Source: an optimization exercise on an open RTL-to-GDS flow (aim: small area and a short achievable clock period). Production flows keep margins and buffers that such runs may drop.
At most, simulation tests tie the RTL to the original design; equivalence was not proved.
Some runs may be left out. An edit can pass the tests and still lose a function that they never use.
Only the layout flow was run in runs 1 to 5; the RTL was not checked for function there.

run_1/ff_map.png
The bar under the picture is 100 um long. Other sequential cells in the stronger grey, the rest of the logic in the fainter grey.
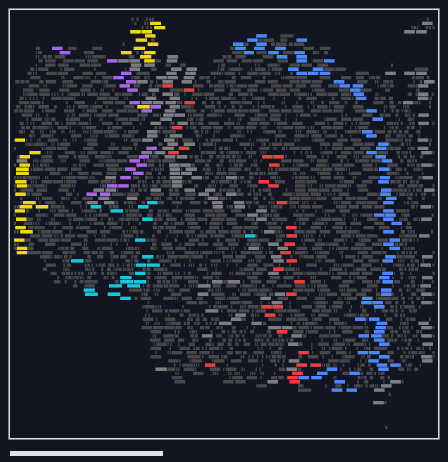
run_1/m3.png
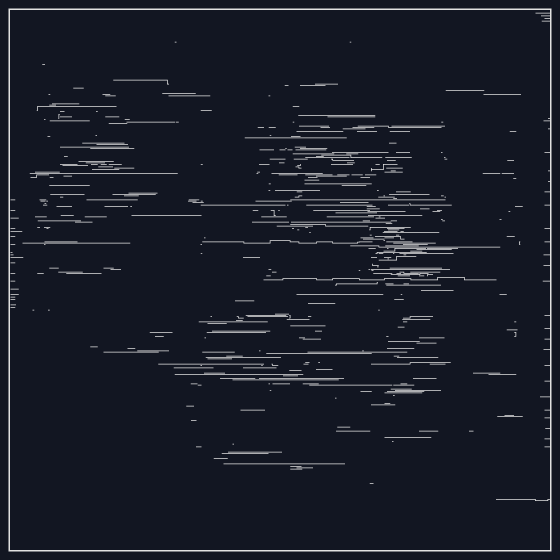
run_1/port_trees.png
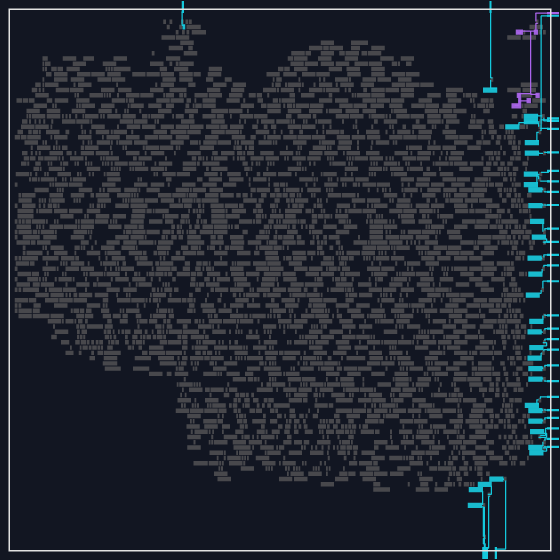
run_1/route_heat.png
The bar under the picture is 100 um long. 28 x 28 tiles, from black (low) to pale yellow (high), scaled to the fullest tile. Values are wire area over tile area, all layers added.
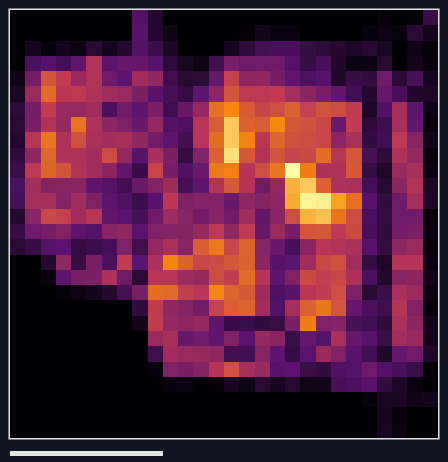
--- flow/design.v: outline only ---
// module lab2_pipe: 2741 lines
// module lab2_fa: 4 lines
// module lab2_x2: 3 lines
// module lab2_bsel: 3 lines
// module lab2_x3: 3 lines
// module lab2_nor: 3 lines
module lab2_pipe (
    input clk,
    input rst,
    input start,
    input [31:0] x,
    output reg rdy,
    output [31:0] y
);
  // ...
==> flow/flow/run.sh <==
#!/bin/bash
set -euo pipefail
export BUFFER_PORTS_ARGS="-buffer_cell sky130_fd_sc_hd__buf_2"
bash standard.sh > standard_flow.log 2>&1
==> flow/standard.sh <==
#!/bin/bash
# synth_recipe.tcl (not shown) runs the flow's synth.tcl, then flattens the netlist and writes it again
# the make line also repeats each setting of config.mk as NAME=value (left out here)
make -C /OpenROAD-flow-scripts/flow DESIGN_CONFIG=/design/flow/config.mk WORK_HOME=/design/flow/orfs CLKGATE_MAP_FILE= SYNTH_SCRIPT=/design/flow/synth_recipe.tcl "${@:-finish}"
==> flow/config.mk <==
export PLATFORM = sky130hd
export DESIGN_NAME = lab2_pipe
export DESIGN_NICKNAME = lab2_pipe
export VERILOG_FILES = /design/flow/design.v
export SDC_FILE = /design/flow/constraint.sdc
export NUM_CORES = 4
export LEC_CHECK = 0
export CAP_MARGIN = 20
export CORE_MARGIN = 2
export CORE_UTILIZATION = 40
export CTS_CLUSTER_DIAMETER = 80
export CTS_CLUSTER_SIZE = 22
export PLACE_DENSITY = 0.6
export SLEW_MARGIN = 75
export SYNTH_HIERARCHICAL = 1
==> flow/constraint.sdc <==
create_clock -name core_clock -period 15.0 [get_ports {clk}]
set_input_delay 3.0000 -clock core_clock [delete_from_list [all_inputs] [get_ports {clk}]]
set_output_delay 3.0000 -clock core_clock [all_outputs]
set_load 0.01 [all_outputs]
==> results.txt, run 1 <==
outcome finished clean; starting density of the core 0.405; Critical Path Stages 14; pre-CTS setup slack between 10 and 15 ns; Max Transition Viols Final 0; Worst Slack Setup Final around 11 ns; Multi-input gate area approximately 0.023 sq mm; Skew-Pair Late Insertion Delay 0.60 ns; Final Hold Vio Count 0; share of cell area taken by multi-input logic gates 0.689; cells along the critical path inv_1 -> fa_2 -> fa_2 -> nor2b_1 -> o21ai_0 -> a21boi_1 -> o21ai_0 -> nand2_1 -> xor2_2 -> nand2_1 -> fa_1 -> fa_1 -> fa_1 -> fa_1; Area growth, synth to finish 8.66%; ratio of cells with drive above 1 in the final layout 0.0868; final worst path period need around 4.4 ns; CTS tree yes; Met2 Routed Length about 38000 um; Net count, final ~3800; EDFF count, synth 0; Residual DRC 0; met1 Resource Use GR 0.270; sequential share of cell area 0.206; share of the cycle needed by the critical path after routing 0.293; chip height 279 um; Final HPWL DP 57600 um; cell area after synthesis between 0.03 and 0.04 sq mm; number of diodes added for antenna fixing 0; clock transition time at the flip-flop clock pins of the worst setup and hold paths approximately 0.090 ns; number of resized instances in the post-cts repair step 0; number of nets with antenna violations after detailed routing 0; synthesized area per cell between 10 and 15 sq um; proportion of synthesized chip area in sequential cells 0.220; async set-reset flop share out of synthesis 0; clock buf count 31; kind of cell adding the most delay to the critical path adder cells; Max Clock Freq around 230 MHz; number of failing setup endpoints in the final timing report 0; first-iteration detailed-routing DRC count 1571; I/O pins between 60 and 70; WL per Instance 19.9 um; number of placed instances, taps included approximately 3900; commonest cells after routing, fill and taps aside sky130_fd_sc_hd__nand2_1, sky130_fd_sc_hd__fa_1, sky130_fd_sc_hd__dfxtp_1, sky130_fd_sc_hd__xor2_1, sky130_fd_sc_hd__inv_1; ys flop type sky130_fd_sc_hd__dfxtp_1; antenna violations before repair 2; via count of the first global-routing pass 22729; multi-input combinational gate total approximately 2400; number of non-clock inverters roughly 120; global route hottest layer met2; slowest stage delay, CP ~0.55 ns; synthesized instance count 2992; final core utilization 0.441; global-route usage over all layers 0.207; post-route cell area 0.0330 sq mm; setup skew after layout 0.0311 ns; number of flip-flops under the largest register name 86; worst min-delay path category reg -> reg; first-pass GRT wire length ~130000 um; number of maximum-capacitance constraint violations 0; critical path peak fanout 4; Clock Tree Buf Depth 3; class of the most critical setup path reg -> reg; number of placement rows 100; total wirelength of the detailed-routed design a little under 80000 um; area of the die approximately 0.08 sq mm; data arrival time at the worst-slack endpoint 4.89 ns; critical path data required time roughly 15 ns; most frequent standard cell in the layout excluding fill and tap cells sky130_fd_sc_hd__nand2_1; maximum level of the CTS H-tree 1; clock network share of area 0.0284
Notes on ff_map.png above:
Key: r3_x2 = red [sequential cells 31]; r2_x2h = purple [sequential cells 22]; r1_x = yellow [sequential cells 32]; r2_x2l = cyan [sequential cells 21]; r4_cs = blue [sequential cells 86]
Another 141 sequential cells are not coloured.

Notes on m3.png above:
The layer holds 6.1% of the routed length. The wires run mostly horizontal. The longest straight run is 80.0 um. 240 nets have wire on it.

Notes on port_trees.png above:
Key: rst = purple [direction input, end cells 8, wire 83.4 um]; y = cyan [direction output, end cells 32, wire 435 um]

Notes on route_heat.png above:
The emptiest ninth of the die: south-west. 15% of the tiles are over half the peak. The fullest tile reaches 0.64. The mean over all tiles is 0.16. The densest ninth of the die: centre. 24% of the tiles are nearly empty.

## run 1: logic make-up (layout without fill, tap and decap cells)
| family | count (synthesis) | count (layout) | share of synthesized area |
|---|---|---|---|
| xor gates and xnor gates | 223 | 223 | 0.0644 |
| buffers and inverters | 304 | 296 | 0.0379 |
| AOI/OAI and AO/OA | 213 | 213 | 0.0462 |
| adders and majority gates | 752 | 752 | 0.476 |
| DFF | 333 | 333 | 0.220 |
| muxes | 3 | 3 | 0.000990 |
| and+or+nand+nor | 1163 | 1163 | 0.155 |
| other | 1 | 1 | 0.000124 |
## run 1: cell usage after synthesis, drive strengths merged, types with 18 or more instances
| cell | number | share of area |
|---|---|---|
| clkbuf | 162 | 0.020 |
| nor2b | 20 | 0.0041 |
| nor2 | 115 | 0.014 |
| inv | 124 | 0.015 |
| dfxtp | 333 | 0.22 |
| xnor2 | 55 | 0.016 |
| a21o | 33 | 0.0082 |
| ha | 83 | 0.034 |
| fa | 669 | 0.44 |
| nand2 | 903 | 0.11 |
| buf | 18 | 0.0024 |
| o21a | 18 | 0.0045 |
| xor2 | 168 | 0.048 |
| nand2b | 58 | 0.012 |
| nor3 | 19 | 0.0031 |
| o21ai | 44 | 0.0075 |
| a21oi | 65 | 0.011 |
==> run 2: too many edits to list; what changed since run 1 <==
flow/design.v: 2757 -> 2744 lines; modules unchanged: 5
  lab2_pipe: edited, 2741 -> 2725 lines
  lab2_or: new, 3 lines
==> module lab2_or as of run 2 <==
module lab2_or (input a, input b, output y);
assign y = a | b;
endmodule
run_2/port_trees.png
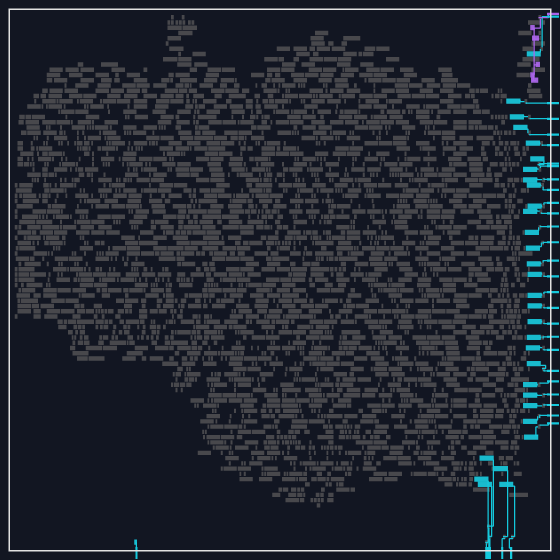
Key: rst = purple [direction input, end cells 7, wire 51.3 um]; y = cyan [direction output, end cells 32, wire 403 um]

run_2/route_heat.png
The bar under the picture is 100 um long. 28 x 28 tiles, from black (low) to pale yellow (high), scaled to the fullest tile. Values are wire area over tile area, all layers added.
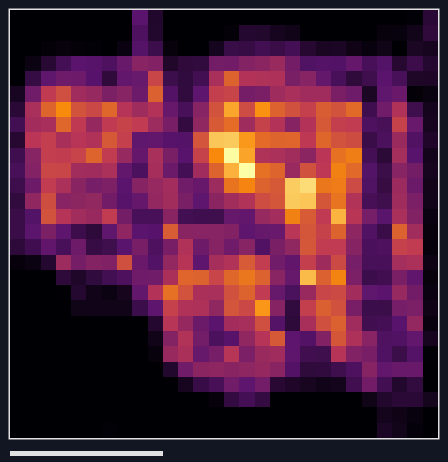
total wirelength of the detailed-routed design: 75700 um
Vias: 20135

==> run 2 against run 1 <==
Wire length decreased by 4.0%. Synthesized cell count decreased by 2.4%. Critical endpoint is now r3_x4h[17]. First-iteration DRC count decreased by 8.4%. Synthesized area increased by 0.30%. Hold slack improved by 0.0028 ns. Sequential share of layout area increased by 0.94 points. Clock skew decreased by 0.0011 ns. Clock-buffer cell count increased by 3. Die area increased by 0.30%. Register-to-register slack improved by 0.18 ns.
==> results.txt, run 2 <==
antenna violations before repair 0 (was 2); adder-cell share of the synthesized area 0.474 (was 0.476); kind of cell adding the most delay to the critical path adder cells (unchanged); share of the synthesized netlist area taken by xor and xnor gates 0.0665 (was 0.0644); async set-reset flop share out of synthesis 0 (unchanged); final-layout setup total negative slack 0 ns (unchanged); buffer and inverter count on the worst path 1 (unchanged); number of filler cells placed in the layout 7169 (was 7131); ratio of cells with drive above 1 in the final layout 0.0917 (was 0.0868); outcome finished clean (unchanged); worst hold stages 0 (unchanged); Max Clock Freq 237 MHz (was 227 MHz); root buffer cell sky130_fd_sc_hd__clkbuf_16 (unchanged); number of failing setup endpoints in the final timing report 0 (unchanged); starting density of the core 0.403 (was 0.405); cells along the critical path inv_1 -> fa_4 -> fa_2 -> a21o_1 -> a21oi_2 -> nor2b_1 -> o21a_1 -> nor2_1 -> xor2_2 -> nand2_1 -> fa_1 -> fa_1 -> fa_1 (was inv_1 -> fa_2 -> fa_2 -> nor2b_1 -> o21ai_0 -> a21boi_1 -> o21ai_0 -> nand2_1 -> xor2_2 -> nand2_1 -> fa_1 -> fa_1 -> fa_1 -> fa_1); Area growth, synth to finish 9.56% (was 8.66%); per-cell via count in the routed design 5.18 (was 5.20); final hold slack 0.328 ns (was 0.326 ns); first-iteration detailed-routing DRC count 1439 (was 1571); global-route usage over all layers 0.201 (was 0.207); most frequent cells after synthesis sky130_fd_sc_hd__nand2_1, sky130_fd_sc_hd__fa_1, sky130_fd_sc_hd__dfxtp_1 (unchanged); critical path data required time 15.48 ns (was 15.49 ns); number of placed instances, taps included 3837 (was 3903); Final HPWL DP 56300 um (was 57600 um); first-pass GRT wire length 123000 um (was 126000 um); Residual DRC 0 (unchanged); final worst path period need 4.22 ns (was 4.40 ns); clock transition time at the flip-flop clock pins of the worst setup and hold paths 0.08 ns (was 0.09 ns); area of the die 0.0783 sq mm (was 0.0781 sq mm); most frequent standard cell in the layout excluding fill and tap cells sky130_fd_sc_hd__nand2_1 (unchanged); Net count, final 3678 (was 3751); data arrival time at the worst-slack endpoint 4.70 ns (was 4.89 ns); die extent in x 280 um (was 279 um); number of placement rows 101 (was 100); number of warnings printed during yosys synthesis 7 (unchanged); CTS tree yes (unchanged); share of the cycle needed by the critical path after routing 0.282 (was 0.293); most repeated cell in the gate-level netlist after synthesis sky130_fd_sc_hd__nand2_1 (unchanged); class of the most critical setup path reg -> reg (unchanged); cell area after synthesis 0.0304 sq mm (was 0.0303 sq mm); proportion of synthesized chip area in sequential cells 0.231 (was 0.220); clock sink count 351 (was 333); Final Instance Count excl. Fillers 3890 (was 3953); mux share of post-synthesis cell area 0.000658 (was 0.000990); met3 track utilization from global routing 0.0288 (was 0.0293); compound-gate portion of the synthesized area 0.0393 (was 0.0462); I/O pins 68 (unchanged); synthesized instance count 2920 (was 2992); GRT met2 Usage 0.351 (was 0.357); fraction of the mapped netlist area in simple logic gates 0.160 (was 0.155); Max Transition Viols Final 0 (unchanged); slowest stage delay, CP 0.53 ns (was 0.55 ns); worst min-delay path category reg -> reg (unchanged); chip height 280 um (was 279 um); synthesized area per cell 10.4 sq um (was 10.1 sq um); largest cells by area after synthesis sky130_fd_sc_hd__fa_1, sky130_fd_sc_hd__dfxtp_1, sky130_fd_sc_hd__nand2_1, sky130_fd_sc_hd__xor2_1, sky130_fd_sc_hd__ha_1 (unchanged); postcts setup bufs 0 (unchanged); Final Hold Vio Count 0 (unchanged); post-synthesis sequential element count 351 (was 333); maximum level of the CTS H-tree 1 (unchanged); dominant combinational cell family by area after synthesis adder cells (unchanged); critical path's slowest cell sky130_fd_sc_hd__fa_1 (unchanged); number of maximum-capacitance constraint violations 0 (unchanged); startpoint kind of the worst setup timing path flip-flop (unchanged); ys flop type sky130_fd_sc_hd__dfxtp_1 (unchanged); number of diodes added for antenna fixing 0 (unchanged); EDFF count, synth 0 (unchanged); number of buffers inserted by port buffering 66 (unchanged); # hold bufs at CTS 0 (unchanged); number of nets with antenna violations after detailed routing 0 (unchanged); number of distinct library cell variants in the gate-level netlist after synthesis 59 (was 64); Clock Tree Buf Depth 3 (unchanged); library cell with the largest summed area after synthesis sky130_fd_sc_hd__fa_1 (unchanged); commonest cells after routing, fill and taps aside sky130_fd_sc_hd__nand2_1, sky130_fd_sc_hd__fa_1, sky130_fd_sc_hd__dfxtp_1, sky130_fd_sc_hd__xor2_1, sky130_fd_sc_hd__xnor2_1 (was sky130_fd_sc_hd__nand2_1, sky130_fd_sc_hd__fa_1, sky130_fd_sc_hd__dfxtp_1, sky130_fd_sc_hd__xor2_1, sky130_fd_sc_hd__inv_1); global route hottest layer met2 (unchanged); number of flip-flops under the largest register name 95 (was 86); unrepaired setup endpoints after global routing no (unchanged); Skew-Pair Late Insertion Delay 0.61 ns (was 0.60 ns); critical path peak fanout 5 (was 4); total clock buffers created by CTS 28 (was 27); Crit path top cell by count sky130_fd_sc_hd__fa_1 (unchanged); via count of the first global-routing pass 22067 (was 22729); category of the worst setup path capture point flip-flop (unchanged); DRT Pass-1 Iters 7 (was 5); core area 0.0756 sq mm (was 0.0748 sq mm); Critical Path Stages 13 (was 14); remaining global-route overflow 0 (unchanged); met1 Resource Use GR 0.260 (was 0.270); final core utilization 0.441 (about the same); number of resized instances in the post-cts repair step 0 (unchanged); gp weighted congestion 0.829 (was 0.845); largest net degree at the start of global routing 36 (was 33); fraction of post-synthesis cell area in the top cell type by area 0.440 (was 0.441); WL per Instance 19.5 um (was 19.9 um); setup skew after layout 0.0300 ns (was 0.0311 ns); FF-to-FF setup slack 10.78 ns (was 10.60 ns); Register-to-Register Path Depth 13 (was 14); Syn Nets 3707 (was 3779)
[run 2: layout make-up]
| cell class | instances | area [sq um] | share of cell area |
|---|---|---|---|
| multi-input combinational | 2344 | 22900 | 0.688 |
| clock buffer | 34 | 754 | 0.0226 |
| sequential | 351 | 7170 | 0.215 |
| inverter | 47 | 176 | 0.00529 |
| timing repair buffer | 119 | 813 | 0.0244 |
| clock inverter | 17 | 260 | 0.00781 |
| tap | 978 | 1220 | 0.0367 |
[run 2: layer usage]
metal  share of wire  wire length (um)  vias up
met5               0                 0        -
met4           0.027              2080        0
met3           0.063              4800      126
met2            0.49             37100      720
met1            0.42             31700    10336
li1                -                 -     8953
[run 2: stage by stage]
stage	worst slack, ns	area [sq um]
after floorplan	10.87	30400
after CTS	10.79	33200
after global routing	10.59	33300
after global placement	10.44	31600
final	10.78	33300
after detailed placement	10.78	32200
==> inputs of run 3 (changes only) <==
--- a/flow/design.v
+++ b/flow/design.v
@@ -731,5 +731,7 @@
 wire i491 = ~r1_x[0];
-wire [20:0] x2_lo = ~({1'b1, s334, c318, s315, c303, s302, c290, c283, c279, s278, c270, s267, c263, s260, c258, p60, p3, p2, p1, 1'b1, i491} + {1'b1, c325, s325, s317, s309, c295, s295, s289, s283, c273, s273, s269, s265, s262, s259, s257, p32, p31, 1'b1, 1'b1, 1'b1} + 1'b1);
+wire [21:0] x2_lo_c = {{1'b1, s334, c318, s315, c303, s302, c290, c283, c279, s278, c270, s267, c263, s260, c258, p60, p3, p2, p1, 1'b1, i491}, 1'b1} + {{1'b1, c325, s325, s317, s309, c295, s295, s289, s283, c273, s273, s269, s265, s262, s259, s257, p32, p31, 1'b1, 1'b1, 1'b1}, 1'b1};
+wire [20:0] x2_lo = ~x2_lo_c[21:1];
 wire i492 = ~r2_x2h[22];
-wire [11:0] x2_hi = ~({i492, r2_x2h[20], r2_x2h[18], r2_x2h[16], r2_x2h[14], r2_x2h[12], r2_x2h[10], r2_x2h[8], r2_x2h[6], r2_x2h[4], r2_x2h[2], r2_x2h[0]} + {r2_x2h[23], r2_x2h[21], r2_x2h[19], r2_x2h[17], r2_x2h[15], r2_x2h[13], r2_x2h[11], r2_x2h[9], r2_x2h[7], r2_x2h[5], r2_x2h[3], r2_x2h[1]} + {~r2_x2l[19]});
+wire [12:0] x2_hi_c = {{i492, r2_x2h[20], r2_x2h[18], r2_x2h[16], r2_x2h[14], r2_x2h[12], r2_x2h[10], r2_x2h[8], r2_x2h[6], r2_x2h[4], r2_x2h[2], r2_x2h[0]}, 1'b1} + {{r2_x2h[23], r2_x2h[21], r2_x2h[19], r2_x2h[17], r2_x2h[15], r2_x2h[13], r2_x2h[11], r2_x2h[9], r2_x2h[7], r2_x2h[5], r2_x2h[3], r2_x2h[1]}, {~r2_x2l[19]}};
+wire [11:0] x2_hi = ~x2_hi_c[12:1];
 wire p493 = ~(r2_x2l[2] & r2_x2l[1]);
@@ -1323,3 +1325,4 @@
 wire i909 = ~r2_x2l[0];
-wire [20:0] x4_lo = ~({1'b1, s776, c764, s763, c751, c744, c740, s739, c731, s728, c724, s721, c719, p548, p493, p521, r2_x2l[1], p519, 1'b1, 1'b1, i909} + {1'b1, s778, s770, c756, s756, s750, s744, c734, s734, s730, s726, s723, s720, s718, p522, 1'b1, p520, 1'b1, 1'b1, 1'b1, 1'b1} + 1'b1);
+wire [21:0] x4_lo_c = {{1'b1, s776, c764, s763, c751, c744, c740, s739, c731, s728, c724, s721, c719, p548, p493, p521, r2_x2l[1], p519, 1'b1, 1'b1, i909}, 1'b1} + {{1'b1, s778, s770, c756, s756, s750, s744, c734, s734, s730, s726, s723, s720, s718, p522, 1'b1, p520, 1'b1, 1'b1, 1'b1, 1'b1}, 1'b1};
+wire [20:0] x4_lo = ~x4_lo_c[21:1];
 wire s910, c910;
@@ -1347,3 +1350,4 @@
 wire i923 = ~s922;
-wire [11:0] x4_hi = ~({i923, c918, s915, c913, s912, r3_x4h[15], r3_x4h[10], r3_x4h[8], r3_x4h[6], r3_x4h[4], r3_x4h[2], r3_x4h[0]} + {c920, s920, s917, s914, c910, s910, r3_x4h[11], r3_x4h[9], r3_x4h[7], r3_x4h[5], r3_x4h[3], r3_x4h[1]} + {~r3_x4l[17]});
+wire [12:0] x4_hi_c = {{i923, c918, s915, c913, s912, r3_x4h[15], r3_x4h[10], r3_x4h[8], r3_x4h[6], r3_x4h[4], r3_x4h[2], r3_x4h[0]}, 1'b1} + {{c920, s920, s917, s914, c910, s910, r3_x4h[11], r3_x4h[9], r3_x4h[7], r3_x4h[5], r3_x4h[3], r3_x4h[1]}, {~r3_x4l[17]}};
+wire [11:0] x4_hi = ~x4_hi_c[12:1];
 wire p924 = ~(r3_x4l[0] & r3_x[0]);
@@ -2708,3 +2712,4 @@
 wire i1850 = ~s1848;
-wire [31:0] y_s = ~({i1850, c1835, c1829, s1826, c1817, c1812, c1807, c1802, s1799, s1796, c1792, s1791, c1787, s1784, c1780, c1777, r4_cs[31], r4_cs[27], r4_cs[25], r4_cs[23], r4_cs[21], r4_cs[19], r4_cs[17], r4_cs[15], r4_cs[13], r4_cs[11], r4_cs[9], r4_cs[7], r4_cs[5], i1849, r4_cs[2], r4_cs[0]} + {c1842, s1841, s1834, s1828, s1822, s1816, s1811, s1806, s1801, c1793, s1793, c1788, s1788, s1786, s1782, s1779, s1776, r4_cs[28], r4_cs[26], r4_cs[24], r4_cs[22], r4_cs[20], r4_cs[18], r4_cs[16], r4_cs[14], r4_cs[12], r4_cs[10], r4_cs[8], r4_cs[6], r4_cs[4], 1'b1, r4_cs[1]} + 1'b1);
+wire [32:0] y_s_c = {{i1850, c1835, c1829, s1826, c1817, c1812, c1807, c1802, s1799, s1796, c1792, s1791, c1787, s1784, c1780, c1777, r4_cs[31], r4_cs[27], r4_cs[25], r4_cs[23], r4_cs[21], r4_cs[19], r4_cs[17], r4_cs[15], r4_cs[13], r4_cs[11], r4_cs[9], r4_cs[7], r4_cs[5], i1849, r4_cs[2], r4_cs[0]}, 1'b1} + {{c1842, s1841, s1834, s1828, s1822, s1816, s1811, s1806, s1801, c1793, s1793, c1788, s1788, s1786, s1782, s1779, s1776, r4_cs[28], r4_cs[26], r4_cs[24], r4_cs[22], r4_cs[20], r4_cs[18], r4_cs[16], r4_cs[14], r4_cs[12], r4_cs[10], r4_cs[8], r4_cs[6], r4_cs[4], 1'b1, r4_cs[1]}, 1'b1};
+wire [31:0] y_s = ~y_s_c[32:1];
 always @(posedge clk) begin
--- a/flow/config.mk
+++ b/flow/config.mk
@@ -10,4 +10,5 @@
 export CORE_UTILIZATION = 40
-export CTS_CLUSTER_DIAMETER = 80
-export CTS_CLUSTER_SIZE = 22
+export CTS_BUF_LIST = sky130_fd_sc_hd__clkbuf_8
+export CTS_CLUSTER_DIAMETER = 60
+export CTS_CLUSTER_SIZE = 16
 export PLACE_DENSITY = 0.6
run_3/port_trees.png
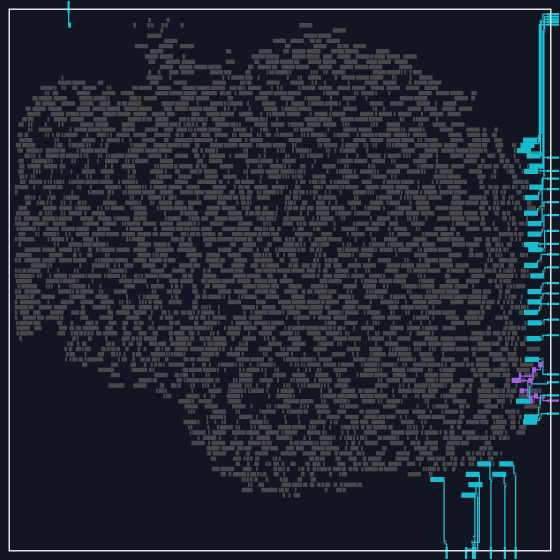
Key: y = cyan [direction output, end cells 32, wire 850 um]; rst = purple [direction input, end cells 8, wire 58.8 um]

run_3/route_heat.png
The bar under the picture is 100 um long. 28 x 28 tiles, from black (low) to pale yellow (high), scaled to the fullest tile. Values are wire area over tile area, all layers added.
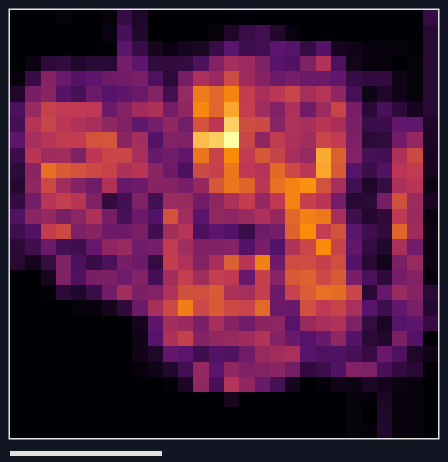
global-route usage over all layers: 0.207
Vias: 20833
total wirelength of the detailed-routed design: 78500 um
WL per Instance: 19.6 um

==> run 3 against run 2 <==
Wire length is 3.7% higher. First-iteration DRC count shrank 7.6%. Sequential cell count unchanged. Core utilization increased by 0.15 points. Largest cell class unchanged.
==> results.txt, run 3 <==
clock buf count 40 (was 34); met3 track utilization from global routing 0.0303 (was 0.0288); total of plain and repair buffers excluding clock buffers 125 (was 119); DRT Pass-1 Iters 6 (was 7); per-cell via count in the routed design 5.19 (was 5.18); number of buffers inserted by port buffering 66 (unchanged); tap cell count 1030 (was 978); number of failing setup endpoints in the final timing report 0 (unchanged); Final HPWL DP 58100 um (was 56300 um); critical path's slowest cell sky130_fd_sc_hd__dfxtp_1 (was sky130_fd_sc_hd__fa_1); worst min-delay path category reg -> reg (unchanged); final worst path period need 4.16 ns (was 4.22 ns); first-iteration detailed-routing DRC count 1330 (was 1439); Seq Cell Count 351 (unchanged); clock network share of area 0.0269 (was 0.0304); Max Transition Viols Final 0 (unchanged); Area growth, synth to finish 9.51% (was 9.56%); Met2 Routed Length 38100 um (was 37100 um); global route hottest layer met2 (unchanged); largest cells by area after synthesis sky130_fd_sc_hd__fa_1, sky130_fd_sc_hd__dfxtp_1, sky130_fd_sc_hd__nand2_1, sky130_fd_sc_hd__xor2_1, sky130_fd_sc_hd__ha_1 (unchanged); most frequent standard cell in the layout excluding fill and tap cells sky130_fd_sc_hd__nand2_1 (unchanged); synthesized instance count 2971 (was 2920); library cell with the largest summed area after synthesis sky130_fd_sc_hd__fa_1 (unchanged); kind of cell adding the most delay to the critical path flip-flops (was adder cells); largest net degree at the start of global routing 33 (was 36); ratio of cells with drive above 1 in the final layout 0.104 (was 0.0917); Clock Tree Buf Depth 3 (unchanged); clock transition time at the flip-flop clock pins of the worst setup and hold paths 0.10 ns (was 0.08 ns); root buffer cell sky130_fd_sc_hd__clkbuf_8 (was sky130_fd_sc_hd__clkbuf_16); sequential share of cell area 0.213 (was 0.215); category of the worst setup path capture point output port (was flip-flop); fraction of post-synthesis cell area in the top cell type by area 0.434 (was 0.440); class of the most critical setup path reg -> out (was reg -> reg); most frequent cells after synthesis sky130_fd_sc_hd__nand2_1, sky130_fd_sc_hd__fa_1, sky130_fd_sc_hd__dfxtp_1 (unchanged); critical path peak fanout 1 (was 5); gp weighted congestion 0.831 (was 0.829); number of distinct library cell variants in the gate-level netlist after synthesis 75 (was 59); most repeated cell in the gate-level netlist after synthesis sky130_fd_sc_hd__nand2_1 (unchanged); EDFF count, synth 0 (unchanged); number of warnings printed during yosys synthesis 7 (unchanged); outcome finished clean (unchanged); data arrival time at the worst-slack endpoint 1.16 ns (was 4.70 ns); combined flip-flop and latch cell area 0.00716 sq mm (was 0.00717 sq mm); worst hold stages 0 (unchanged); highest layer used for signal routing met4 (unchanged); multi-input combinational gate total 2379 (was 2344); via count of the first global-routing pass 22715 (was 22067); final-layout setup total negative slack 0 ns (unchanged); met1 Resource Use GR 0.270 (was 0.260); number of maximum-capacitance constraint violations 0 (unchanged); remaining global-route overflow 0 (unchanged); number of resized instances in the post-cts repair step 0 (unchanged); startpoint kind of the worst setup timing path flip-flop (unchanged); Final Instance Count excl. Fillers 4014 (was 3890); # hold bufs at CTS 0 (unchanged); number of diodes added for antenna fixing 1 (was 0); Skew-Pair Late Insertion Delay 0.67 ns (was 0.61 ns); buffer share of cell area 0.0260 (was 0.0244); Register-to-Register Path Depth 13 (unchanged); postcts setup bufs 0 (unchanged); number of non-clock inverters 58 (was 47); post-synthesis sequential element count 351 (unchanged); met3 wire len 4980 um (was 4800 um); Net count, final 3741 (was 3678); buffer and inverter count on the worst path 1 (unchanged); ys flop type sky130_fd_sc_hd__dfxtp_1 (unchanged); unrepaired setup endpoints after global routing no (unchanged); share of the cycle needed by the critical path after routing 0.277 (was 0.282); number of filler cells placed in the layout 7256 (was 7169); share of cell area taken by multi-input logic gates 0.690 (was 0.688); biggest area consumer among cell classes multi-input combinational cells (unchanged); M1 wire length 32600 um (was 31700 um); setup skew after layout 0.0483 ns (was 0.0300 ns); GRT met2 Usage 0.350 (was 0.351); cell area after synthesis 0.0308 sq mm (was 0.0304 sq mm); synthesized area per cell 10.4 sq um (about the same); antenna violations before repair 2 (was 0); Max Clock Freq 240 MHz (was 237 MHz); Final Hold Vio Count 0 (unchanged); number of nets with antenna violations after detailed routing 0 (unchanged); cells along the critical path buf_2 (was inv_1 -> fa_4 -> fa_2 -> a21o_1 -> a21oi_2 -> nor2b_1 -> o21a_1 -> nor2_1 -> xor2_2 -> nand2_1 -> fa_1 -> fa_1 -> fa_1); async set-reset flop share out of synthesis 0 (unchanged); chip height 281 um (was 280 um); starting density of the core 0.404 (was 0.403); proportion of synthesized chip area in sequential cells 0.228 (was 0.231); critical path data required time 12.00 ns (was 15.48 ns); Critical Path Stages 1 (was 13); FF-to-FF setup slack 10.90 ns (was 10.78 ns); Residual DRC 0 (unchanged); commonest cells after routing, fill and taps aside sky130_fd_sc_hd__nand2_1, sky130_fd_sc_hd__fa_1, sky130_fd_sc_hd__dfxtp_1, sky130_fd_sc_hd__xor2_1, sky130_fd_sc_hd__ha_1 (was sky130_fd_sc_hd__nand2_1, sky130_fd_sc_hd__fa_1, sky130_fd_sc_hd__dfxtp_1, sky130_fd_sc_hd__xor2_1, sky130_fd_sc_hd__xnor2_1); slowest stage delay, CP 0.38 ns (was 0.53 ns); total clock buffers created by CTS 39 (was 28); maximum level of the CTS H-tree 2 (was 1); number of placement rows 101 (unchanged); Multi-input gate area 0.0232 sq mm (was 0.0229 sq mm); core area 0.0761 sq mm (was 0.0756 sq mm); die extent in x 281 um (was 280 um); area of the die 0.0791 sq mm (was 0.0783 sq mm); I/O pins 68 (unchanged); number of flip-flops under the largest register name 95 (unchanged)
run 3: per-stage QoR:
stage | instance area [sq um] | hold WS, ns | worst slack (ns)
finish | 33700 | 0.323 | 10.84
global route | 33700 | 0.316 | 10.70
CTS | 33500 | 0.310 | 10.78
detailed placement | 32600 | 0.312 | 10.69
global placement | 32000 | 0.310 | 10.56
floorplan | 30800 | 0.310 | 11.06
run 3: cell families after synthesis:
| kind of cell | Yosys count | synth area share |
|---|---|---|
| multiplexers | 1 | 0.000325 |
| flip-flops | 351 | 0.228 |
| XOR/XNOR | 226 | 0.0644 |
| AO/OA/AOI/OAI | 223 | 0.0500 |
| other | 1 | 0.000122 |
| AND/OR/NAND/NOR | 1176 | 0.158 |
| buffers and inverters | 241 | 0.0299 |
| adder cells (fa/ha/maj) | 752 | 0.469 |
==> run 4: too many edits to list; what changed since run 3 <==
flow/design.v: 2749 -> 2730 lines; modules unchanged: 5
  lab2_pipe: edited, 2730 -> 2714 lines
  removed: lab2_or
run_4/port_trees.png
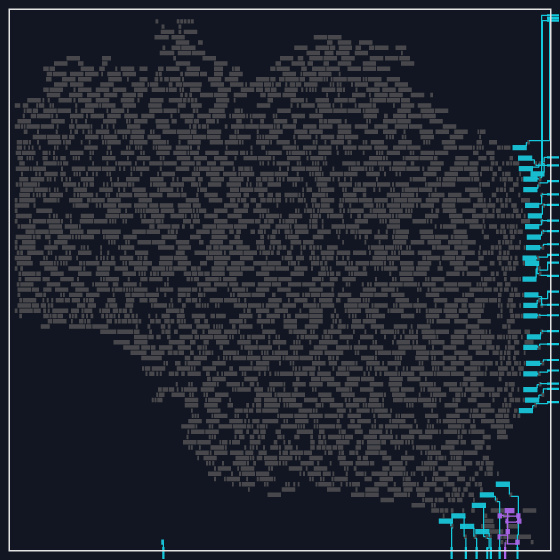
Key: y = cyan [direction output, end cells 32, wire 569 um]; rst = purple [direction input, end cells 8, wire 49.7 um]

run_4/ff_map.png
The bar under the picture is 100 um long. Other sequential cells in the stronger grey, the rest of the logic in the fainter grey.
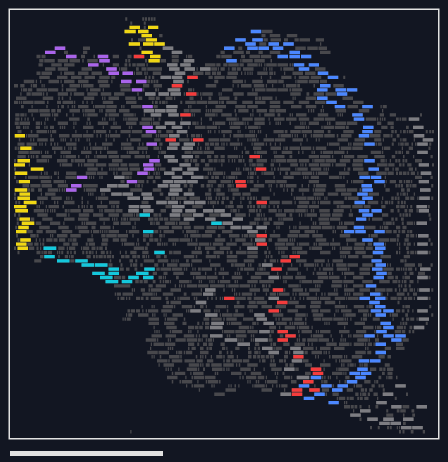
Key: r4_cs = blue [sequential cells 95, where a vertical strip on the right]; r2_x2l = cyan [sequential cells 20, where west]; r2_x2h = purple [sequential cells 24, where north-west]; r1_x = yellow [sequential cells 32]; r3_x2 = red [sequential cells 31]

==> run 4 against run 3 <==
Still clean on timing, DRC and antenna. Synthesized cell count is 1.3% lower. Hold slack improved by 0.0079 ns. Non-clock buffer count down 6. Clock skew down 0.0016 ns. Clock-buffer cell count rose by 2. Fmax decreased by 3.3%. Sequential cell count unchanged. Highest routed layer is now met5.
==> results.txt, run 4 <==
worst min-delay path category reg -> reg (unchanged); number of buffers inserted by port buffering 66 (unchanged); synthesized area per cell 10.3 sq um (was 10.4 sq um); EDFF count, synth 0 (unchanged); number of diodes added for antenna fixing 1 (unchanged); ratio of cells with drive above 1 in the final layout 0.0965 (was 0.104); per-cell via count in the routed design 5.22 (was 5.19); global-route usage over all layers 0.204 (was 0.207); most frequent standard cell in the layout excluding fill and tap cells sky130_fd_sc_hd__nand2_1 (unchanged); class of the most critical setup path reg -> reg (was reg -> out); number of maximum-capacitance constraint violations 0 (unchanged); die extent in x 279 um (was 281 um); postcts setup bufs 0 (unchanged); share of cell area taken by multi-input logic gates 0.683 (was 0.690); DRT Pass-1 Iters 6 (unchanged); ys flop type sky130_fd_sc_hd__dfxtp_1 (unchanged); buffer share of cell area 0.0245 (was 0.0260); number of filler cells placed in the layout 7072 (was 7256); number of non-clock inverters 109 (was 58); root buffer cell sky130_fd_sc_hd__clkbuf_8 (unchanged); via count of the first global-routing pass 22242 (was 22715); Worst Slack Setup Final 10.70 ns (was 10.84 ns); instance area at placement 0.0320 sq mm (was 0.0326 sq mm); library cell with the largest summed area after synthesis sky130_fd_sc_hd__fa_1 (unchanged); maximum level of the CTS H-tree 2 (unchanged); biggest area consumer among cell classes multi-input combinational cells (unchanged); Vias 20411 (was 20833); sequential share of cell area 0.218 (was 0.213); async set-reset flop share out of synthesis 0 (unchanged); Register-to-Register Path Depth 14 (was 13); clock transition time at the flip-flop clock pins of the worst setup and hold paths 0.09 ns (was 0.10 ns); Residual DRC 0 (unchanged); met1 Resource Use GR 0.260 (was 0.270); share of the cycle needed by the critical path after routing 0.287 (was 0.277); fraction of post-synthesis cell area in the top cell type by area 0.448 (was 0.434); commonest cells after routing, fill and taps aside sky130_fd_sc_hd__nand2_1, sky130_fd_sc_hd__fa_1, sky130_fd_sc_hd__dfxtp_1, sky130_fd_sc_hd__xor2_1, sky130_fd_sc_hd__inv_1 (was sky130_fd_sc_hd__nand2_1, sky130_fd_sc_hd__fa_1, sky130_fd_sc_hd__dfxtp_1, sky130_fd_sc_hd__xor2_1, sky130_fd_sc_hd__ha_1); combined flip-flop and latch cell area 0.00717 sq mm (was 0.00716 sq mm); Final HPWL DP 56500 um (was 58100 um); number of resized instances in the post-cts repair step 0 (unchanged); Final Hold Vio Count 0 (unchanged); startpoint kind of the worst setup timing path flip-flop (unchanged); GRT met2 Usage 0.349 (was 0.350); most frequent cells after synthesis sky130_fd_sc_hd__nand2_1, sky130_fd_sc_hd__fa_1, sky130_fd_sc_hd__dfxtp_1 (unchanged); critical path peak fanout 5 (was 1); Max Transition Viols Final 0 (unchanged); total of plain and repair buffers excluding clock buffers 119 (was 125); Final Instance Count excl. Fillers 3912 (was 4014); core area 0.0747 sq mm (was 0.0761 sq mm); post-synthesis sequential element count 351 (unchanged); # hold bufs at CTS 0 (unchanged); first-pass GRT wire length 124000 um (was 127000 um); critical path's slowest cell sky130_fd_sc_hd__fa_4 (was sky130_fd_sc_hd__dfxtp_1); outcome finished clean (unchanged); Syn Nets 3720 (was 3758); slowest stage delay, CP 0.53 ns (was 0.38 ns); chip height 279 um (was 281 um); number of warnings printed during yosys synthesis 7 (unchanged); number of placed instances, taps included 3845 (was 3939); Net count, final 3702 (was 3741); clock network share of area 0.0252 (was 0.0269); largest cells by area after synthesis sky130_fd_sc_hd__fa_1, sky130_fd_sc_hd__dfxtp_1, sky130_fd_sc_hd__nand2_1, sky130_fd_sc_hd__xor2_1, sky130_fd_sc_hd__ha_1 (unchanged); final hold slack 0.331 ns (was 0.323 ns); final worst path period need 4.30 ns (was 4.16 ns); unrepaired setup endpoints after global routing no (unchanged); largest net degree at the start of global routing 42 (was 33); Max Clock Freq 232 MHz (was 240 MHz); global route hottest layer met2 (unchanged); tap cell count 969 (was 1030); total clock buffers created by CTS 37 (was 39); gp weighted congestion 0.850 (was 0.831); clock sink count 351 (unchanged); final-layout setup total negative slack 0 ns (unchanged); final core utilization 0.441 (was 0.443); most repeated cell in the gate-level netlist after synthesis sky130_fd_sc_hd__nand2_1 (unchanged); cells along the critical path inv_1 -> fa_4 -> fa_4 -> nor2b_1 -> o21ai_1 -> a21boi_1 -> o21ai_1 -> nor2b_1 -> xnor2_2 -> clkdlybuf4s15_2 -> nand2_1 -> fa_1 -> fa_1 -> fa_1 (was buf_2); proportion of synthesized chip area in sequential cells 0.232 (was 0.228); FF-to-FF setup slack 10.70 ns (was 10.90 ns)
==> run 4: cell types whose count changed after synthesis, moves of 13 or more <==
cell	before	now
sky130_fd_sc_hd__o21ai_0	34	21
sky130_fd_sc_hd__nand2b_1	39	67
sky130_fd_sc_hd__inv_1	57	108
sky130_fd_sc_hd__nor2_1	70	105
sky130_fd_sc_hd__or2_1	53	3
sky130_fd_sc_hd__xnor2_1	93	61
sky130_fd_sc_hd__xor2_1	133	157
sky130_fd_sc_hd__nand2_1	923	891
==> run 4: kinds of logic after synthesis <==
family          Yosys count  share of synthesized area
xor+xnor                218                     0.0630
flops                   351                      0.232
compound gates          173                     0.0356
mux                       2                   0.000661
simple gates           1151                      0.155
fa+ha+maj               752                      0.478
buf+inv                 285                     0.0354
other cells               1                   0.000124
==> run 4: worst max-delay path: cells and delay by family, from the launching register on <==
family          cells  cell delay, ns
compound gates      3            0.51
xor+xnor            1            0.22
fa+ha+maj           5            2.38
buf+inv             2            0.35
flops               1            0.31
simple gates        3            0.38
==> run 4: per-layer routing <==
layer  wire length [um]  vias to the layer above
met5                 13                        -
met4               2810                        2
met3               5310                      168
met2              37500                      798
met1              31100                    10559
li1                   -                     8884
==> inputs of run 5 (changes only) <==
--- a/flow/config.mk
+++ b/flow/config.mk
@@ -9,7 +9,6 @@
 export CORE_MARGIN = 2
-export CORE_UTILIZATION = 40
-export CTS_BUF_LIST = sky130_fd_sc_hd__clkbuf_8
-export CTS_CLUSTER_DIAMETER = 60
-export CTS_CLUSTER_SIZE = 16
-export PLACE_DENSITY = 0.6
+export CORE_UTILIZATION = 60
+export CTS_CLUSTER_DIAMETER = 80
+export CTS_CLUSTER_SIZE = 22
+export PLACE_DENSITY = 0.75
 export SLEW_MARGIN = 75
run_5/m3.png
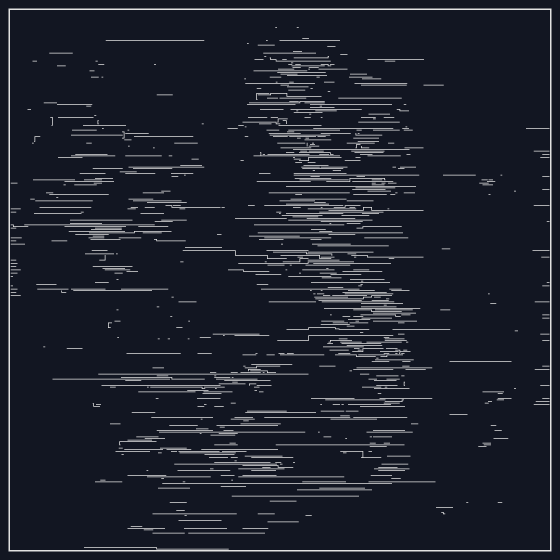
The wires run mostly horizontal. The longest straight run is 97.1 um. The layer carries 7550 um of wire.

run_5/routed.png
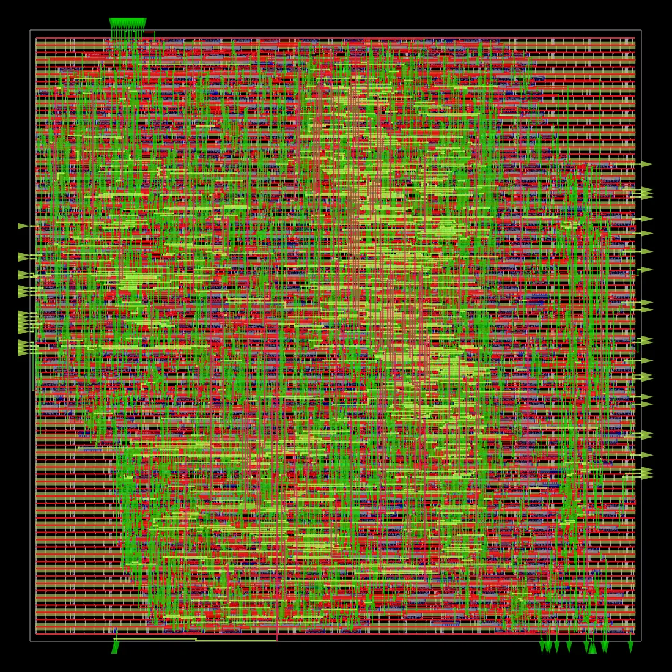
met3 wire len: 7550 um
WL per Instance: 21.5 um

==> run 5 against run 4 <==
Still clean. Critical path type unchanged. Synthesized cell count unchanged. Sequential cell count unchanged. Critical path depth increased by 2. Via count increased by 3.1%. Non-clock buffer count decreased by 1. First-iteration DRC count increased by 20%. Clock-buffer cell count decreased by 13.
==> results.txt, run 5 <==
outcome finished clean (unchanged); maximum level of the CTS H-tree 1 (was 2); slowest stage delay, CP 0.51 ns (was 0.53 ns); Crit path top cell by count sky130_fd_sc_hd__fa_1 (unchanged); final hold slack 0.330 ns (was 0.331 ns); ratio of cells with drive above 1 in the final layout 0.0928 (was 0.0965); global route hottest layer met2 (unchanged); die extent in x 229 um (was 279 um); Register-to-Register Path Depth 16 (was 14); I/O pins 68 (unchanged); cell area after synthesis 0.0303 sq mm (unchanged); number of buffers inserted by port buffering 66 (unchanged); Final Hold Vio Count 0 (unchanged); Critical Path Stages 16 (was 14); critical path's slowest cell sky130_fd_sc_hd__fa_4 (unchanged); instance area at placement 0.0317 sq mm (was 0.0320 sq mm); critical path data required time 15.44 ns (was 15.51 ns); number of maximum-capacitance constraint violations 0 (unchanged); number of diodes added for antenna fixing 0 (was 1); antenna violations before repair 1 (was 4); highest layer used for signal routing met4 (was met5); number of warnings printed during yosys synthesis 7 (unchanged); met1 Resource Use GR 0.368 (was 0.260); number of placement rows 82 (was 100); largest net degree at the start of global routing 37 (was 42); Max Clock Freq 233 MHz (was 232 MHz); worst hold stages 0 (unchanged); clock transition time at the flip-flop clock pins of the worst setup and hold paths 0.09 ns (about the same); number of flip-flops under the largest register name 95 (unchanged); commonest cells after routing, fill and taps aside sky130_fd_sc_hd__nand2_1, sky130_fd_sc_hd__fa_1, sky130_fd_sc_hd__dfxtp_1, sky130_fd_sc_hd__xor2_1, sky130_fd_sc_hd__inv_1 (unchanged); proportion of synthesized chip area in sequential cells 0.232 (unchanged); cells along the critical path inv_1 -> fa_4 -> fa_2 -> nor2b_1 -> o21ai_1 -> a21boi_1 -> o21ai_1 -> nor2b_1 -> xnor2_2 -> clkdlybuf4s18_2 -> buf_2 -> nand2_1 -> fa_1 -> fa_1 -> fa_1 -> xor2_1 (was inv_1 -> fa_4 -> fa_4 -> nor2b_1 -> o21ai_1 -> a21boi_1 -> o21ai_1 -> nor2b_1 -> xnor2_2 -> clkdlybuf4s15_2 -> nand2_1 -> fa_1 -> fa_1 -> fa_1); number of filler cells placed in the layout 3775 (was 7072); unrepaired setup endpoints after global routing no (unchanged); gp weighted congestion 0.902 (was 0.850); worst min-delay path category reg -> reg (unchanged); per-cell via count in the routed design 5.86 (was 5.22); number of nets with antenna violations after detailed routing 0 (unchanged); GRT met2 Usage 0.516 (was 0.349); ys flop type sky130_fd_sc_hd__dfxtp_1 (unchanged); first-pass GRT wire length 123000 um (was 124000 um); async set-reset flop share out of synthesis 0 (unchanged); library cell with the largest summed area after synthesis sky130_fd_sc_hd__fa_1 (unchanged); setup skew after layout 0.0168 ns (was 0.0467 ns); chip height 229 um (was 279 um); met3 track utilization from global routing 0.0649 (was 0.0359); Skew-Pair Late Insertion Delay 0.57 ns (was 0.67 ns); buffer and inverter count on the worst path 3 (was 2); most repeated cell in the gate-level netlist after synthesis sky130_fd_sc_hd__nand2_1 (unchanged); fraction of post-synthesis cell area in the top cell type by area 0.448 (unchanged); M1 wire length 27800 um (was 31100 um); Final HPWL DP 57000 um (was 56500 um); Final Instance Count excl. Fillers 3592 (was 3912); Max Transition Viols Final 0 (unchanged); first-iteration detailed-routing DRC count 1680 (was 1403); Residual DRC 0 (unchanged); FF-to-FF setup slack 10.71 ns (was 10.70 ns); global-route usage over all layers 0.303 (was 0.204); critical path peak fanout 4 (was 5); synthesized instance count 2933 (unchanged); number of resized instances in the post-cts repair step 0 (unchanged); postcts setup bufs 0 (unchanged); remaining global-route overflow 0 (unchanged); total clock buffers created by CTS 25 (was 37); # hold bufs at CTS 0 (unchanged); starting density of the core 0.606 (was 0.406); startpoint kind of the worst setup timing path flip-flop (unchanged); final-layout setup total negative slack 0 ns (unchanged); Net count, final 3689 (was 3702); CTS tree yes (unchanged); category of the worst setup path capture point flip-flop (unchanged); number of failing setup endpoints in the final timing report 0 (unchanged); class of the most critical setup path reg -> reg (unchanged); via count of the first global-routing pass 23224 (was 22242); area of the die 0.0523 sq mm (was 0.0780 sq mm); Met2 Routed Length 37400 um (was 37500 um); root buffer cell sky130_fd_sc_hd__clkbuf_16 (was sky130_fd_sc_hd__clkbuf_8); final worst path period need 4.29 ns (was 4.30 ns); kind of cell adding the most delay to the critical path adder cells (unchanged); EDFF count, synth 0 (unchanged); synthesized area per cell 10.3 sq um (unchanged); post-route cell area 0.0327 sq mm (was 0.0329 sq mm); Worst Slack Setup Final 10.71 ns (was 10.70 ns); most frequent standard cell in the layout excluding fill and tap cells sky130_fd_sc_hd__nand2_1 (unchanged); core area 0.0500 sq mm (was 0.0747 sq mm); pre-CTS setup slack 10.83 ns (was 10.71 ns); most frequent cells after synthesis sky130_fd_sc_hd__nand2_1, sky130_fd_sc_hd__fa_1, sky130_fd_sc_hd__dfxtp_1 (unchanged); total wirelength of the detailed-routed design 77100 um (was 76700 um); share of the cycle needed by the critical path after routing 0.286 (was 0.287); data arrival time at the worst-slack endpoint 4.73 ns (was 4.81 ns); post-synthesis sequential element count 351 (unchanged); DRT Pass-1 Iters 5 (was 6); Syn Nets 3720 (unchanged); Clock Tree Buf Depth 3 (unchanged); Vias 21044 (was 20411); number of placed instances, taps included 3544 (was 3845); largest cells by area after synthesis sky130_fd_sc_hd__fa_1, sky130_fd_sc_hd__dfxtp_1, sky130_fd_sc_hd__nand2_1, sky130_fd_sc_hd__xor2_1, sky130_fd_sc_hd__ha_1 (unchanged); number of distinct library cell variants in the gate-level netlist after synthesis 57 (unchanged); Area growth, synth to finish 7.88% (was 8.70%); clock sink count 351 (unchanged); final core utilization 0.654 (was 0.441)
==> run 5: area by class of cell <==
| class | instances | area [sq um] | share of cell area |
|---|---|---|---|
| multi-input combinational | 2297 | 22500 | 0.689 |
| sequential | 351 | 7190 | 0.220 |
| tap | 672 | 841 | 0.0257 |
| timing repair buffer | 118 | 817 | 0.0250 |
| clock buffer | 29 | 641 | 0.0196 |
| inverter | 109 | 412 | 0.0126 |
| clock inverter | 16 | 265 | 0.00811 |
==> run 5: cell families (layout without fill, tap and decap cells) <==
kind of cell	after synthesis	in the layout	share of synthesized area
adders and majority gates	752	752	0.478
AOI/OAI and AO/OA	173	173	0.0356
muxes	2	2	0.000661
xor gates and xnor gates	218	218	0.0630
DFF	351	351	0.232
and+or+nand+nor	1151	1151	0.155
buffers and inverters	285	272	0.0354
other	1	1	0.000124
--- run 6: outline of the changes from run 5 ---
flow/design.v: 2730 -> 2558 lines; modules unchanged: 3
  lab2_pipe: edited, 2714 -> 2548 lines
  removed: lab2_x2, lab2_bsel
==> flow/run.sh (new file) <==
#!/bin/bash
# synth_recipe.tcl (not shown) runs the flow's synth.tcl, then flattens the netlist and writes it again
# the make line also repeats each setting of config.mk as NAME=value (left out here)
make -C /OpenROAD-flow-scripts/flow DESIGN_CONFIG=/design/flow/config.mk WORK_HOME=/design/flow/orfs CLKGATE_MAP_FILE= SYNTH_SCRIPT=/design/flow/synth_recipe.tcl finish
--- a/flow/config.mk
+++ b/flow/config.mk
@@ -8,8 +8,6 @@
 export CAP_MARGIN = 20
 export CORE_MARGIN = 2
-export CORE_UTILIZATION = 60
-export CTS_CLUSTER_DIAMETER = 80
-export CTS_CLUSTER_SIZE = 22
-export PLACE_DENSITY = 0.75
-export SLEW_MARGIN = 75
+export CORE_UTILIZATION = 40
+export PLACE_DENSITY = 0.6
+export SLEW_MARGIN = 20
 export SYNTH_HIERARCHICAL = 1
removed: flow/flow/run.sh
removed: flow/standard.sh
run_6/ff_map.png
The bar under the picture is 100 um long. Other sequential cells in the stronger grey, the rest of the logic in the fainter grey.
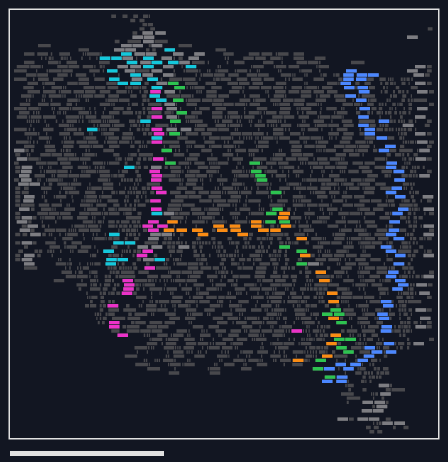
Key: r2_x2 = magenta [sequential cells 30]; r2_x = cyan [sequential cells 32]; r3_x4 = orange [sequential cells 28]; r4_cs = blue [sequential cells 62, where a vertical strip on the right]; r3_x2 = green [sequential cells 31]
Another 102 sequential cells are not coloured.

run_6/m3.png
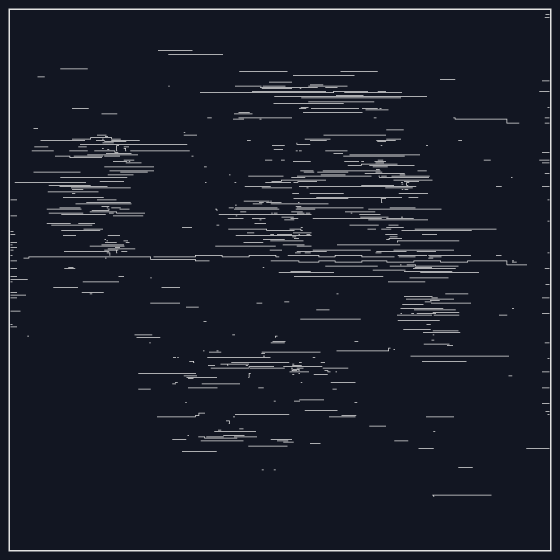
The layer carries 5720 um of wire. The wires run mostly horizontal. 268 nets have wire on it. The layer holds 7.4% of the routed length.

==> run 6 against run 5 <==
Register-to-register slack got worse by 1.2 ns. Design area decreased by 0.18%. Highest routed layer unchanged. Still clean on timing, DRC and antenna.
==> results.txt, run 6 <==
outcome finished clean (unchanged); worst min-delay path category reg -> reg (unchanged); number of filler cells placed in the layout 7065 (was 3775); area of the die 0.0770 sq mm (was 0.0523 sq mm); Final HPWL DP 56700 um (was 57000 um); startpoint kind of the worst setup timing path flip-flop (unchanged); Syn Nets 3724 (was 3720); category of the worst setup path capture point flip-flop (unchanged); Critical Path Stages 15 (was 16); worst hold stages 0 (unchanged); Final Hold Vio Count 0 (unchanged); root buffer cell sky130_fd_sc_hd__clkbuf_16 (unchanged); Crit path top cell by count sky130_fd_sc_hd__fa_1 (unchanged); setup skew after layout 0.0249 ns (was 0.0168 ns); critical path's slowest cell sky130_fd_sc_hd__dfxtp_1 (was sky130_fd_sc_hd__fa_4); first-pass GRT wire length 126000 um (was 123000 um); ys flop type sky130_fd_sc_hd__dfxtp_1 (unchanged); final-layout setup total negative slack 0 ns (unchanged); synthesized area per cell 10.2 sq um (was 10.3 sq um); first-iteration detailed-routing DRC count 1432 (was 1680); number of placement rows 100 (was 82); kind of cell adding the most delay to the critical path adder cells (unchanged); WL per Instance 20.0 um (was 21.5 um); number of nets with antenna violations after detailed routing 0 (unchanged); adder-cell share of the synthesized area 0.485 (was 0.478); die extent in x 277 um (was 229 um); clock transition time at the flip-flop clock pins of the worst setup and hold paths 0.06 ns (was 0.09 ns); gp weighted congestion 0.842 (was 0.902); instance area at placement 0.0315 sq mm (was 0.0317 sq mm); number of maximum-capacitance constraint violations 0 (unchanged); Residual DRC 0 (unchanged); compound-gate portion of the synthesized area 0.0515 (was 0.0356); I/O pins 68 (unchanged); data arrival time at the worst-slack endpoint 5.94 ns (was 4.73 ns); synthesized instance count 2929 (was 2933); postcts setup bufs 0 (unchanged); number of placed instances, taps included 3831 (was 3544); FF-to-FF setup slack 9.47 ns (was 10.71 ns); number of buffers inserted by port buffering 66 (unchanged); number of distinct library cell variants in the gate-level netlist after synthesis 68 (was 57); post-route cell area 0.0326 sq mm (was 0.0327 sq mm); Net count, final 3694 (was 3689); class of the most critical setup path reg -> reg (unchanged); mux share of post-synthesis cell area 0.00100 (was 0.000661); number of failing setup endpoints in the final timing report 0 (unchanged); total wirelength of the detailed-routed design 77700 um (was 77100 um); maximum level of the CTS H-tree 2 (was 1); cell area after synthesis 0.0299 sq mm (was 0.0303 sq mm); async set-reset flop share out of synthesis 0 (unchanged); chip height 277 um (was 229 um); antenna violations before repair 0 (was 1); library cell with the largest summed area after synthesis sky130_fd_sc_hd__fa_1 (unchanged); Clock Tree Buf Depth 3 (unchanged); total clock buffers created by CTS 35 (was 25); Max Transition Viols Final 0 (unchanged); commonest cells after routing, fill and taps aside sky130_fd_sc_hd__nand2_1, sky130_fd_sc_hd__fa_1, sky130_fd_sc_hd__dfxtp_1, sky130_fd_sc_hd__inv_1, sky130_fd_sc_hd__nor2_1 (was sky130_fd_sc_hd__nand2_1, sky130_fd_sc_hd__fa_1, sky130_fd_sc_hd__dfxtp_1, sky130_fd_sc_hd__xor2_1, sky130_fd_sc_hd__inv_1); starting density of the core 0.403 (was 0.606); # hold bufs at CTS 0 (unchanged); Area growth, synth to finish 9.12% (was 7.88%)
## run 6: cell types whose count changed after synthesis, sizes merged, moves of 31 or more
cell	before	now
xor2	157	61
dfxtp	351	285
xor3	0	55
nand2b	67	20
inv	109	154
nand2	891	922
## run 6: area by class of cell
type | count | share of cell area
tap | 969 | 0.0372
sequential | 285 | 0.175
multi-input combinational | 2308 | 0.703
inverter | 155 | 0.0178
timing repair buffer | 114 | 0.0313
clock inverter | 18 | 0.00667
clock buffer | 44 | 0.0294
## run 6: stage by stage
step,setup slack (ns),util
2_1_floorplan,10.02,-
3_3_place_gp,9.59,0.424
3_5_place_dp,9.47,0.424
4_1_cts,9.47,0.440
5_1_grt,9.08,0.440
6_report,9.47,0.440
## run 6: routing by layer
metal	track usage	part of all wire
met1	0.271	0.41
met2	0.358	0.48
met3	0.0305	0.074
met4	0.0747	0.036
met5	0	0
==> inputs of run 7 (changes only) <==
--- a/flow/config.mk
+++ b/flow/config.mk
@@ -11,3 +11,3 @@
 export PLACE_DENSITY = 0.6
-export SLEW_MARGIN = 20
+export SLEW_MARGIN = 90
 export SYNTH_HIERARCHICAL = 1
run_7/m3.png
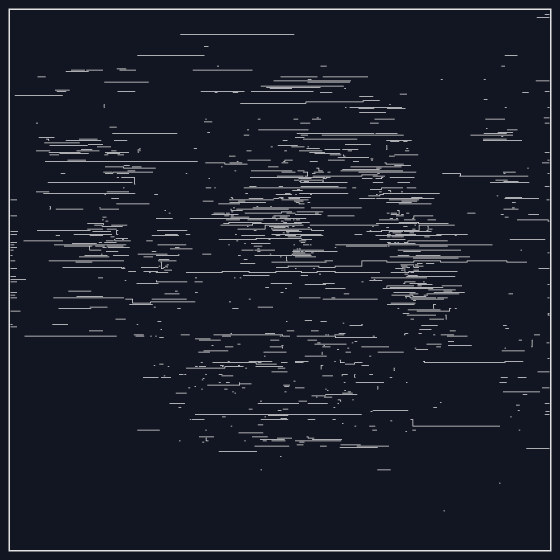
510 nets have wire on it. The longest straight run is 85.3 um. The layer holds 6.7% of the routed length. The layer carries 6950 um of wire.

run_7/route_heat.png
The bar under the picture is 100 um long. 28 x 28 tiles, from black (low) to pale yellow (high), scaled to the fullest tile. Values are wire area over tile area, all layers added.
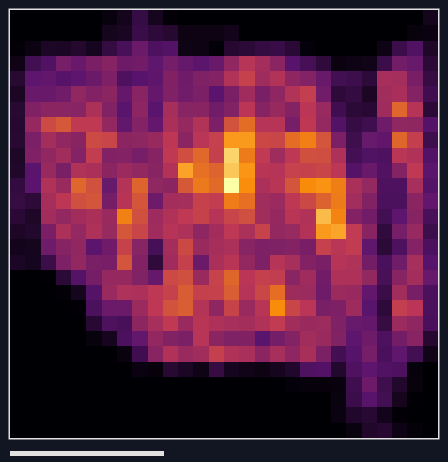
Vias: 24998
global-route usage over all layers: 0.245
WL per Instance: 23.0 um

==> run 7 against run 6 <==
Still clean. Via count up 21%. Critical path depth increased by 26. Global-route usage is 3.6 points higher. Hold slack got worse by 0.0041 ns. Core utilization up 18 points. Register-to-register slack lost 8.9 ns. Die area did not move. Worst setup slack got worse by 8.9 ns. Largest cell class unchanged.
==> results.txt, run 7 <==
Area growth, synth to finish 52.8% (was 9.12%); critical path peak fanout 3 (was 22); die extent in x 277 um (unchanged); multi-input combinational gate total 2308 (unchanged); Final HPWL DP 77000 um (was 56700 um); # hold bufs at CTS 0 (unchanged); buffer share of cell area 0.158 (was 0.0313); clock network share of area 0.0264 (was 0.0361); largest cells by area after synthesis sky130_fd_sc_hd__fa_1, sky130_fd_sc_hd__dfxtp_1, sky130_fd_sc_hd__nand2_1, sky130_fd_sc_hd__xor3_1, sky130_fd_sc_hd__ha_1 (unchanged); GRT met2 Usage 0.438 (was 0.358); first-iteration detailed-routing DRC count 1903 (was 1432); number of buffers inserted by port buffering 66 (unchanged); post-route cell area 0.0457 sq mm (was 0.0326 sq mm); most frequent cells after synthesis sky130_fd_sc_hd__nand2_1, sky130_fd_sc_hd__fa_1, sky130_fd_sc_hd__dfxtp_1 (unchanged); critical path's slowest cell sky130_fd_sc_hd__clkdlybuf4s50_1 (was sky130_fd_sc_hd__dfxtp_1); number of flip-flops under the largest register name 62 (unchanged); synthesized instance count 2929 (unchanged); Net count, final 4343 (was 3694); total of plain and repair buffers excluding clock buffers 761 (was 114); Register-to-Register Path Depth 41 (was 15); number of distinct library cell variants in the gate-level netlist after synthesis 68 (unchanged); number of non-clock inverters 155 (unchanged); unrepaired setup endpoints after global routing no (unchanged); Final Hold Vio Count 0 (unchanged); number of filler cells placed in the layout 5165 (was 7065); fraction of post-synthesis cell area in the top cell type by area 0.445 (unchanged); combined flip-flop and latch cell area 0.00595 sq mm (was 0.00571 sq mm); antenna violations before repair 2 (was 0); per-cell via count in the routed design 5.50 (was 5.30); Worst Slack Setup Final 0.594 ns (was 9.47 ns); Crit path top cell by count sky130_fd_sc_hd__clkdlybuf4s50_1 (was sky130_fd_sc_hd__fa_1); postcts setup bufs 5 (was 0); async set-reset flop share out of synthesis 0 (unchanged); instance area at placement 0.0422 sq mm (was 0.0315 sq mm); clock buf count 44 (unchanged); Max Transition Viols Final 0 (unchanged); cell area after synthesis 0.0299 sq mm (unchanged); number of failing setup endpoints in the final timing report 0 (unchanged); first-pass GRT wire length 148000 um (was 126000 um); number of maximum-capacitance constraint violations 0 (unchanged); starting density of the core 0.403 (unchanged); number of diodes added for antenna fixing 2 (was 0); CTS tree yes (unchanged); Skew-Pair Late Insertion Delay 0.56 ns (was 0.55 ns); FF-to-FF setup slack 0.59 ns (was 9.47 ns); final core utilization 0.616 (was 0.440); highest layer used for signal routing met4 (unchanged); number of warnings printed during yosys synthesis 7 (unchanged); met3 wire len 6950 um (was 5720 um); remaining global-route overflow 0 (unchanged); clock transition time at the flip-flop clock pins of the worst setup and hold paths 0.06 ns (about the same); DRT Pass-1 Iters 5 (was 6); final worst path period need 14.41 ns (was 5.53 ns); category of the worst setup path capture point flip-flop (unchanged); number of nets with antenna violations after detailed routing 0 (unchanged); Residual DRC 0 (unchanged); setup skew after layout 0.0174 ns (was 0.0249 ns); core area 0.0742 sq mm (unchanged); mux share of post-synthesis cell area 0.00100 (unchanged); number of placed instances, taps included 4438 (was 3831); worst min-delay path category reg -> reg (unchanged); library cell with the largest summed area after synthesis sky130_fd_sc_hd__fa_1 (unchanged); clock sink count 285 (unchanged); commonest cells after routing, fill and taps aside sky130_fd_sc_hd__nand2_1, sky130_fd_sc_hd__fa_1, sky130_fd_sc_hd__clkdlybuf4s50_1, sky130_fd_sc_hd__nand2_4, sky130_fd_sc_hd__dfxtp_1 (was sky130_fd_sc_hd__nand2_1, sky130_fd_sc_hd__fa_1, sky130_fd_sc_hd__dfxtp_1, sky130_fd_sc_hd__inv_1, sky130_fd_sc_hd__nor2_1); dominant combinational cell family by area after synthesis adder cells (unchanged); worst hold stages 0 (unchanged); share of the synthesized netlist area taken by xor and xnor gates 0.0754 (unchanged); share of cell area taken by multi-input logic gates 0.646 (was 0.703); largest net degree at the start of global routing 21 (was 61); synthesized area per cell 10.2 sq um (unchanged); total clock buffers created by CTS 37 (was 35); maximum level of the CTS H-tree 2 (unchanged); slowest stage delay, CP 0.52 ns (was 1.01 ns); via count of the first global-routing pass 27061 (was 23013); Multi-input gate area 0.0295 sq mm (was 0.0229 sq mm); Seq Cell Count 285 (unchanged); root buffer cell sky130_fd_sc_hd__clkbuf_16 (unchanged); ys flop type sky130_fd_sc_hd__dfxtp_1 (unchanged); outcome finished clean (unchanged); most frequent standard cell in the layout excluding fill and tap cells sky130_fd_sc_hd__nand2_1 (unchanged); chip height 277 um (unchanged); ratio of cells with drive above 1 in the final layout 0.413 (was 0.0424); data arrival time at the worst-slack endpoint 14.86 ns (was 5.94 ns); adder-cell share of the synthesized area 0.485 (unchanged); area of the die 0.0770 sq mm (unchanged); post-synthesis sequential element count 285 (unchanged); M1 wire length 38200 um (was 31700 um); most repeated cell in the gate-level netlist after synthesis sky130_fd_sc_hd__nand2_1 (unchanged); fraction of the mapped netlist area in simple logic gates 0.154 (unchanged); Final Instance Count excl. Fillers 4544 (was 3893); share of the cycle needed by the critical path after routing 0.960 (was 0.368); sequential share of cell area 0.130 (was 0.175); I/O pins 68 (unchanged); final-layout setup total negative slack 0 ns (unchanged); critical path data required time 15.45 ns (was 15.42 ns)
run 7: changes by cell type in the layout (fill, tap and decap cells not counted), moves of 71 or more:
| cell | delta |
|---|---|
| sky130_fd_sc_hd__nand2_2 | +126 |
| sky130_fd_sc_hd__ha_1 | -84 |
| sky130_fd_sc_hd__nand2_1 | -335 |
| sky130_fd_sc_hd__buf_8 | +71 |
| sky130_fd_sc_hd__nand2_4 | +209 |
| sky130_fd_sc_hd__fa_2 | +74 |
| sky130_fd_sc_hd__a21oi_1 | -71 |
| sky130_fd_sc_hd__dfxtp_1 | -75 |
| sky130_fd_sc_hd__clkdlybuf4s50_1 | +240 |
| sky130_fd_sc_hd__fa_1 | -112 |
| sky130_fd_sc_hd__buf_4 | +102 |
| sky130_fd_sc_hd__buf_6 | +82 |
| sky130_fd_sc_hd__nor2_1 | -72 |
run 7: worst max-delay path: cells and delay by family, from the launching register on:
kind                       cells  cell delay (ns)
xor gates and xnor gates       1             0.15
AOI/OAI and AO/OA              6             0.75
and+or+nand+nor                1             0.05
buffers and inverters         32            12.76
adders and majority gates      1             0.24
DFF                            1             0.36
==> inputs of run 8 (changes only) <==
--- a/flow/config.mk
+++ b/flow/config.mk
@@ -11,3 +11,3 @@
 export PLACE_DENSITY = 0.6
-export SLEW_MARGIN = 90
+export SLEW_MARGIN = 75
 export SYNTH_HIERARCHICAL = 1
run_8/route_heat.png
The bar under the picture is 100 um long. 28 x 28 tiles, from black (low) to pale yellow (high), scaled to the fullest tile. Values are wire area over tile area, all layers added.
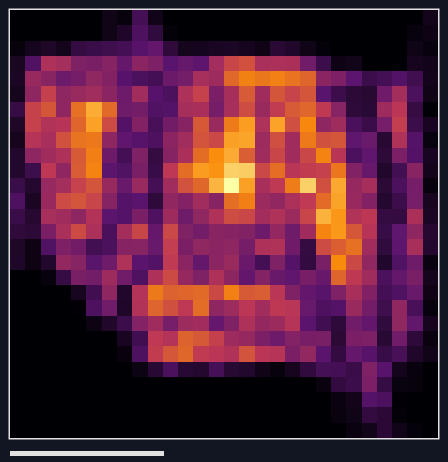
The fullest tile reaches 0.63. 17% of the tiles are over half the peak. The mean over all tiles is 0.16. The emptiest ninth of the die: south-west. The densest ninth of the die: centre.

run_8/ff_map.png
The bar under the picture is 100 um long. Other sequential cells in the stronger grey, the rest of the logic in the fainter grey.
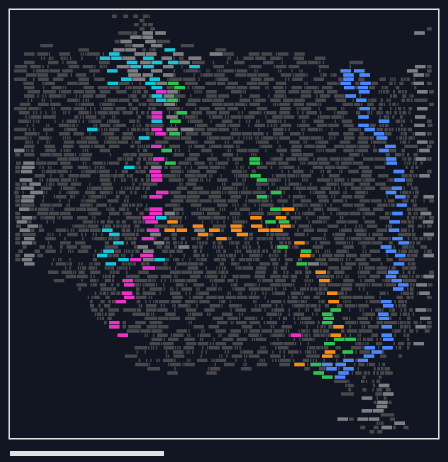
Key: r3_x2 = green [sequential cells 31]; r3_x4 = orange [sequential cells 28]; r4_cs = blue [sequential cells 62, where a vertical strip on the right]; r2_x2 = magenta [sequential cells 30]; r2_x = cyan [sequential cells 32]
Another 102 sequential cells are not coloured.

==> run 8 against run 7 <==
Critical path type unchanged. Sequential cell count unchanged. First-iteration DRC count down 15%. Worst setup slack better by 9.3 ns. Design area down 28%. Synthesized area unchanged. Clock skew up 0.0094 ns.
==> results.txt, run 8 <==
most frequent cells after synthesis sky130_fd_sc_hd__nand2_1, sky130_fd_sc_hd__fa_1, sky130_fd_sc_hd__dfxtp_1 (unchanged); chip height 277 um (unchanged); die extent in x 277 um (unchanged); number of nets with antenna violations after detailed routing 0 (unchanged); number of maximum-capacitance constraint violations 0 (unchanged); clock buf count 47 (was 44); via count of the first global-routing pass 23042 (was 27061); cell area after synthesis 0.0299 sq mm (unchanged); # hold bufs at CTS 0 (unchanged); post-synthesis sequential element count 285 (unchanged); share of cell area taken by multi-input logic gates 0.697 (was 0.646); buffer share of cell area 0.0354 (was 0.158); sequential share of cell area 0.176 (was 0.130); number of filler cells placed in the layout 7003 (was 5165); number of failing setup endpoints in the final timing report 0 (unchanged); clock network share of area 0.0365 (was 0.0264); first-pass GRT wire length 126000 um (was 148000 um); number of buffers inserted by port buffering 66 (unchanged); Net count, final 3701 (was 4343); number of warnings printed during yosys synthesis 7 (unchanged); proportion of synthesized chip area in sequential cells 0.191 (unchanged); root buffer cell sky130_fd_sc_hd__clkbuf_16 (unchanged); startpoint kind of the worst setup timing path flip-flop (unchanged); critical path's slowest cell sky130_fd_sc_hd__fa_1 (was sky130_fd_sc_hd__clkdlybuf4s50_1); commonest cells after routing, fill and taps aside sky130_fd_sc_hd__nand2_1, sky130_fd_sc_hd__fa_1, sky130_fd_sc_hd__dfxtp_1, sky130_fd_sc_hd__inv_1, sky130_fd_sc_hd__nor2_1 (was sky130_fd_sc_hd__nand2_1, sky130_fd_sc_hd__fa_1, sky130_fd_sc_hd__clkdlybuf4s50_1, sky130_fd_sc_hd__nand2_4, sky130_fd_sc_hd__dfxtp_1); per-cell via count in the routed design 5.30 (was 5.50); FF-to-FF setup slack 9.86 ns (was 0.59 ns); setup skew after layout 0.0268 ns (was 0.0174 ns); class of the most critical setup path reg -> reg (unchanged); number of diodes added for antenna fixing 0 (was 2); Multi-input gate area 0.0230 sq mm (was 0.0295 sq mm); total wirelength of the detailed-routed design 77700 um (was 105000 um); I/O pins 68 (unchanged); total of plain and repair buffers excluding clock buffers 120 (was 761); area of the die 0.0770 sq mm (unchanged); gp weighted congestion 0.842 (unchanged); Final HPWL DP 56800 um (was 77000 um); share of the cycle needed by the critical path after routing 0.343 (was 0.960); clock sink count 285 (unchanged); biggest area consumer among cell classes multi-input combinational cells (unchanged); Final Hold Vio Count 0 (unchanged); global-route usage over all layers 0.208 (was 0.245); fraction of post-synthesis cell area in the top cell type by area 0.445 (unchanged); first-iteration detailed-routing DRC count 1624 (was 1903); remaining global-route overflow 0 (unchanged); number of resized instances in the post-cts repair step 0 (was 22); antenna violations before repair 0 (was 2); synthesized instance count 2929 (unchanged); Final Instance Count excl. Fillers 3902 (was 4544); critical path data required time 15.41 ns (was 15.45 ns); unrepaired setup endpoints after global routing no (unchanged); Syn Nets 3724 (unchanged); starting density of the core 0.403 (unchanged); slowest stage delay, CP 0.49 ns (was 0.52 ns); critical path peak fanout 18 (was 3); EDFF count, synth 0 (unchanged); combined flip-flop and latch cell area 0.00583 sq mm (was 0.00595 sq mm); category of the worst setup path capture point flip-flop (unchanged); Residual DRC 0 (unchanged); postcts setup bufs 0 (was 5); ys flop type sky130_fd_sc_hd__dfxtp_1 (unchanged); cells along the critical path buf_4 -> nand2_1 -> fa_1 -> fa_1 -> fa_1 -> fa_1 -> fa_1 -> inv_1 -> ha_1 -> or2_2 -> a21oi_1 -> o32ai_4 -> a221oi_4 -> nor4b_1 -> a311o_1; ratio of cells with drive above 1 in the final layout 0.0668 (was 0.413); final core utilization 0.445 (was 0.616); data arrival time at the worst-slack endpoint 5.55 ns (was 14.86 ns); instance area at placement 0.0318 sq mm (was 0.0422 sq mm); maximum level of the CTS H-tree 2 (unchanged); number of placement rows 100 (unchanged); tap cell count 969 (unchanged); number of placed instances, taps included 3835 (was 4438); WL per Instance 19.9 um (was 23.0 um); number of flip-flops under the largest register name 62 (unchanged); number of distinct library cell variants in the gate-level netlist after synthesis 68 (unchanged); final-layout setup total negative slack 0 ns (unchanged); clock transition time at the flip-flop clock pins of the worst setup and hold paths 0.06 ns (about the same); post-route cell area 0.0331 sq mm (was 0.0457 sq mm); most frequent standard cell in the layout excluding fill and tap cells sky130_fd_sc_hd__nand2_1 (unchanged); Vias 20677 (was 24998); multi-input combinational gate total 2308 (unchanged); Register-to-Register Path Depth 15 (was 41); largest cells by area after synthesis sky130_fd_sc_hd__fa_1, sky130_fd_sc_hd__dfxtp_1, sky130_fd_sc_hd__nand2_1, sky130_fd_sc_hd__xor3_1, sky130_fd_sc_hd__ha_1 (unchanged); total clock buffers created by CTS 36 (was 37); CTS tree yes (unchanged); outcome finished clean (unchanged); Crit path top cell by count sky130_fd_sc_hd__fa_1 (was sky130_fd_sc_hd__clkdlybuf4s50_1); Worst Slack Setup Final 9.86 ns (was 0.594 ns); DRT Pass-1 Iters 5 (unchanged); worst min-delay path category reg -> reg (unchanged); async set-reset flop share out of synthesis 0 (unchanged); final hold slack 0.319 ns (about the same); Seq Cell Count 285 (unchanged); pre-CTS setup slack 9.85 ns (was -15.03 ns); Clock Tree Buf Depth 3 (unchanged); Max Transition Viols Final 0 (unchanged)
[run 8: cell counts after synthesis]
Identical to the previous run, type by type.
[run 8: per-layer routing]
layer | wire length [um] | global-route usage | vias to the layer above
met5 | 0 | 0 | -
met4 | 2680 | 0.0727 | 0
met3 | 5460 | 0.0304 | 190
met2 | 37500 | 0.356 | 848
met1 | 32000 | 0.270 | 10603
li1 | - | - | 9036
[run 8: cells by family after synthesis]
logic type,share of synthesized area
other,0.000125
AO/OA/AOI/OAI,0.0515
multiplexers,0.00100
flip-flops,0.191
AND/OR/NAND/NOR,0.154
adder cells (fa/ha/maj),0.485
buffers and inverters,0.0424
XOR/XNOR,0.0754
[run 8: worst max-delay path: cells and delay by family, from the launching register on]
family          cells  cell delay (ns)
compound gates      4             1.08
fa+ha+maj           6             2.62
buf+inv             2             0.33
simple gates        3             0.49
flops               1             0.47
==> inputs of run 9 (changes only) <==
--- a/flow/config.mk
+++ b/flow/config.mk
@@ -7,3 +7,3 @@
 export LEC_CHECK = 0
-export CAP_MARGIN = 20
+export CAP_MARGIN = 50
 export CORE_MARGIN = 2
run_9/routed.png
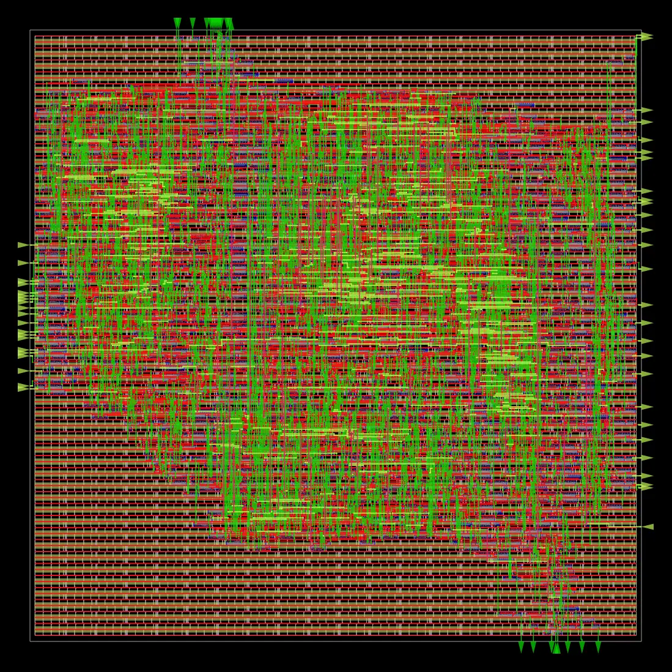
M1 wire length: 32000 um
global-route usage over all layers: 0.208
total wirelength of the detailed-routed design: 77700 um
highest layer used for signal routing: met4
Met2 Routed Length: 37500 um

run_9/port_trees.png
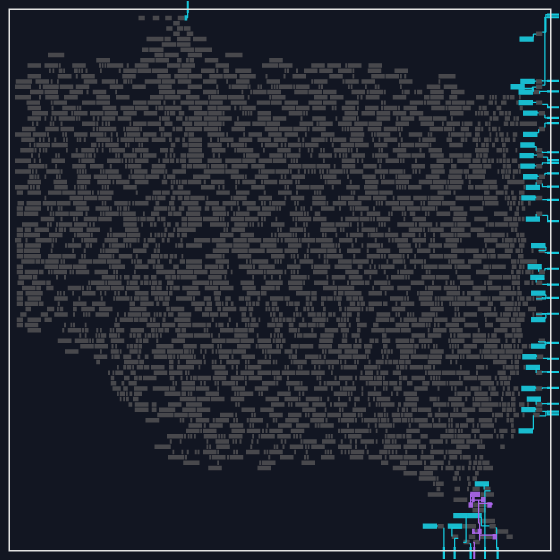
Key: y = cyan [direction output, end cells 32, wire 353 um]; rst = purple [direction input, end cells 8, wire 58.1 um]

==> run 9 against run 8 <==
Critical endpoint unchanged. Global-route usage stayed put. Via count stayed put. Clock-buffer cell count stayed put. Still clean on timing, DRC and antenna. Critical path type unchanged. Highest routed layer unchanged. Clock skew stayed put. Largest cell class unchanged. Synthesized cell count stayed put.
==> results.txt, run 9 <==
synthesized area per cell 10.2 sq um (unchanged); category of the worst setup path capture point flip-flop (unchanged); number of distinct library cell variants in the gate-level netlist after synthesis 68 (unchanged); data arrival time at the worst-slack endpoint 5.55 ns (about the same); share of cell area taken by multi-input logic gates 0.697 (unchanged); number of failing setup endpoints in the final timing report 0 (unchanged); fraction of post-synthesis cell area in the top cell type by area 0.445 (unchanged); # hold bufs at CTS 0 (unchanged); sequential share of cell area 0.176 (unchanged); post-synthesis sequential element count 285 (unchanged); chip height 277 um (unchanged); I/O pins 68 (unchanged); clock network share of area 0.0365 (unchanged); share of the cycle needed by the critical path after routing 0.343 (unchanged); Clock Tree Buf Depth 3 (unchanged); largest net degree at the start of global routing 35 (unchanged); buffer share of cell area 0.0354 (unchanged); buffer and inverter count on the worst path 2 (unchanged); Worst Slack Setup Final 9.86 ns (unchanged); total clock buffers created by CTS 36 (unchanged); Net count, final 3701 (unchanged); die extent in x 277 um (unchanged); slowest stage delay, CP 0.49 ns (about the same); Crit path top cell by count sky130_fd_sc_hd__fa_1 (unchanged); Max Clock Freq 195 MHz (unchanged); number of placement rows 100 (unchanged); FF-to-FF setup slack 9.86 ns (about the same); Seq Cell Count 285 (unchanged); number of warnings printed during yosys synthesis 7 (unchanged); class of the most critical setup path reg -> reg (unchanged); critical path peak fanout 18 (unchanged); most repeated cell in the gate-level netlist after synthesis sky130_fd_sc_hd__nand2_1 (unchanged); multi-input combinational gate total 2308 (unchanged); startpoint kind of the worst setup timing path flip-flop (unchanged); CTS tree yes (unchanged); number of buffers inserted by port buffering 66 (unchanged); ys flop type sky130_fd_sc_hd__dfxtp_1 (unchanged); Syn Nets 3724 (unchanged); Area growth, synth to finish 10.5% (unchanged); outcome finished clean (unchanged); pre-CTS setup slack 9.85 ns (unchanged); commonest cells after routing, fill and taps aside sky130_fd_sc_hd__nand2_1, sky130_fd_sc_hd__fa_1, sky130_fd_sc_hd__dfxtp_1, sky130_fd_sc_hd__inv_1, sky130_fd_sc_hd__nor2_1 (unchanged); critical path's slowest cell sky130_fd_sc_hd__fa_1 (unchanged); kind of cell adding the most delay to the critical path adder cells (unchanged); Vias 20677 (unchanged); Final HPWL DP 56800 um (unchanged); Max Transition Viols Final 0 (unchanged); Critical Path Stages 15 (unchanged); first-pass GRT wire length 126000 um (unchanged); postcts setup bufs 0 (unchanged); clock buf count 47 (unchanged); combined flip-flop and latch cell area 0.00583 sq mm (unchanged); number of maximum-capacitance constraint violations 0 (unchanged); per-cell via count in the routed design 5.30 (unchanged); antenna violations before repair 0 (unchanged); Skew-Pair Late Insertion Delay 0.54 ns (about the same); via count of the first global-routing pass 23042 (unchanged); biggest area consumer among cell classes multi-input combinational cells (unchanged); synthesized instance count 2929 (unchanged); area of the die 0.0770 sq mm (unchanged); instance area at placement 0.0318 sq mm (unchanged); clock transition time at the flip-flop clock pins of the worst setup and hold paths 0.06 ns (about the same); WL per Instance 19.9 um (unchanged); total of plain and repair buffers excluding clock buffers 120 (unchanged); worst min-delay path category reg -> reg (unchanged); worst hold stages 0 (unchanged); number of non-clock inverters 155 (unchanged); cells along the critical path buf_4 -> nand2_1 -> fa_1 -> fa_1 -> fa_1 -> fa_1 -> fa_1 -> inv_1 -> ha_1 -> or2_2 -> a21oi_1 -> o32ai_4 -> a221oi_4 -> nor4b_1 -> a311o_1 (unchanged); Final Hold Vio Count 0 (unchanged); library cell with the largest summed area after synthesis sky130_fd_sc_hd__fa_1 (unchanged); Register-to-Register Path Depth 15 (unchanged); core area 0.0742 sq mm (unchanged); number of nets with antenna violations after detailed routing 0 (unchanged); final worst path period need 5.14 ns (unchanged); starting density of the core 0.403 (unchanged); clock sink count 285 (unchanged); Multi-input gate area 0.0230 sq mm (unchanged); setup skew after layout 0.0268 ns (unchanged); gp weighted congestion 0.842 (unchanged); Final Instance Count excl. Fillers 3902 (unchanged); largest cells by area after synthesis sky130_fd_sc_hd__fa_1, sky130_fd_sc_hd__dfxtp_1, sky130_fd_sc_hd__nand2_1, sky130_fd_sc_hd__xor3_1, sky130_fd_sc_hd__ha_1 (unchanged); final core utilization 0.445 (unchanged); final hold slack 0.319 ns (unchanged); ratio of cells with drive above 1 in the final layout 0.0668 (unchanged); unrepaired setup endpoints after global routing no (unchanged); maximum level of the CTS H-tree 2 (unchanged); number of flip-flops under the largest register name 62 (unchanged); DRT Pass-1 Iters 5 (unchanged); most frequent cells after synthesis sky130_fd_sc_hd__nand2_1, sky130_fd_sc_hd__fa_1, sky130_fd_sc_hd__dfxtp_1 (unchanged); post-route cell area 0.0331 sq mm (unchanged); number of placed instances, taps included 3835 (unchanged); tap cell count 969 (unchanged)
==> run 9: cell counts after synthesis <==
No cell type changed its count.
==> run 9: cell families (layout without fill, tap and decap cells) <==
| family | count (synthesis) | in the layout | synth area share |
|---|---|---|---|
| simple gates | 1149 | 1149 | 0.154 |
| mux | 3 | 3 | 0.00100 |
| buf+inv | 336 | 340 | 0.0424 |
| fa+ha+maj | 760 | 760 | 0.485 |
| xor+xnor | 163 | 163 | 0.0754 |
| other cells | 1 | 1 | 0.000125 |
| flops | 285 | 285 | 0.191 |
| compound gates | 232 | 232 | 0.0515 |
==> run 9: layer usage <==
metal / track usage / vias to the layer above / wire (um)
li1: - / 9036 / -
met1: 0.270 / 10603 / 32000
met2: 0.356 / 848 / 37500
met3: 0.0304 / 190 / 5460
met4: 0.0727 / 0 / 2680
met5: 0 / - / 0
==> run 10: too many edits to list; what changed since run 9 <==
flow/design.v: 2558 -> 2762 lines; modules unchanged: 3
  lab2_pipe: edited, 2548 -> 2746 lines
  lab2_x2: new, 3 lines
  lab2_bsel: new, 3 lines
==> module lab2_x2 as of run 10 <==
module lab2_x2 (input a, input b, output y);
assign y = a ^ b;
endmodule
==> module lab2_bsel as of run 10 <==
module lab2_bsel (input one, input two, input neg, input m0, input m1, output y);
assign y = ~(((one & m0) | (two & m1)) ^ neg);
endmodule
--- a/flow/config.mk
+++ b/flow/config.mk
@@ -6,8 +6,8 @@
 export NUM_CORES = 4
 export LEC_CHECK = 0
-export CAP_MARGIN = 50
+export CAP_MARGIN = 20
 export CORE_MARGIN = 2
 export CORE_UTILIZATION = 40
 export PLACE_DENSITY = 0.6
-export SLEW_MARGIN = 75
+export SLEW_MARGIN = 20
 export SYNTH_HIERARCHICAL = 1
run_10/port_trees.png
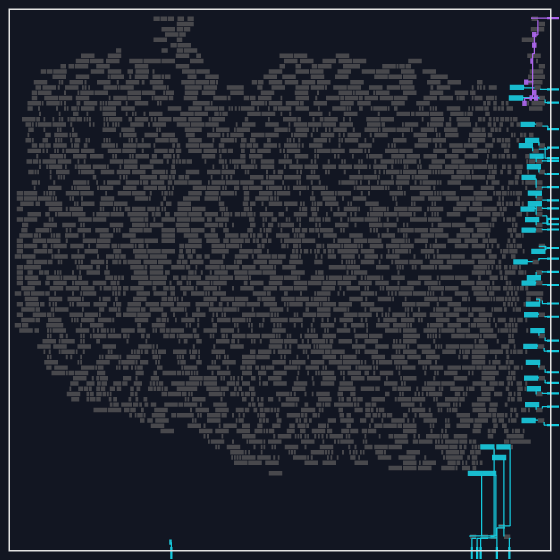
Key: rst = purple [direction input, end cells 8, wire 65.0 um]; y = cyan [direction output, end cells 32, wire 470 um]

run_10/m3.png
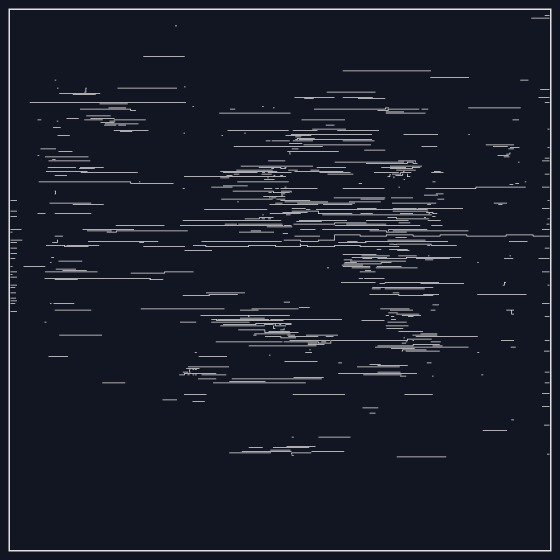
The layer carries 6300 um of wire. 253 nets have wire on it. The longest straight run is 80.0 um. The layer holds 8.1% of the routed length.

==> run 10 against run 9 <==
Final cell count grew 0.49%. Sequential cell count is 35 higher. Critical endpoint is now r3_x4l[21]. Clock-buffer cell count unchanged. Die area increased by 0.30%. Synthesized area rose by 0.31%. Synthesized cell count grew 0.82%. Critical path type unchanged. Fmax rose by 8.1%. Largest cell class unchanged.
==> results.txt, run 10 <==
first-pass GRT wire length 125000 um (was 126000 um); number of resized instances in the post-cts repair step 0 (unchanged); Clock Tree Buf Depth 3 (unchanged); critical path peak fanout 23 (was 18); Net count, final 3710 (was 3701); number of filler cells placed in the layout 7157 (was 7003); per-cell via count in the routed design 5.25 (was 5.30); library cell with the largest summed area after synthesis sky130_fd_sc_hd__fa_1 (unchanged); startpoint kind of the worst setup timing path flip-flop (unchanged); Max Clock Freq 210 MHz (was 195 MHz); postcts setup bufs 0 (unchanged); Max Transition Viols Final 0 (unchanged); clock sink count 320 (was 285); most frequent cells after synthesis sky130_fd_sc_hd__nand2_1, sky130_fd_sc_hd__fa_1, sky130_fd_sc_hd__dfxtp_1 (unchanged); largest net degree at the start of global routing 61 (was 35); chip height 278 um (was 277 um); highest layer used for signal routing met4 (unchanged); M1 wire length 31900 um (was 32000 um); starting density of the core 0.404 (was 0.403); most repeated cell in the gate-level netlist after synthesis sky130_fd_sc_hd__nand2_1 (unchanged); via count of the first global-routing pass 22597 (was 23042); largest cells by area after synthesis sky130_fd_sc_hd__fa_1, sky130_fd_sc_hd__dfxtp_1, sky130_fd_sc_hd__nand2_1, sky130_fd_sc_hd__xor2_1, sky130_fd_sc_hd__ha_1 (was sky130_fd_sc_hd__fa_1, sky130_fd_sc_hd__dfxtp_1, sky130_fd_sc_hd__nand2_1, sky130_fd_sc_hd__xor3_1, sky130_fd_sc_hd__ha_1); met3 track utilization from global routing 0.0404 (was 0.0304); worst min-delay path category reg -> reg (unchanged); proportion of synthesized chip area in sequential cells 0.214 (was 0.191); total clock buffers created by CTS 38 (was 36); outcome finished clean (unchanged); global route hottest layer met2 (unchanged); commonest cells after routing, fill and taps aside sky130_fd_sc_hd__nand2_1, sky130_fd_sc_hd__fa_1, sky130_fd_sc_hd__dfxtp_1, sky130_fd_sc_hd__xor2_1, sky130_fd_sc_hd__inv_1 (was sky130_fd_sc_hd__nand2_1, sky130_fd_sc_hd__fa_1, sky130_fd_sc_hd__dfxtp_1, sky130_fd_sc_hd__inv_1, sky130_fd_sc_hd__nor2_1); clock transition time at the flip-flop clock pins of the worst setup and hold paths 0.07 ns (was 0.06 ns); share of the cycle needed by the critical path after routing 0.317 (was 0.343); pre-CTS setup slack 9.70 ns (was 9.85 ns); number of failing setup endpoints in the final timing report 0 (unchanged); maximum level of the CTS H-tree 2 (unchanged); global-route usage over all layers 0.208 (about the same); met1 Resource Use GR 0.271 (was 0.270); class of the most critical setup path reg -> reg (unchanged); async set-reset flop share out of synthesis 0 (unchanged); final-layout setup total negative slack 0 ns (unchanged); number of maximum-capacitance constraint violations 0 (unchanged); # hold bufs at CTS 0 (unchanged); area of the die 0.0772 sq mm (was 0.0770 sq mm); WL per Instance 19.8 um (was 19.9 um); final hold slack 0.310 ns (was 0.319 ns); ys flop type sky130_fd_sc_hd__dfxtp_1 (unchanged); Final Hold Vio Count 0 (unchanged); GRT met2 Usage 0.352 (was 0.356); unrepaired setup endpoints after global routing no (unchanged); number of nets with antenna violations after detailed routing 0 (unchanged); number of placement rows 100 (unchanged); buffer and inverter count on the worst path 0 (was 2); worst hold stages 0 (unchanged); Final HPWL DP 55500 um (was 56800 um); core area 0.0743 sq mm (was 0.0742 sq mm); antenna violations before repair 0 (unchanged); I/O pins 68 (unchanged); Met2 Routed Length 37400 um (was 37500 um); number of distinct library cell variants in the gate-level netlist after synthesis 64 (was 68); cell area after synthesis 0.0300 sq mm (was 0.0299 sq mm); Skew-Pair Late Insertion Delay 0.58 ns (was 0.54 ns); number of diodes added for antenna fixing 0 (unchanged); Syn Nets 3740 (was 3724); final worst path period need 4.76 ns (was 5.14 ns); post-synthesis sequential element count 320 (was 285); gp weighted congestion 0.869 (was 0.842); synthesized area per cell 10.2 sq um (about the same)
-- run 10: kinds of logic (layout without fill, tap and decap cells) --
logic type	after synthesis	count (layout)	share of synthesized area
buffers and inverters	294	293	0.0373
AOI/OAI and AO/OA	205	205	0.0446
xor gates and xnor gates	228	228	0.0666
other	1	1	0.000125
adders and majority gates	752	752	0.481
and+or+nand+nor	1150	1150	0.156
muxes	3	3	0.00100
DFF	320	320	0.214
-- run 10: layout make-up --
class	count	area [sq um]	area share
Inverter	116	435	0.0133
Clock buffer	47	1020	0.0312
Tap cell	969	1210	0.0370
Sequential cell	320	6410	0.195
Timing Repair Buffer	108	976	0.0298
Multi-Input combinational cell	2339	22500	0.685
Clock inverter	22	277	0.00843
-- run 10: metrics by stage --
stage / area, sq um / std cells / utilization
6_report: 32800 / 3921 / 0.441
3_5_place_dp: 31500 / 3852 / 0.424
5_1_grt: 32800 / 3921 / 0.441
3_3_place_gp: 31500 / 3852 / 0.424
2_1_floorplan: 30000 / 2953 / -
4_1_cts: 32800 / 3921 / 0.441
==> inputs of run 11 (changes only) <==
--- a/flow/config.mk
+++ b/flow/config.mk
@@ -11,3 +11,3 @@
 export PLACE_DENSITY = 0.6
-export SLEW_MARGIN = 20
+export SLEW_MARGIN = 75
 export SYNTH_HIERARCHICAL = 1
run_11/routed.png
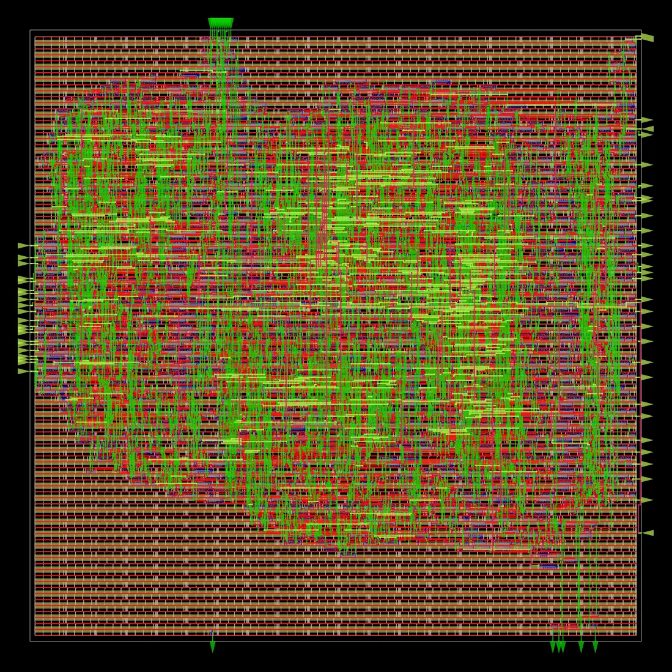
Met2 Routed Length: 37700 um
met3 wire len: 6330 um
Vias: 20602
total wirelength of the detailed-routed design: 77900 um
M1 wire length: 32100 um

run_11/ff_map.png
The bar under the picture is 100 um long. Other sequential cells in the stronger grey, the rest of the logic in the fainter grey.
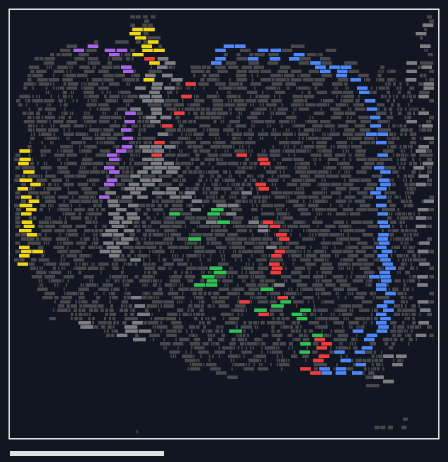
Key: r3_x4l = green [sequential cells 22]; r4_cs = blue [sequential cells 77]; r1_x = yellow [sequential cells 32]; r2_x2h = purple [sequential cells 20]; r3_x2 = red [sequential cells 31]
Another 138 sequential cells are not coloured.

==> run 11 against run 10 <==
Via count barely moved. Sequential share of layout area grew 0.10 points. Final cell count up 0.15%. Hold slack improved by 0.014 ns. Synthesized cell count unchanged. First-iteration DRC count increased by 0.26%. Non-clock buffer count is 7 higher. Highest routed layer unchanged.
==> results.txt, run 11 <==
outcome finished clean (unchanged); final hold slack 0.324 ns (was 0.310 ns); number of filler cells placed in the layout 7049 (was 7157); root buffer cell sky130_fd_sc_hd__clkbuf_16 (unchanged); number of placement rows 100 (unchanged); cell area after synthesis 0.0300 sq mm (unchanged); first-iteration detailed-routing DRC count 1567 (was 1563); total clock buffers created by CTS 39 (was 38); core area 0.0743 sq mm (unchanged); Register-to-Register Path Depth 14 (was 13); cells along the critical path clkdlybuf4s50_1 (was nand2_1 -> fa_1 -> fa_1 -> fa_1 -> fa_1 -> ha_1 -> a41oi_1 -> o21ai_0 -> a21o_1 -> nor3_1 -> a21boi_0 -> o21bai_1 -> a31oi_1); fraction of post-synthesis cell area in the top cell type by area 0.446 (unchanged); number of resized instances in the post-cts repair step 0 (unchanged); startpoint kind of the worst setup timing path flip-flop (unchanged); EDFF count, synth 0 (unchanged); worst hold stages 0 (unchanged); critical path's slowest cell sky130_fd_sc_hd__clkdlybuf4s50_1 (was sky130_fd_sc_hd__dfxtp_1); starting density of the core 0.404 (unchanged); # hold bufs at CTS 0 (unchanged); number of maximum-capacitance constraint violations 0 (unchanged); Residual DRC 0 (unchanged); ratio of cells with drive above 1 in the final layout 0.0747 (was 0.0451); highest layer used for signal routing met4 (unchanged); library cell with the largest summed area after synthesis sky130_fd_sc_hd__fa_1 (unchanged); Worst Slack Setup Final 10.55 ns (was 10.24 ns); Critical Path Stages 1 (was 13); global-route usage over all layers 0.209 (was 0.208); Final Hold Vio Count 0 (unchanged); Final HPWL DP 55800 um (was 55500 um); remaining global-route overflow 0 (unchanged); FF-to-FF setup slack 10.61 ns (was 10.24 ns); number of buffers inserted by port buffering 66 (unchanged); final worst path period need 4.45 ns (was 4.76 ns); WL per Instance 19.8 um (about the same); kind of cell adding the most delay to the critical path buffers and inverters (was adder cells); met3 track utilization from global routing 0.0355 (was 0.0404); pre-CTS setup slack 10.21 ns (was 9.70 ns); post-synthesis sequential element count 320 (unchanged); instance area at placement 0.0319 sq mm (was 0.0315 sq mm); number of warnings printed during yosys synthesis 7 (unchanged); synthesized area per cell 10.2 sq um (unchanged); GRT met2 Usage 0.353 (was 0.352); data arrival time at the worst-slack endpoint 1.45 ns (was 5.27 ns); critical path data required time 12.00 ns (was 15.51 ns); I/O pins 68 (unchanged); async set-reset flop share out of synthesis 0 (unchanged); chip height 278 um (unchanged); first-pass GRT wire length 126000 um (was 125000 um); postcts setup bufs 0 (unchanged); Max Clock Freq 225 MHz (was 210 MHz); Final Instance Count excl. Fillers 3927 (was 3921); clock sink count 320 (unchanged); number of placed instances, taps included 3858 (was 3852); number of flip-flops under the largest register name 77 (unchanged); largest net degree at the start of global routing 37 (was 61); number of diodes added for antenna fixing 0 (unchanged); setup skew after layout 0.0420 ns (was 0.0334 ns); met1 Resource Use GR 0.278 (was 0.271); antenna violations before repair 1 (was 0); most repeated cell in the gate-level netlist after synthesis sky130_fd_sc_hd__nand2_1 (unchanged); synthesized instance count 2953 (unchanged); clock transition time at the flip-flop clock pins of the worst setup and hold paths 0.07 ns (about the same); ys flop type sky130_fd_sc_hd__dfxtp_1 (unchanged); category of the worst setup path capture point output port (was flip-flop); final-layout setup total negative slack 0 ns (unchanged); most frequent cells after synthesis sky130_fd_sc_hd__nand2_1, sky130_fd_sc_hd__fa_1, sky130_fd_sc_hd__dfxtp_1 (unchanged); proportion of synthesized chip area in sequential cells 0.214 (unchanged); share of the cycle needed by the critical path after routing 0.297 (was 0.317); die extent in x 278 um (unchanged); buffer and inverter count on the worst path 1 (was 0); CTS tree yes (unchanged); Syn Nets 3740 (unchanged); critical path peak fanout 1 (was 23); maximum level of the CTS H-tree 2 (unchanged); number of failing setup endpoints in the final timing report 0 (unchanged); most frequent standard cell in the layout excluding fill and tap cells sky130_fd_sc_hd__nand2_1 (unchanged); class of the most critical setup path reg -> out (was reg -> reg); Net count, final 3718 (was 3710); per-cell via count in the routed design 5.25 (about the same); post-route cell area 0.0333 sq mm (was 0.0328 sq mm); gp weighted congestion 0.869 (unchanged); Max Transition Viols Final 0 (unchanged); slowest stage delay, CP 0.55 ns (was 1.09 ns); Skew-Pair Late Insertion Delay 0.58 ns (about the same); largest cells by area after synthesis sky130_fd_sc_hd__fa_1, sky130_fd_sc_hd__dfxtp_1, sky130_fd_sc_hd__nand2_1, sky130_fd_sc_hd__xor2_1, sky130_fd_sc_hd__ha_1 (unchanged); via count of the first global-routing pass 22693 (was 22597); commonest cells after routing, fill and taps aside sky130_fd_sc_hd__nand2_1, sky130_fd_sc_hd__fa_1, sky130_fd_sc_hd__dfxtp_1, sky130_fd_sc_hd__xor2_1, sky130_fd_sc_hd__inv_1 (unchanged); number of distinct library cell variants in the gate-level netlist after synthesis 64 (unchanged); DRT Pass-1 Iters 7 (was 5); unrepaired setup endpoints after global routing no (unchanged); Area growth, synth to finish 11.2% (was 9.36%); worst min-delay path category reg -> reg (unchanged); final core utilization 0.449 (was 0.441); number of nets with antenna violations after detailed routing 0 (unchanged); Clock Tree Buf Depth 3 (unchanged); area of the die 0.0772 sq mm (unchanged); global route hottest layer met2 (unchanged)
[run 11: layout make-up]
cell class | instances | area, sq um | share of cell area
multi-input combinational | 2339 | 22700 | 0.680
sequential | 320 | 6550 | 0.196
clock buffer | 55 | 1210 | 0.0364
tap | 969 | 1210 | 0.0364
timing repair buffer | 115 | 1150 | 0.0346
inverter | 116 | 438 | 0.0131
clock inverter | 13 | 113 | 0.00338
[run 11: cell families after synthesis]
logic type | after synthesis | share of synthesized area
other | 1 | 0.000125
XOR/XNOR | 228 | 0.0666
buffers and inverters | 294 | 0.0373
flip-flops | 320 | 0.214
multiplexers | 3 | 0.00100
AO/OA/AOI/OAI | 205 | 0.0446
adder cells (fa/ha/maj) | 752 | 0.481
AND/OR/NAND/NOR | 1150 | 0.156
==> inputs of run 12 (changes only) <==
--- a/flow/config.mk
+++ b/flow/config.mk
@@ -10,2 +10,4 @@
 export CORE_UTILIZATION = 40
+export CTS_CLUSTER_DIAMETER = 80
+export CTS_CLUSTER_SIZE = 22
 export PLACE_DENSITY = 0.6
run_12/route_heat.png
The bar under the picture is 100 um long. 28 x 28 tiles, from black (low) to pale yellow (high), scaled to the fullest tile. Values are wire area over tile area, all layers added.
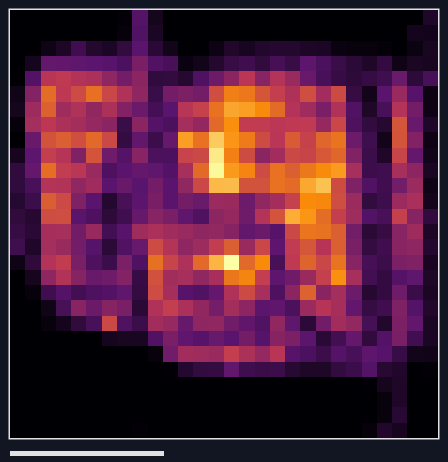
25% of the tiles are nearly empty. 16% of the tiles are over half the peak. The fullest tile reaches 0.64. The mean over all tiles is 0.16. The densest ninth of the die: centre. The emptiest ninth of the die: south-west.

run_12/port_trees.png
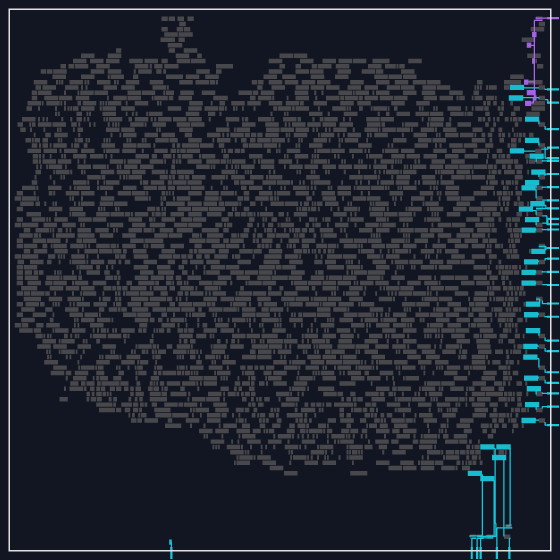
number of buffers inserted by port buffering: 66
I/O pins: 68

==> run 12 against run 11 <==
Critical path depth stayed put. Wire length is 1.2% lower. Design area is 1.5% lower. Fmax is 0.91% lower. Critical path type unchanged.
==> results.txt, run 12 <==
outcome finished clean (unchanged); remaining global-route overflow 0 (unchanged); fraction of post-synthesis cell area in the top cell type by area 0.446 (unchanged); ratio of cells with drive above 1 in the final layout 0.0668 (was 0.0747); Clock Tree Buf Depth 3 (unchanged); compound-gate portion of the synthesized area 0.0446 (unchanged); buffer and inverter count on the worst path 1 (unchanged); data arrival time at the worst-slack endpoint 1.49 ns (was 1.45 ns); startpoint kind of the worst setup timing path flip-flop (unchanged); DRT Pass-1 Iters 5 (was 7); synthesized instance count 2953 (unchanged); critical path data required time 12.00 ns (about the same); mux share of post-synthesis cell area 0.00100 (unchanged); number of placement rows 100 (unchanged); global route hottest layer met2 (unchanged); largest cells by area after synthesis sky130_fd_sc_hd__fa_1, sky130_fd_sc_hd__dfxtp_1, sky130_fd_sc_hd__nand2_1, sky130_fd_sc_hd__xor2_1, sky130_fd_sc_hd__ha_1 (unchanged); starting density of the core 0.404 (unchanged); highest layer used for signal routing met4 (unchanged); via count of the first global-routing pass 22401 (was 22693); slowest stage delay, CP 0.55 ns (about the same); largest net degree at the start of global routing 37 (unchanged); most frequent cells after synthesis sky130_fd_sc_hd__nand2_1, sky130_fd_sc_hd__fa_1, sky130_fd_sc_hd__dfxtp_1 (unchanged); kind of cell adding the most delay to the critical path buffers and inverters (unchanged); global-route usage over all layers 0.206 (was 0.209); synthesized area per cell 10.2 sq um (unchanged); Area growth, synth to finish 9.49% (was 11.2%); core area 0.0743 sq mm (unchanged); most repeated cell in the gate-level netlist after synthesis sky130_fd_sc_hd__nand2_1 (unchanged); clock sink count 320 (unchanged); unrepaired setup endpoints after global routing no (unchanged); final worst path period need 4.49 ns (was 4.45 ns); area of the die 0.0772 sq mm (unchanged); die extent in x 278 um (unchanged); number of diodes added for antenna fixing 0 (unchanged); critical path peak fanout 1 (unchanged); adder-cell share of the synthesized area 0.481 (unchanged); number of placed instances, taps included 3858 (unchanged); total clock buffers created by CTS 24 (was 39); met3 wire len 5800 um (was 6330 um); clock transition time at the flip-flop clock pins of the worst setup and hold paths 0.08 ns (was 0.07 ns); gp weighted congestion 0.869 (unchanged); per-cell via count in the routed design 5.25 (about the same); Vias 20473 (was 20602); Net count, final 3703 (was 3718); Final HPWL DP 55800 um (unchanged); number of warnings printed during yosys synthesis 7 (unchanged); category of the worst setup path capture point output port (unchanged); Register-to-Register Path Depth 14 (unchanged); fraction of the mapped netlist area in simple logic gates 0.156 (unchanged); post-synthesis sequential element count 320 (unchanged); postcts setup bufs 0 (unchanged); first-iteration detailed-routing DRC count 1506 (was 1567); critical path's slowest cell sky130_fd_sc_hd__clkdlybuf4s50_1 (unchanged); met3 track utilization from global routing 0.0302 (was 0.0355); Syn Nets 3740 (unchanged); WL per Instance 19.7 um (was 19.8 um); library cell with the largest summed area after synthesis sky130_fd_sc_hd__fa_1 (unchanged); EDFF count, synth 0 (unchanged); share of the synthesized netlist area taken by xor and xnor gates 0.0666 (unchanged); Final Instance Count excl. Fillers 3901 (was 3927); CTS tree yes (unchanged); antenna violations before repair 1 (unchanged); GRT met2 Usage 0.354 (was 0.353); root buffer cell sky130_fd_sc_hd__clkbuf_16 (unchanged); proportion of synthesized chip area in sequential cells 0.214 (unchanged); Max Transition Viols Final 0 (unchanged); number of flip-flops under the largest register name 77 (unchanged); worst hold stages 0 (unchanged); worst min-delay path category reg -> reg (unchanged); most frequent standard cell in the layout excluding fill and tap cells sky130_fd_sc_hd__nand2_1 (unchanged); Met2 Routed Length 37300 um (was 37700 um); class of the most critical setup path reg -> out (unchanged); number of distinct library cell variants in the gate-level netlist after synthesis 64 (unchanged); # hold bufs at CTS 0 (unchanged); commonest cells after routing, fill and taps aside sky130_fd_sc_hd__nand2_1, sky130_fd_sc_hd__fa_1, sky130_fd_sc_hd__dfxtp_1, sky130_fd_sc_hd__xor2_1, sky130_fd_sc_hd__inv_1 (unchanged); async set-reset flop share out of synthesis 0 (unchanged); met1 Resource Use GR 0.276 (was 0.278); number of resized instances in the post-cts repair step 0 (unchanged); Max Clock Freq 222 MHz (was 225 MHz); FF-to-FF setup slack 10.61 ns (about the same); number of failing setup endpoints in the final timing report 0 (unchanged); first-pass GRT wire length 125000 um (was 126000 um); final-layout setup total negative slack 0 ns (unchanged)
[run 12: layout make-up]
| cell class | count | area [sq um] |
|---|---|---|
| multi-input combinational | 2339 | 22700 |
| inverter | 116 | 438 |
| clock inverter | 14 | 185 |
| fill | 7096 | 41500 |
| clock buffer | 28 | 637 |
| timing repair buffer | 115 | 1150 |
| sequential | 320 | 6550 |
| tap | 969 | 1210 |
[run 12: metrics by stage]
step / utilization / worst slack [ns] / instance area, sq um / hold slack (ns)
finish: 0.442 / 10.51 / 32800 / 0.324
CTS: 0.441 / 10.44 / 32700 / 0.321
global route: 0.442 / 10.36 / 32800 / 0.325
global placement: 0.424 / 9.70 / 31500 / 0.310
detailed placement: 0.429 / 10.21 / 31900 / 0.312
floorplan: - / 10.81 / 30000 / 0.310
==> inputs of run 13 (changes only) <==
==> flow/flow/run.sh (new file) <==
#!/bin/bash
set -euo pipefail
export BUFFER_PORTS_ARGS="-buffer_cell sky130_fd_sc_hd__buf_2"
bash standard.sh > standard_flow.log 2>&1
==> flow/standard.sh (new file) <==
#!/bin/bash
# synth_recipe.tcl (not shown) runs the flow's synth.tcl, then flattens the netlist and writes it again
# the make line also repeats each setting of config.mk as NAME=value (left out here)
make -C /OpenROAD-flow-scripts/flow DESIGN_CONFIG=/design/flow/config.mk WORK_HOME=/design/flow/orfs CLKGATE_MAP_FILE= SYNTH_SCRIPT=/design/flow/synth_recipe.tcl "${@:-finish}"
--- a/flow/config.mk
+++ b/flow/config.mk
@@ -10,4 +10,2 @@
 export CORE_UTILIZATION = 40
-export CTS_CLUSTER_DIAMETER = 80
-export CTS_CLUSTER_SIZE = 22
 export PLACE_DENSITY = 0.6
removed: flow/run.sh
run_13/ff_map.png
The bar under the picture is 100 um long. Other sequential cells in the stronger grey, the rest of the logic in the fainter grey.
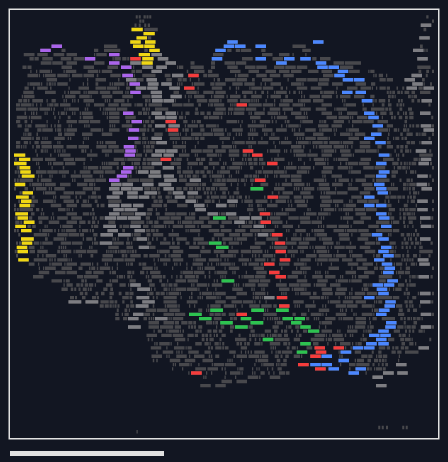
Key: r3_x4l = green [sequential cells 22, where south]; r2_x2h = purple [sequential cells 20, where north-west]; r4_cs = blue [sequential cells 77, where a vertical strip on the right]; r1_x = yellow [sequential cells 32]; r3_x2 = red [sequential cells 31]
Another 138 sequential cells are not coloured.

run_13/routed.png
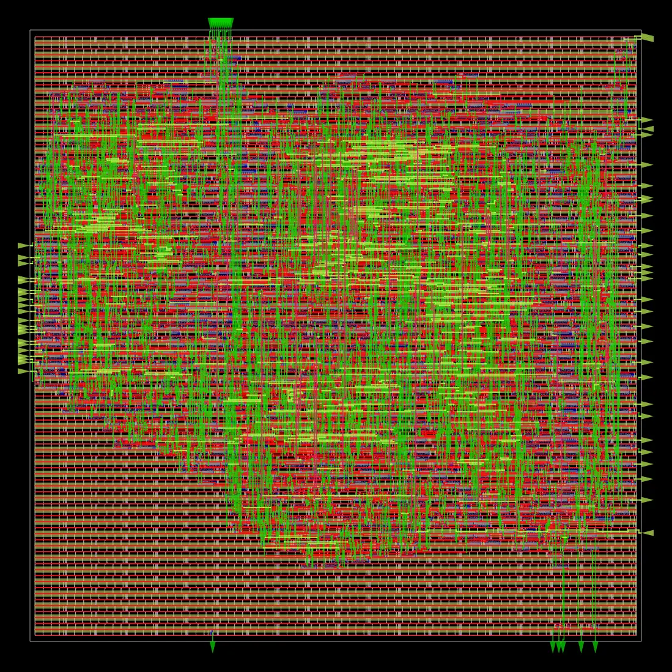
met3 wire len: 5730 um
M1 wire length: 32800 um
global-route usage over all layers: 0.208
WL per Instance: 19.8 um
Vias: 20441

==> run 13 against run 12 <==
Clock-buffer cell count up 23. Die area unchanged. Register-to-register slack better by 0.11 ns. Critical path depth up 14. Still clean on timing, DRC and antenna. Synthesized area unchanged. Fmax up 4.9%. Synthesized cell count unchanged. Global-route usage up 0.19 points.
==> results.txt, run 13 <==
outcome finished clean (unchanged); number of maximum-capacitance constraint violations 0 (unchanged); instance area at placement 0.0315 sq mm (was 0.0319 sq mm); maximum level of the CTS H-tree 2 (was 1); Max Transition Viols Final 0 (unchanged); kind of cell adding the most delay to the critical path adder cells (was buffers and inverters); buffer and inverter count on the worst path 2 (was 1); data arrival time at the worst-slack endpoint 4.78 ns (was 1.49 ns); chip height 278 um (unchanged); category of the worst setup path capture point flip-flop (was output port); final-layout setup total negative slack 0 ns (unchanged); Clock Tree Buf Depth 3 (unchanged); fraction of post-synthesis cell area in the top cell type by area 0.446 (unchanged); Final Hold Vio Count 0 (unchanged); first-iteration detailed-routing DRC count 1487 (was 1506); number of buffers inserted by port buffering 66 (unchanged); number of distinct library cell variants in the gate-level netlist after synthesis 64 (unchanged); first-pass GRT wire length 125000 um (about the same); Residual DRC 0 (unchanged); postcts setup bufs 0 (unchanged); fraction of the mapped netlist area in simple logic gates 0.156 (unchanged); starting density of the core 0.404 (unchanged); final core utilization 0.444 (was 0.442); Crit path top cell by count sky130_fd_sc_hd__fa_1; Skew-Pair Late Insertion Delay 0.58 ns (was 0.59 ns); synthesized area per cell 10.2 sq um (unchanged); number of filler cells placed in the layout 7015 (was 7096); Final Instance Count excl. Fillers 3927 (was 3901); proportion of synthesized chip area in sequential cells 0.214 (unchanged); Syn Nets 3740 (unchanged); cells along the critical path buf_6 -> inv_1 -> nand2_1 -> fa_1 -> fa_1 -> fa_1 -> fa_1 -> ha_1 -> a41oi_1 -> o21ai_0 -> a21o_1 -> nor3_1 -> o21ai_2 -> a221oi_2 -> xor2_1 (was clkdlybuf4s50_1); number of nets with antenna violations after detailed routing 0 (unchanged); most frequent cells after synthesis sky130_fd_sc_hd__nand2_1, sky130_fd_sc_hd__fa_1, sky130_fd_sc_hd__dfxtp_1 (unchanged); core area 0.0743 sq mm (unchanged); per-cell via count in the routed design 5.21 (was 5.25); number of warnings printed during yosys synthesis 7 (unchanged); worst hold stages 0 (unchanged); critical path's slowest cell sky130_fd_sc_hd__fa_1 (was sky130_fd_sc_hd__clkdlybuf4s50_1); final hold slack 0.320 ns (was 0.324 ns); FF-to-FF setup slack 10.72 ns (was 10.61 ns); number of flip-flops under the largest register name 77 (unchanged); clock sink count 320 (unchanged); share of the synthesized netlist area taken by xor and xnor gates 0.0666 (unchanged); gp weighted congestion 0.840 (was 0.869); unrepaired setup endpoints after global routing no (unchanged); area of the die 0.0772 sq mm (unchanged); synthesized instance count 2953 (unchanged); adder-cell share of the synthesized area 0.481 (unchanged); clock transition time at the flip-flop clock pins of the worst setup and hold paths 0.06 ns (was 0.08 ns); most repeated cell in the gate-level netlist after synthesis sky130_fd_sc_hd__nand2_1 (unchanged); EDFF count, synth 0 (unchanged); largest cells by area after synthesis sky130_fd_sc_hd__fa_1, sky130_fd_sc_hd__dfxtp_1, sky130_fd_sc_hd__nand2_1, sky130_fd_sc_hd__xor2_1, sky130_fd_sc_hd__ha_1 (unchanged); number of placement rows 100 (unchanged); critical path peak fanout 25 (was 1); via count of the first global-routing pass 22113 (was 22401); setup skew after layout 0.0386 ns (was 0.0559 ns); share of the cycle needed by the critical path after routing 0.286 (was 0.300); # hold bufs at CTS 0 (unchanged); cell area after synthesis 0.0300 sq mm (unchanged); Area growth, synth to finish 10.1% (was 9.49%); Worst Slack Setup Final 10.72 ns (was 10.51 ns)
==> run 13: layer usage <==
layer | global-route usage | wire length [um] | vias to the layer above
met1 | 0.276 | 32800 | 10445
met3 | 0.0399 | 5730 | 172
met5 | 0 | 0 | -
met4 | 0.0628 | 2420 | 0
li1 | - | - | 8991
met2 | 0.346 | 36800 | 833
==> run 13: cell type report <==
class | instances | area, sq um | area share
sequential | 320 | 6570 | 0.199
clock inverter | 19 | 268 | 0.00811
clock buffer | 51 | 1140 | 0.0347
tap | 969 | 1210 | 0.0367
multi-input combinational | 2339 | 22600 | 0.685
timing repair buffer | 113 | 786 | 0.0238
inverter | 116 | 440 | 0.0133
==> run 13: kinds of logic (layout without fill, tap and decap cells) <==
logic type / count (synthesis) / after routing
mux: 3 / 3
simple gates: 1150 / 1150
fa+ha+maj: 752 / 752
xor+xnor: 228 / 228
compound gates: 205 / 205
other cells: 1 / 1
buf+inv: 294 / 299
flops: 320 / 320

==> layout pictures side by side <==
Wires after detailed routing.
picture 1
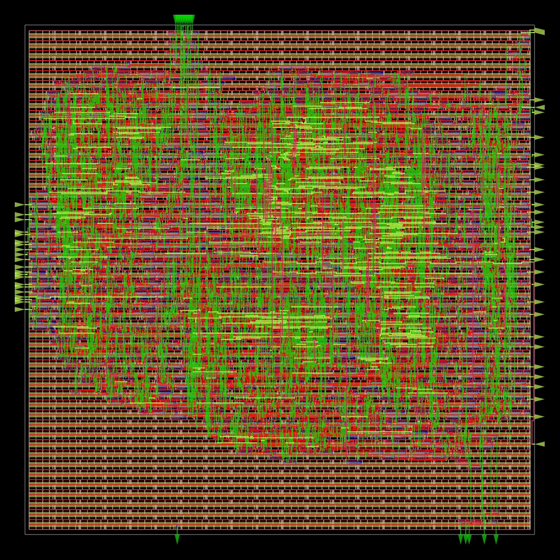
picture 2
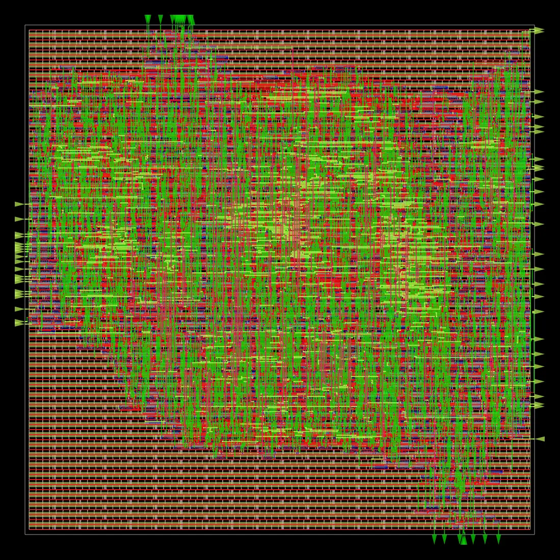
picture 1: run 12
picture 2: run 7
The one with the most wire per cell is picture 2.

==> separate check: timing with driven ports <==
The results above use ideal ports. As a check the final layouts listed here were re-extracted and re-timed, cells and wires unchanged.
Step 1, drivers: a clkbuf_16 drives clk and a buf_2 each remaining input, both assumed.
Step 2, shift: input delay + t, output delay - t, t = (earliest + latest rising clock arrival at the registers) / 2. This alone moves slack from input paths to output paths.
Slacks: no drivers / after step 1 / after step 2; pairs: no drivers / after step 1.
| run | t (ns) | setup WS [ns] | hold slack, ns | clock arrival spread, ns |
|---|---|---|---|---|
| run 1 | 0.658 | 10.598 / 10.598 / 10.598 | 0.326 / 0.326 / 0.326 | 0.036 / 0.036 |
| run 2 | 0.655 | 10.777 / 10.777 / 10.777 | 0.328 / 0.328 / 0.328 | 0.038 / 0.037 |
| run 3 | 0.706 | 10.838 / 10.773 / 10.680 | 0.323 / 0.323 / 0.323 | 0.050 / 0.051 |
| run 4 | 0.704 | 10.695 / 10.695 / 10.695 | 0.331 / 0.331 / 0.331 | 0.047 / 0.047 |
| run 5 | 0.611 | 10.713 / 10.713 / 10.713 | 0.330 / 0.330 / 0.330 | 0.017 / 0.017 |
| run 6 | 0.602 | 9.475 / 9.475 / 9.475 | 0.323 / 0.323 / 0.323 | 0.026 / 0.026 |
| run 7 | 0.624 | 0.594 / 0.594 / 0.594 | 0.319 / 0.319 / 0.319 | 0.024 / 0.024 |
| run 8 | 0.595 | 9.859 / 9.859 / 9.859 | 0.319 / 0.319 / 0.319 | 0.033 / 0.033 |
| run 9 | 0.595 | 9.859 / 9.859 / 9.859 | 0.319 / 0.319 / 0.319 | 0.033 / 0.033 |
| run 10 | 0.627 | 10.244 / 10.244 / 9.722 | 0.310 / 0.310 / 0.310 | 0.034 / 0.034 |
| run 11 | 0.615 | 10.546 / 10.484 / 10.263 | 0.324 / 0.324 / 0.324 | 0.045 / 0.045 |
| run 12 | 0.627 | 10.505 / 10.445 / 10.241 | 0.324 / 0.324 / 0.324 | 0.058 / 0.058 |
| run 13 | 0.623 | 10.716 / 10.716 / 10.716 | 0.320 / 0.320 / 0.320 | 0.040 / 0.039 |
After both steps every run listed still meets setup and hold. The setup slack of run 10, which loses most, moves by 0.000 ns with the drivers and by -0.522 ns with both steps.
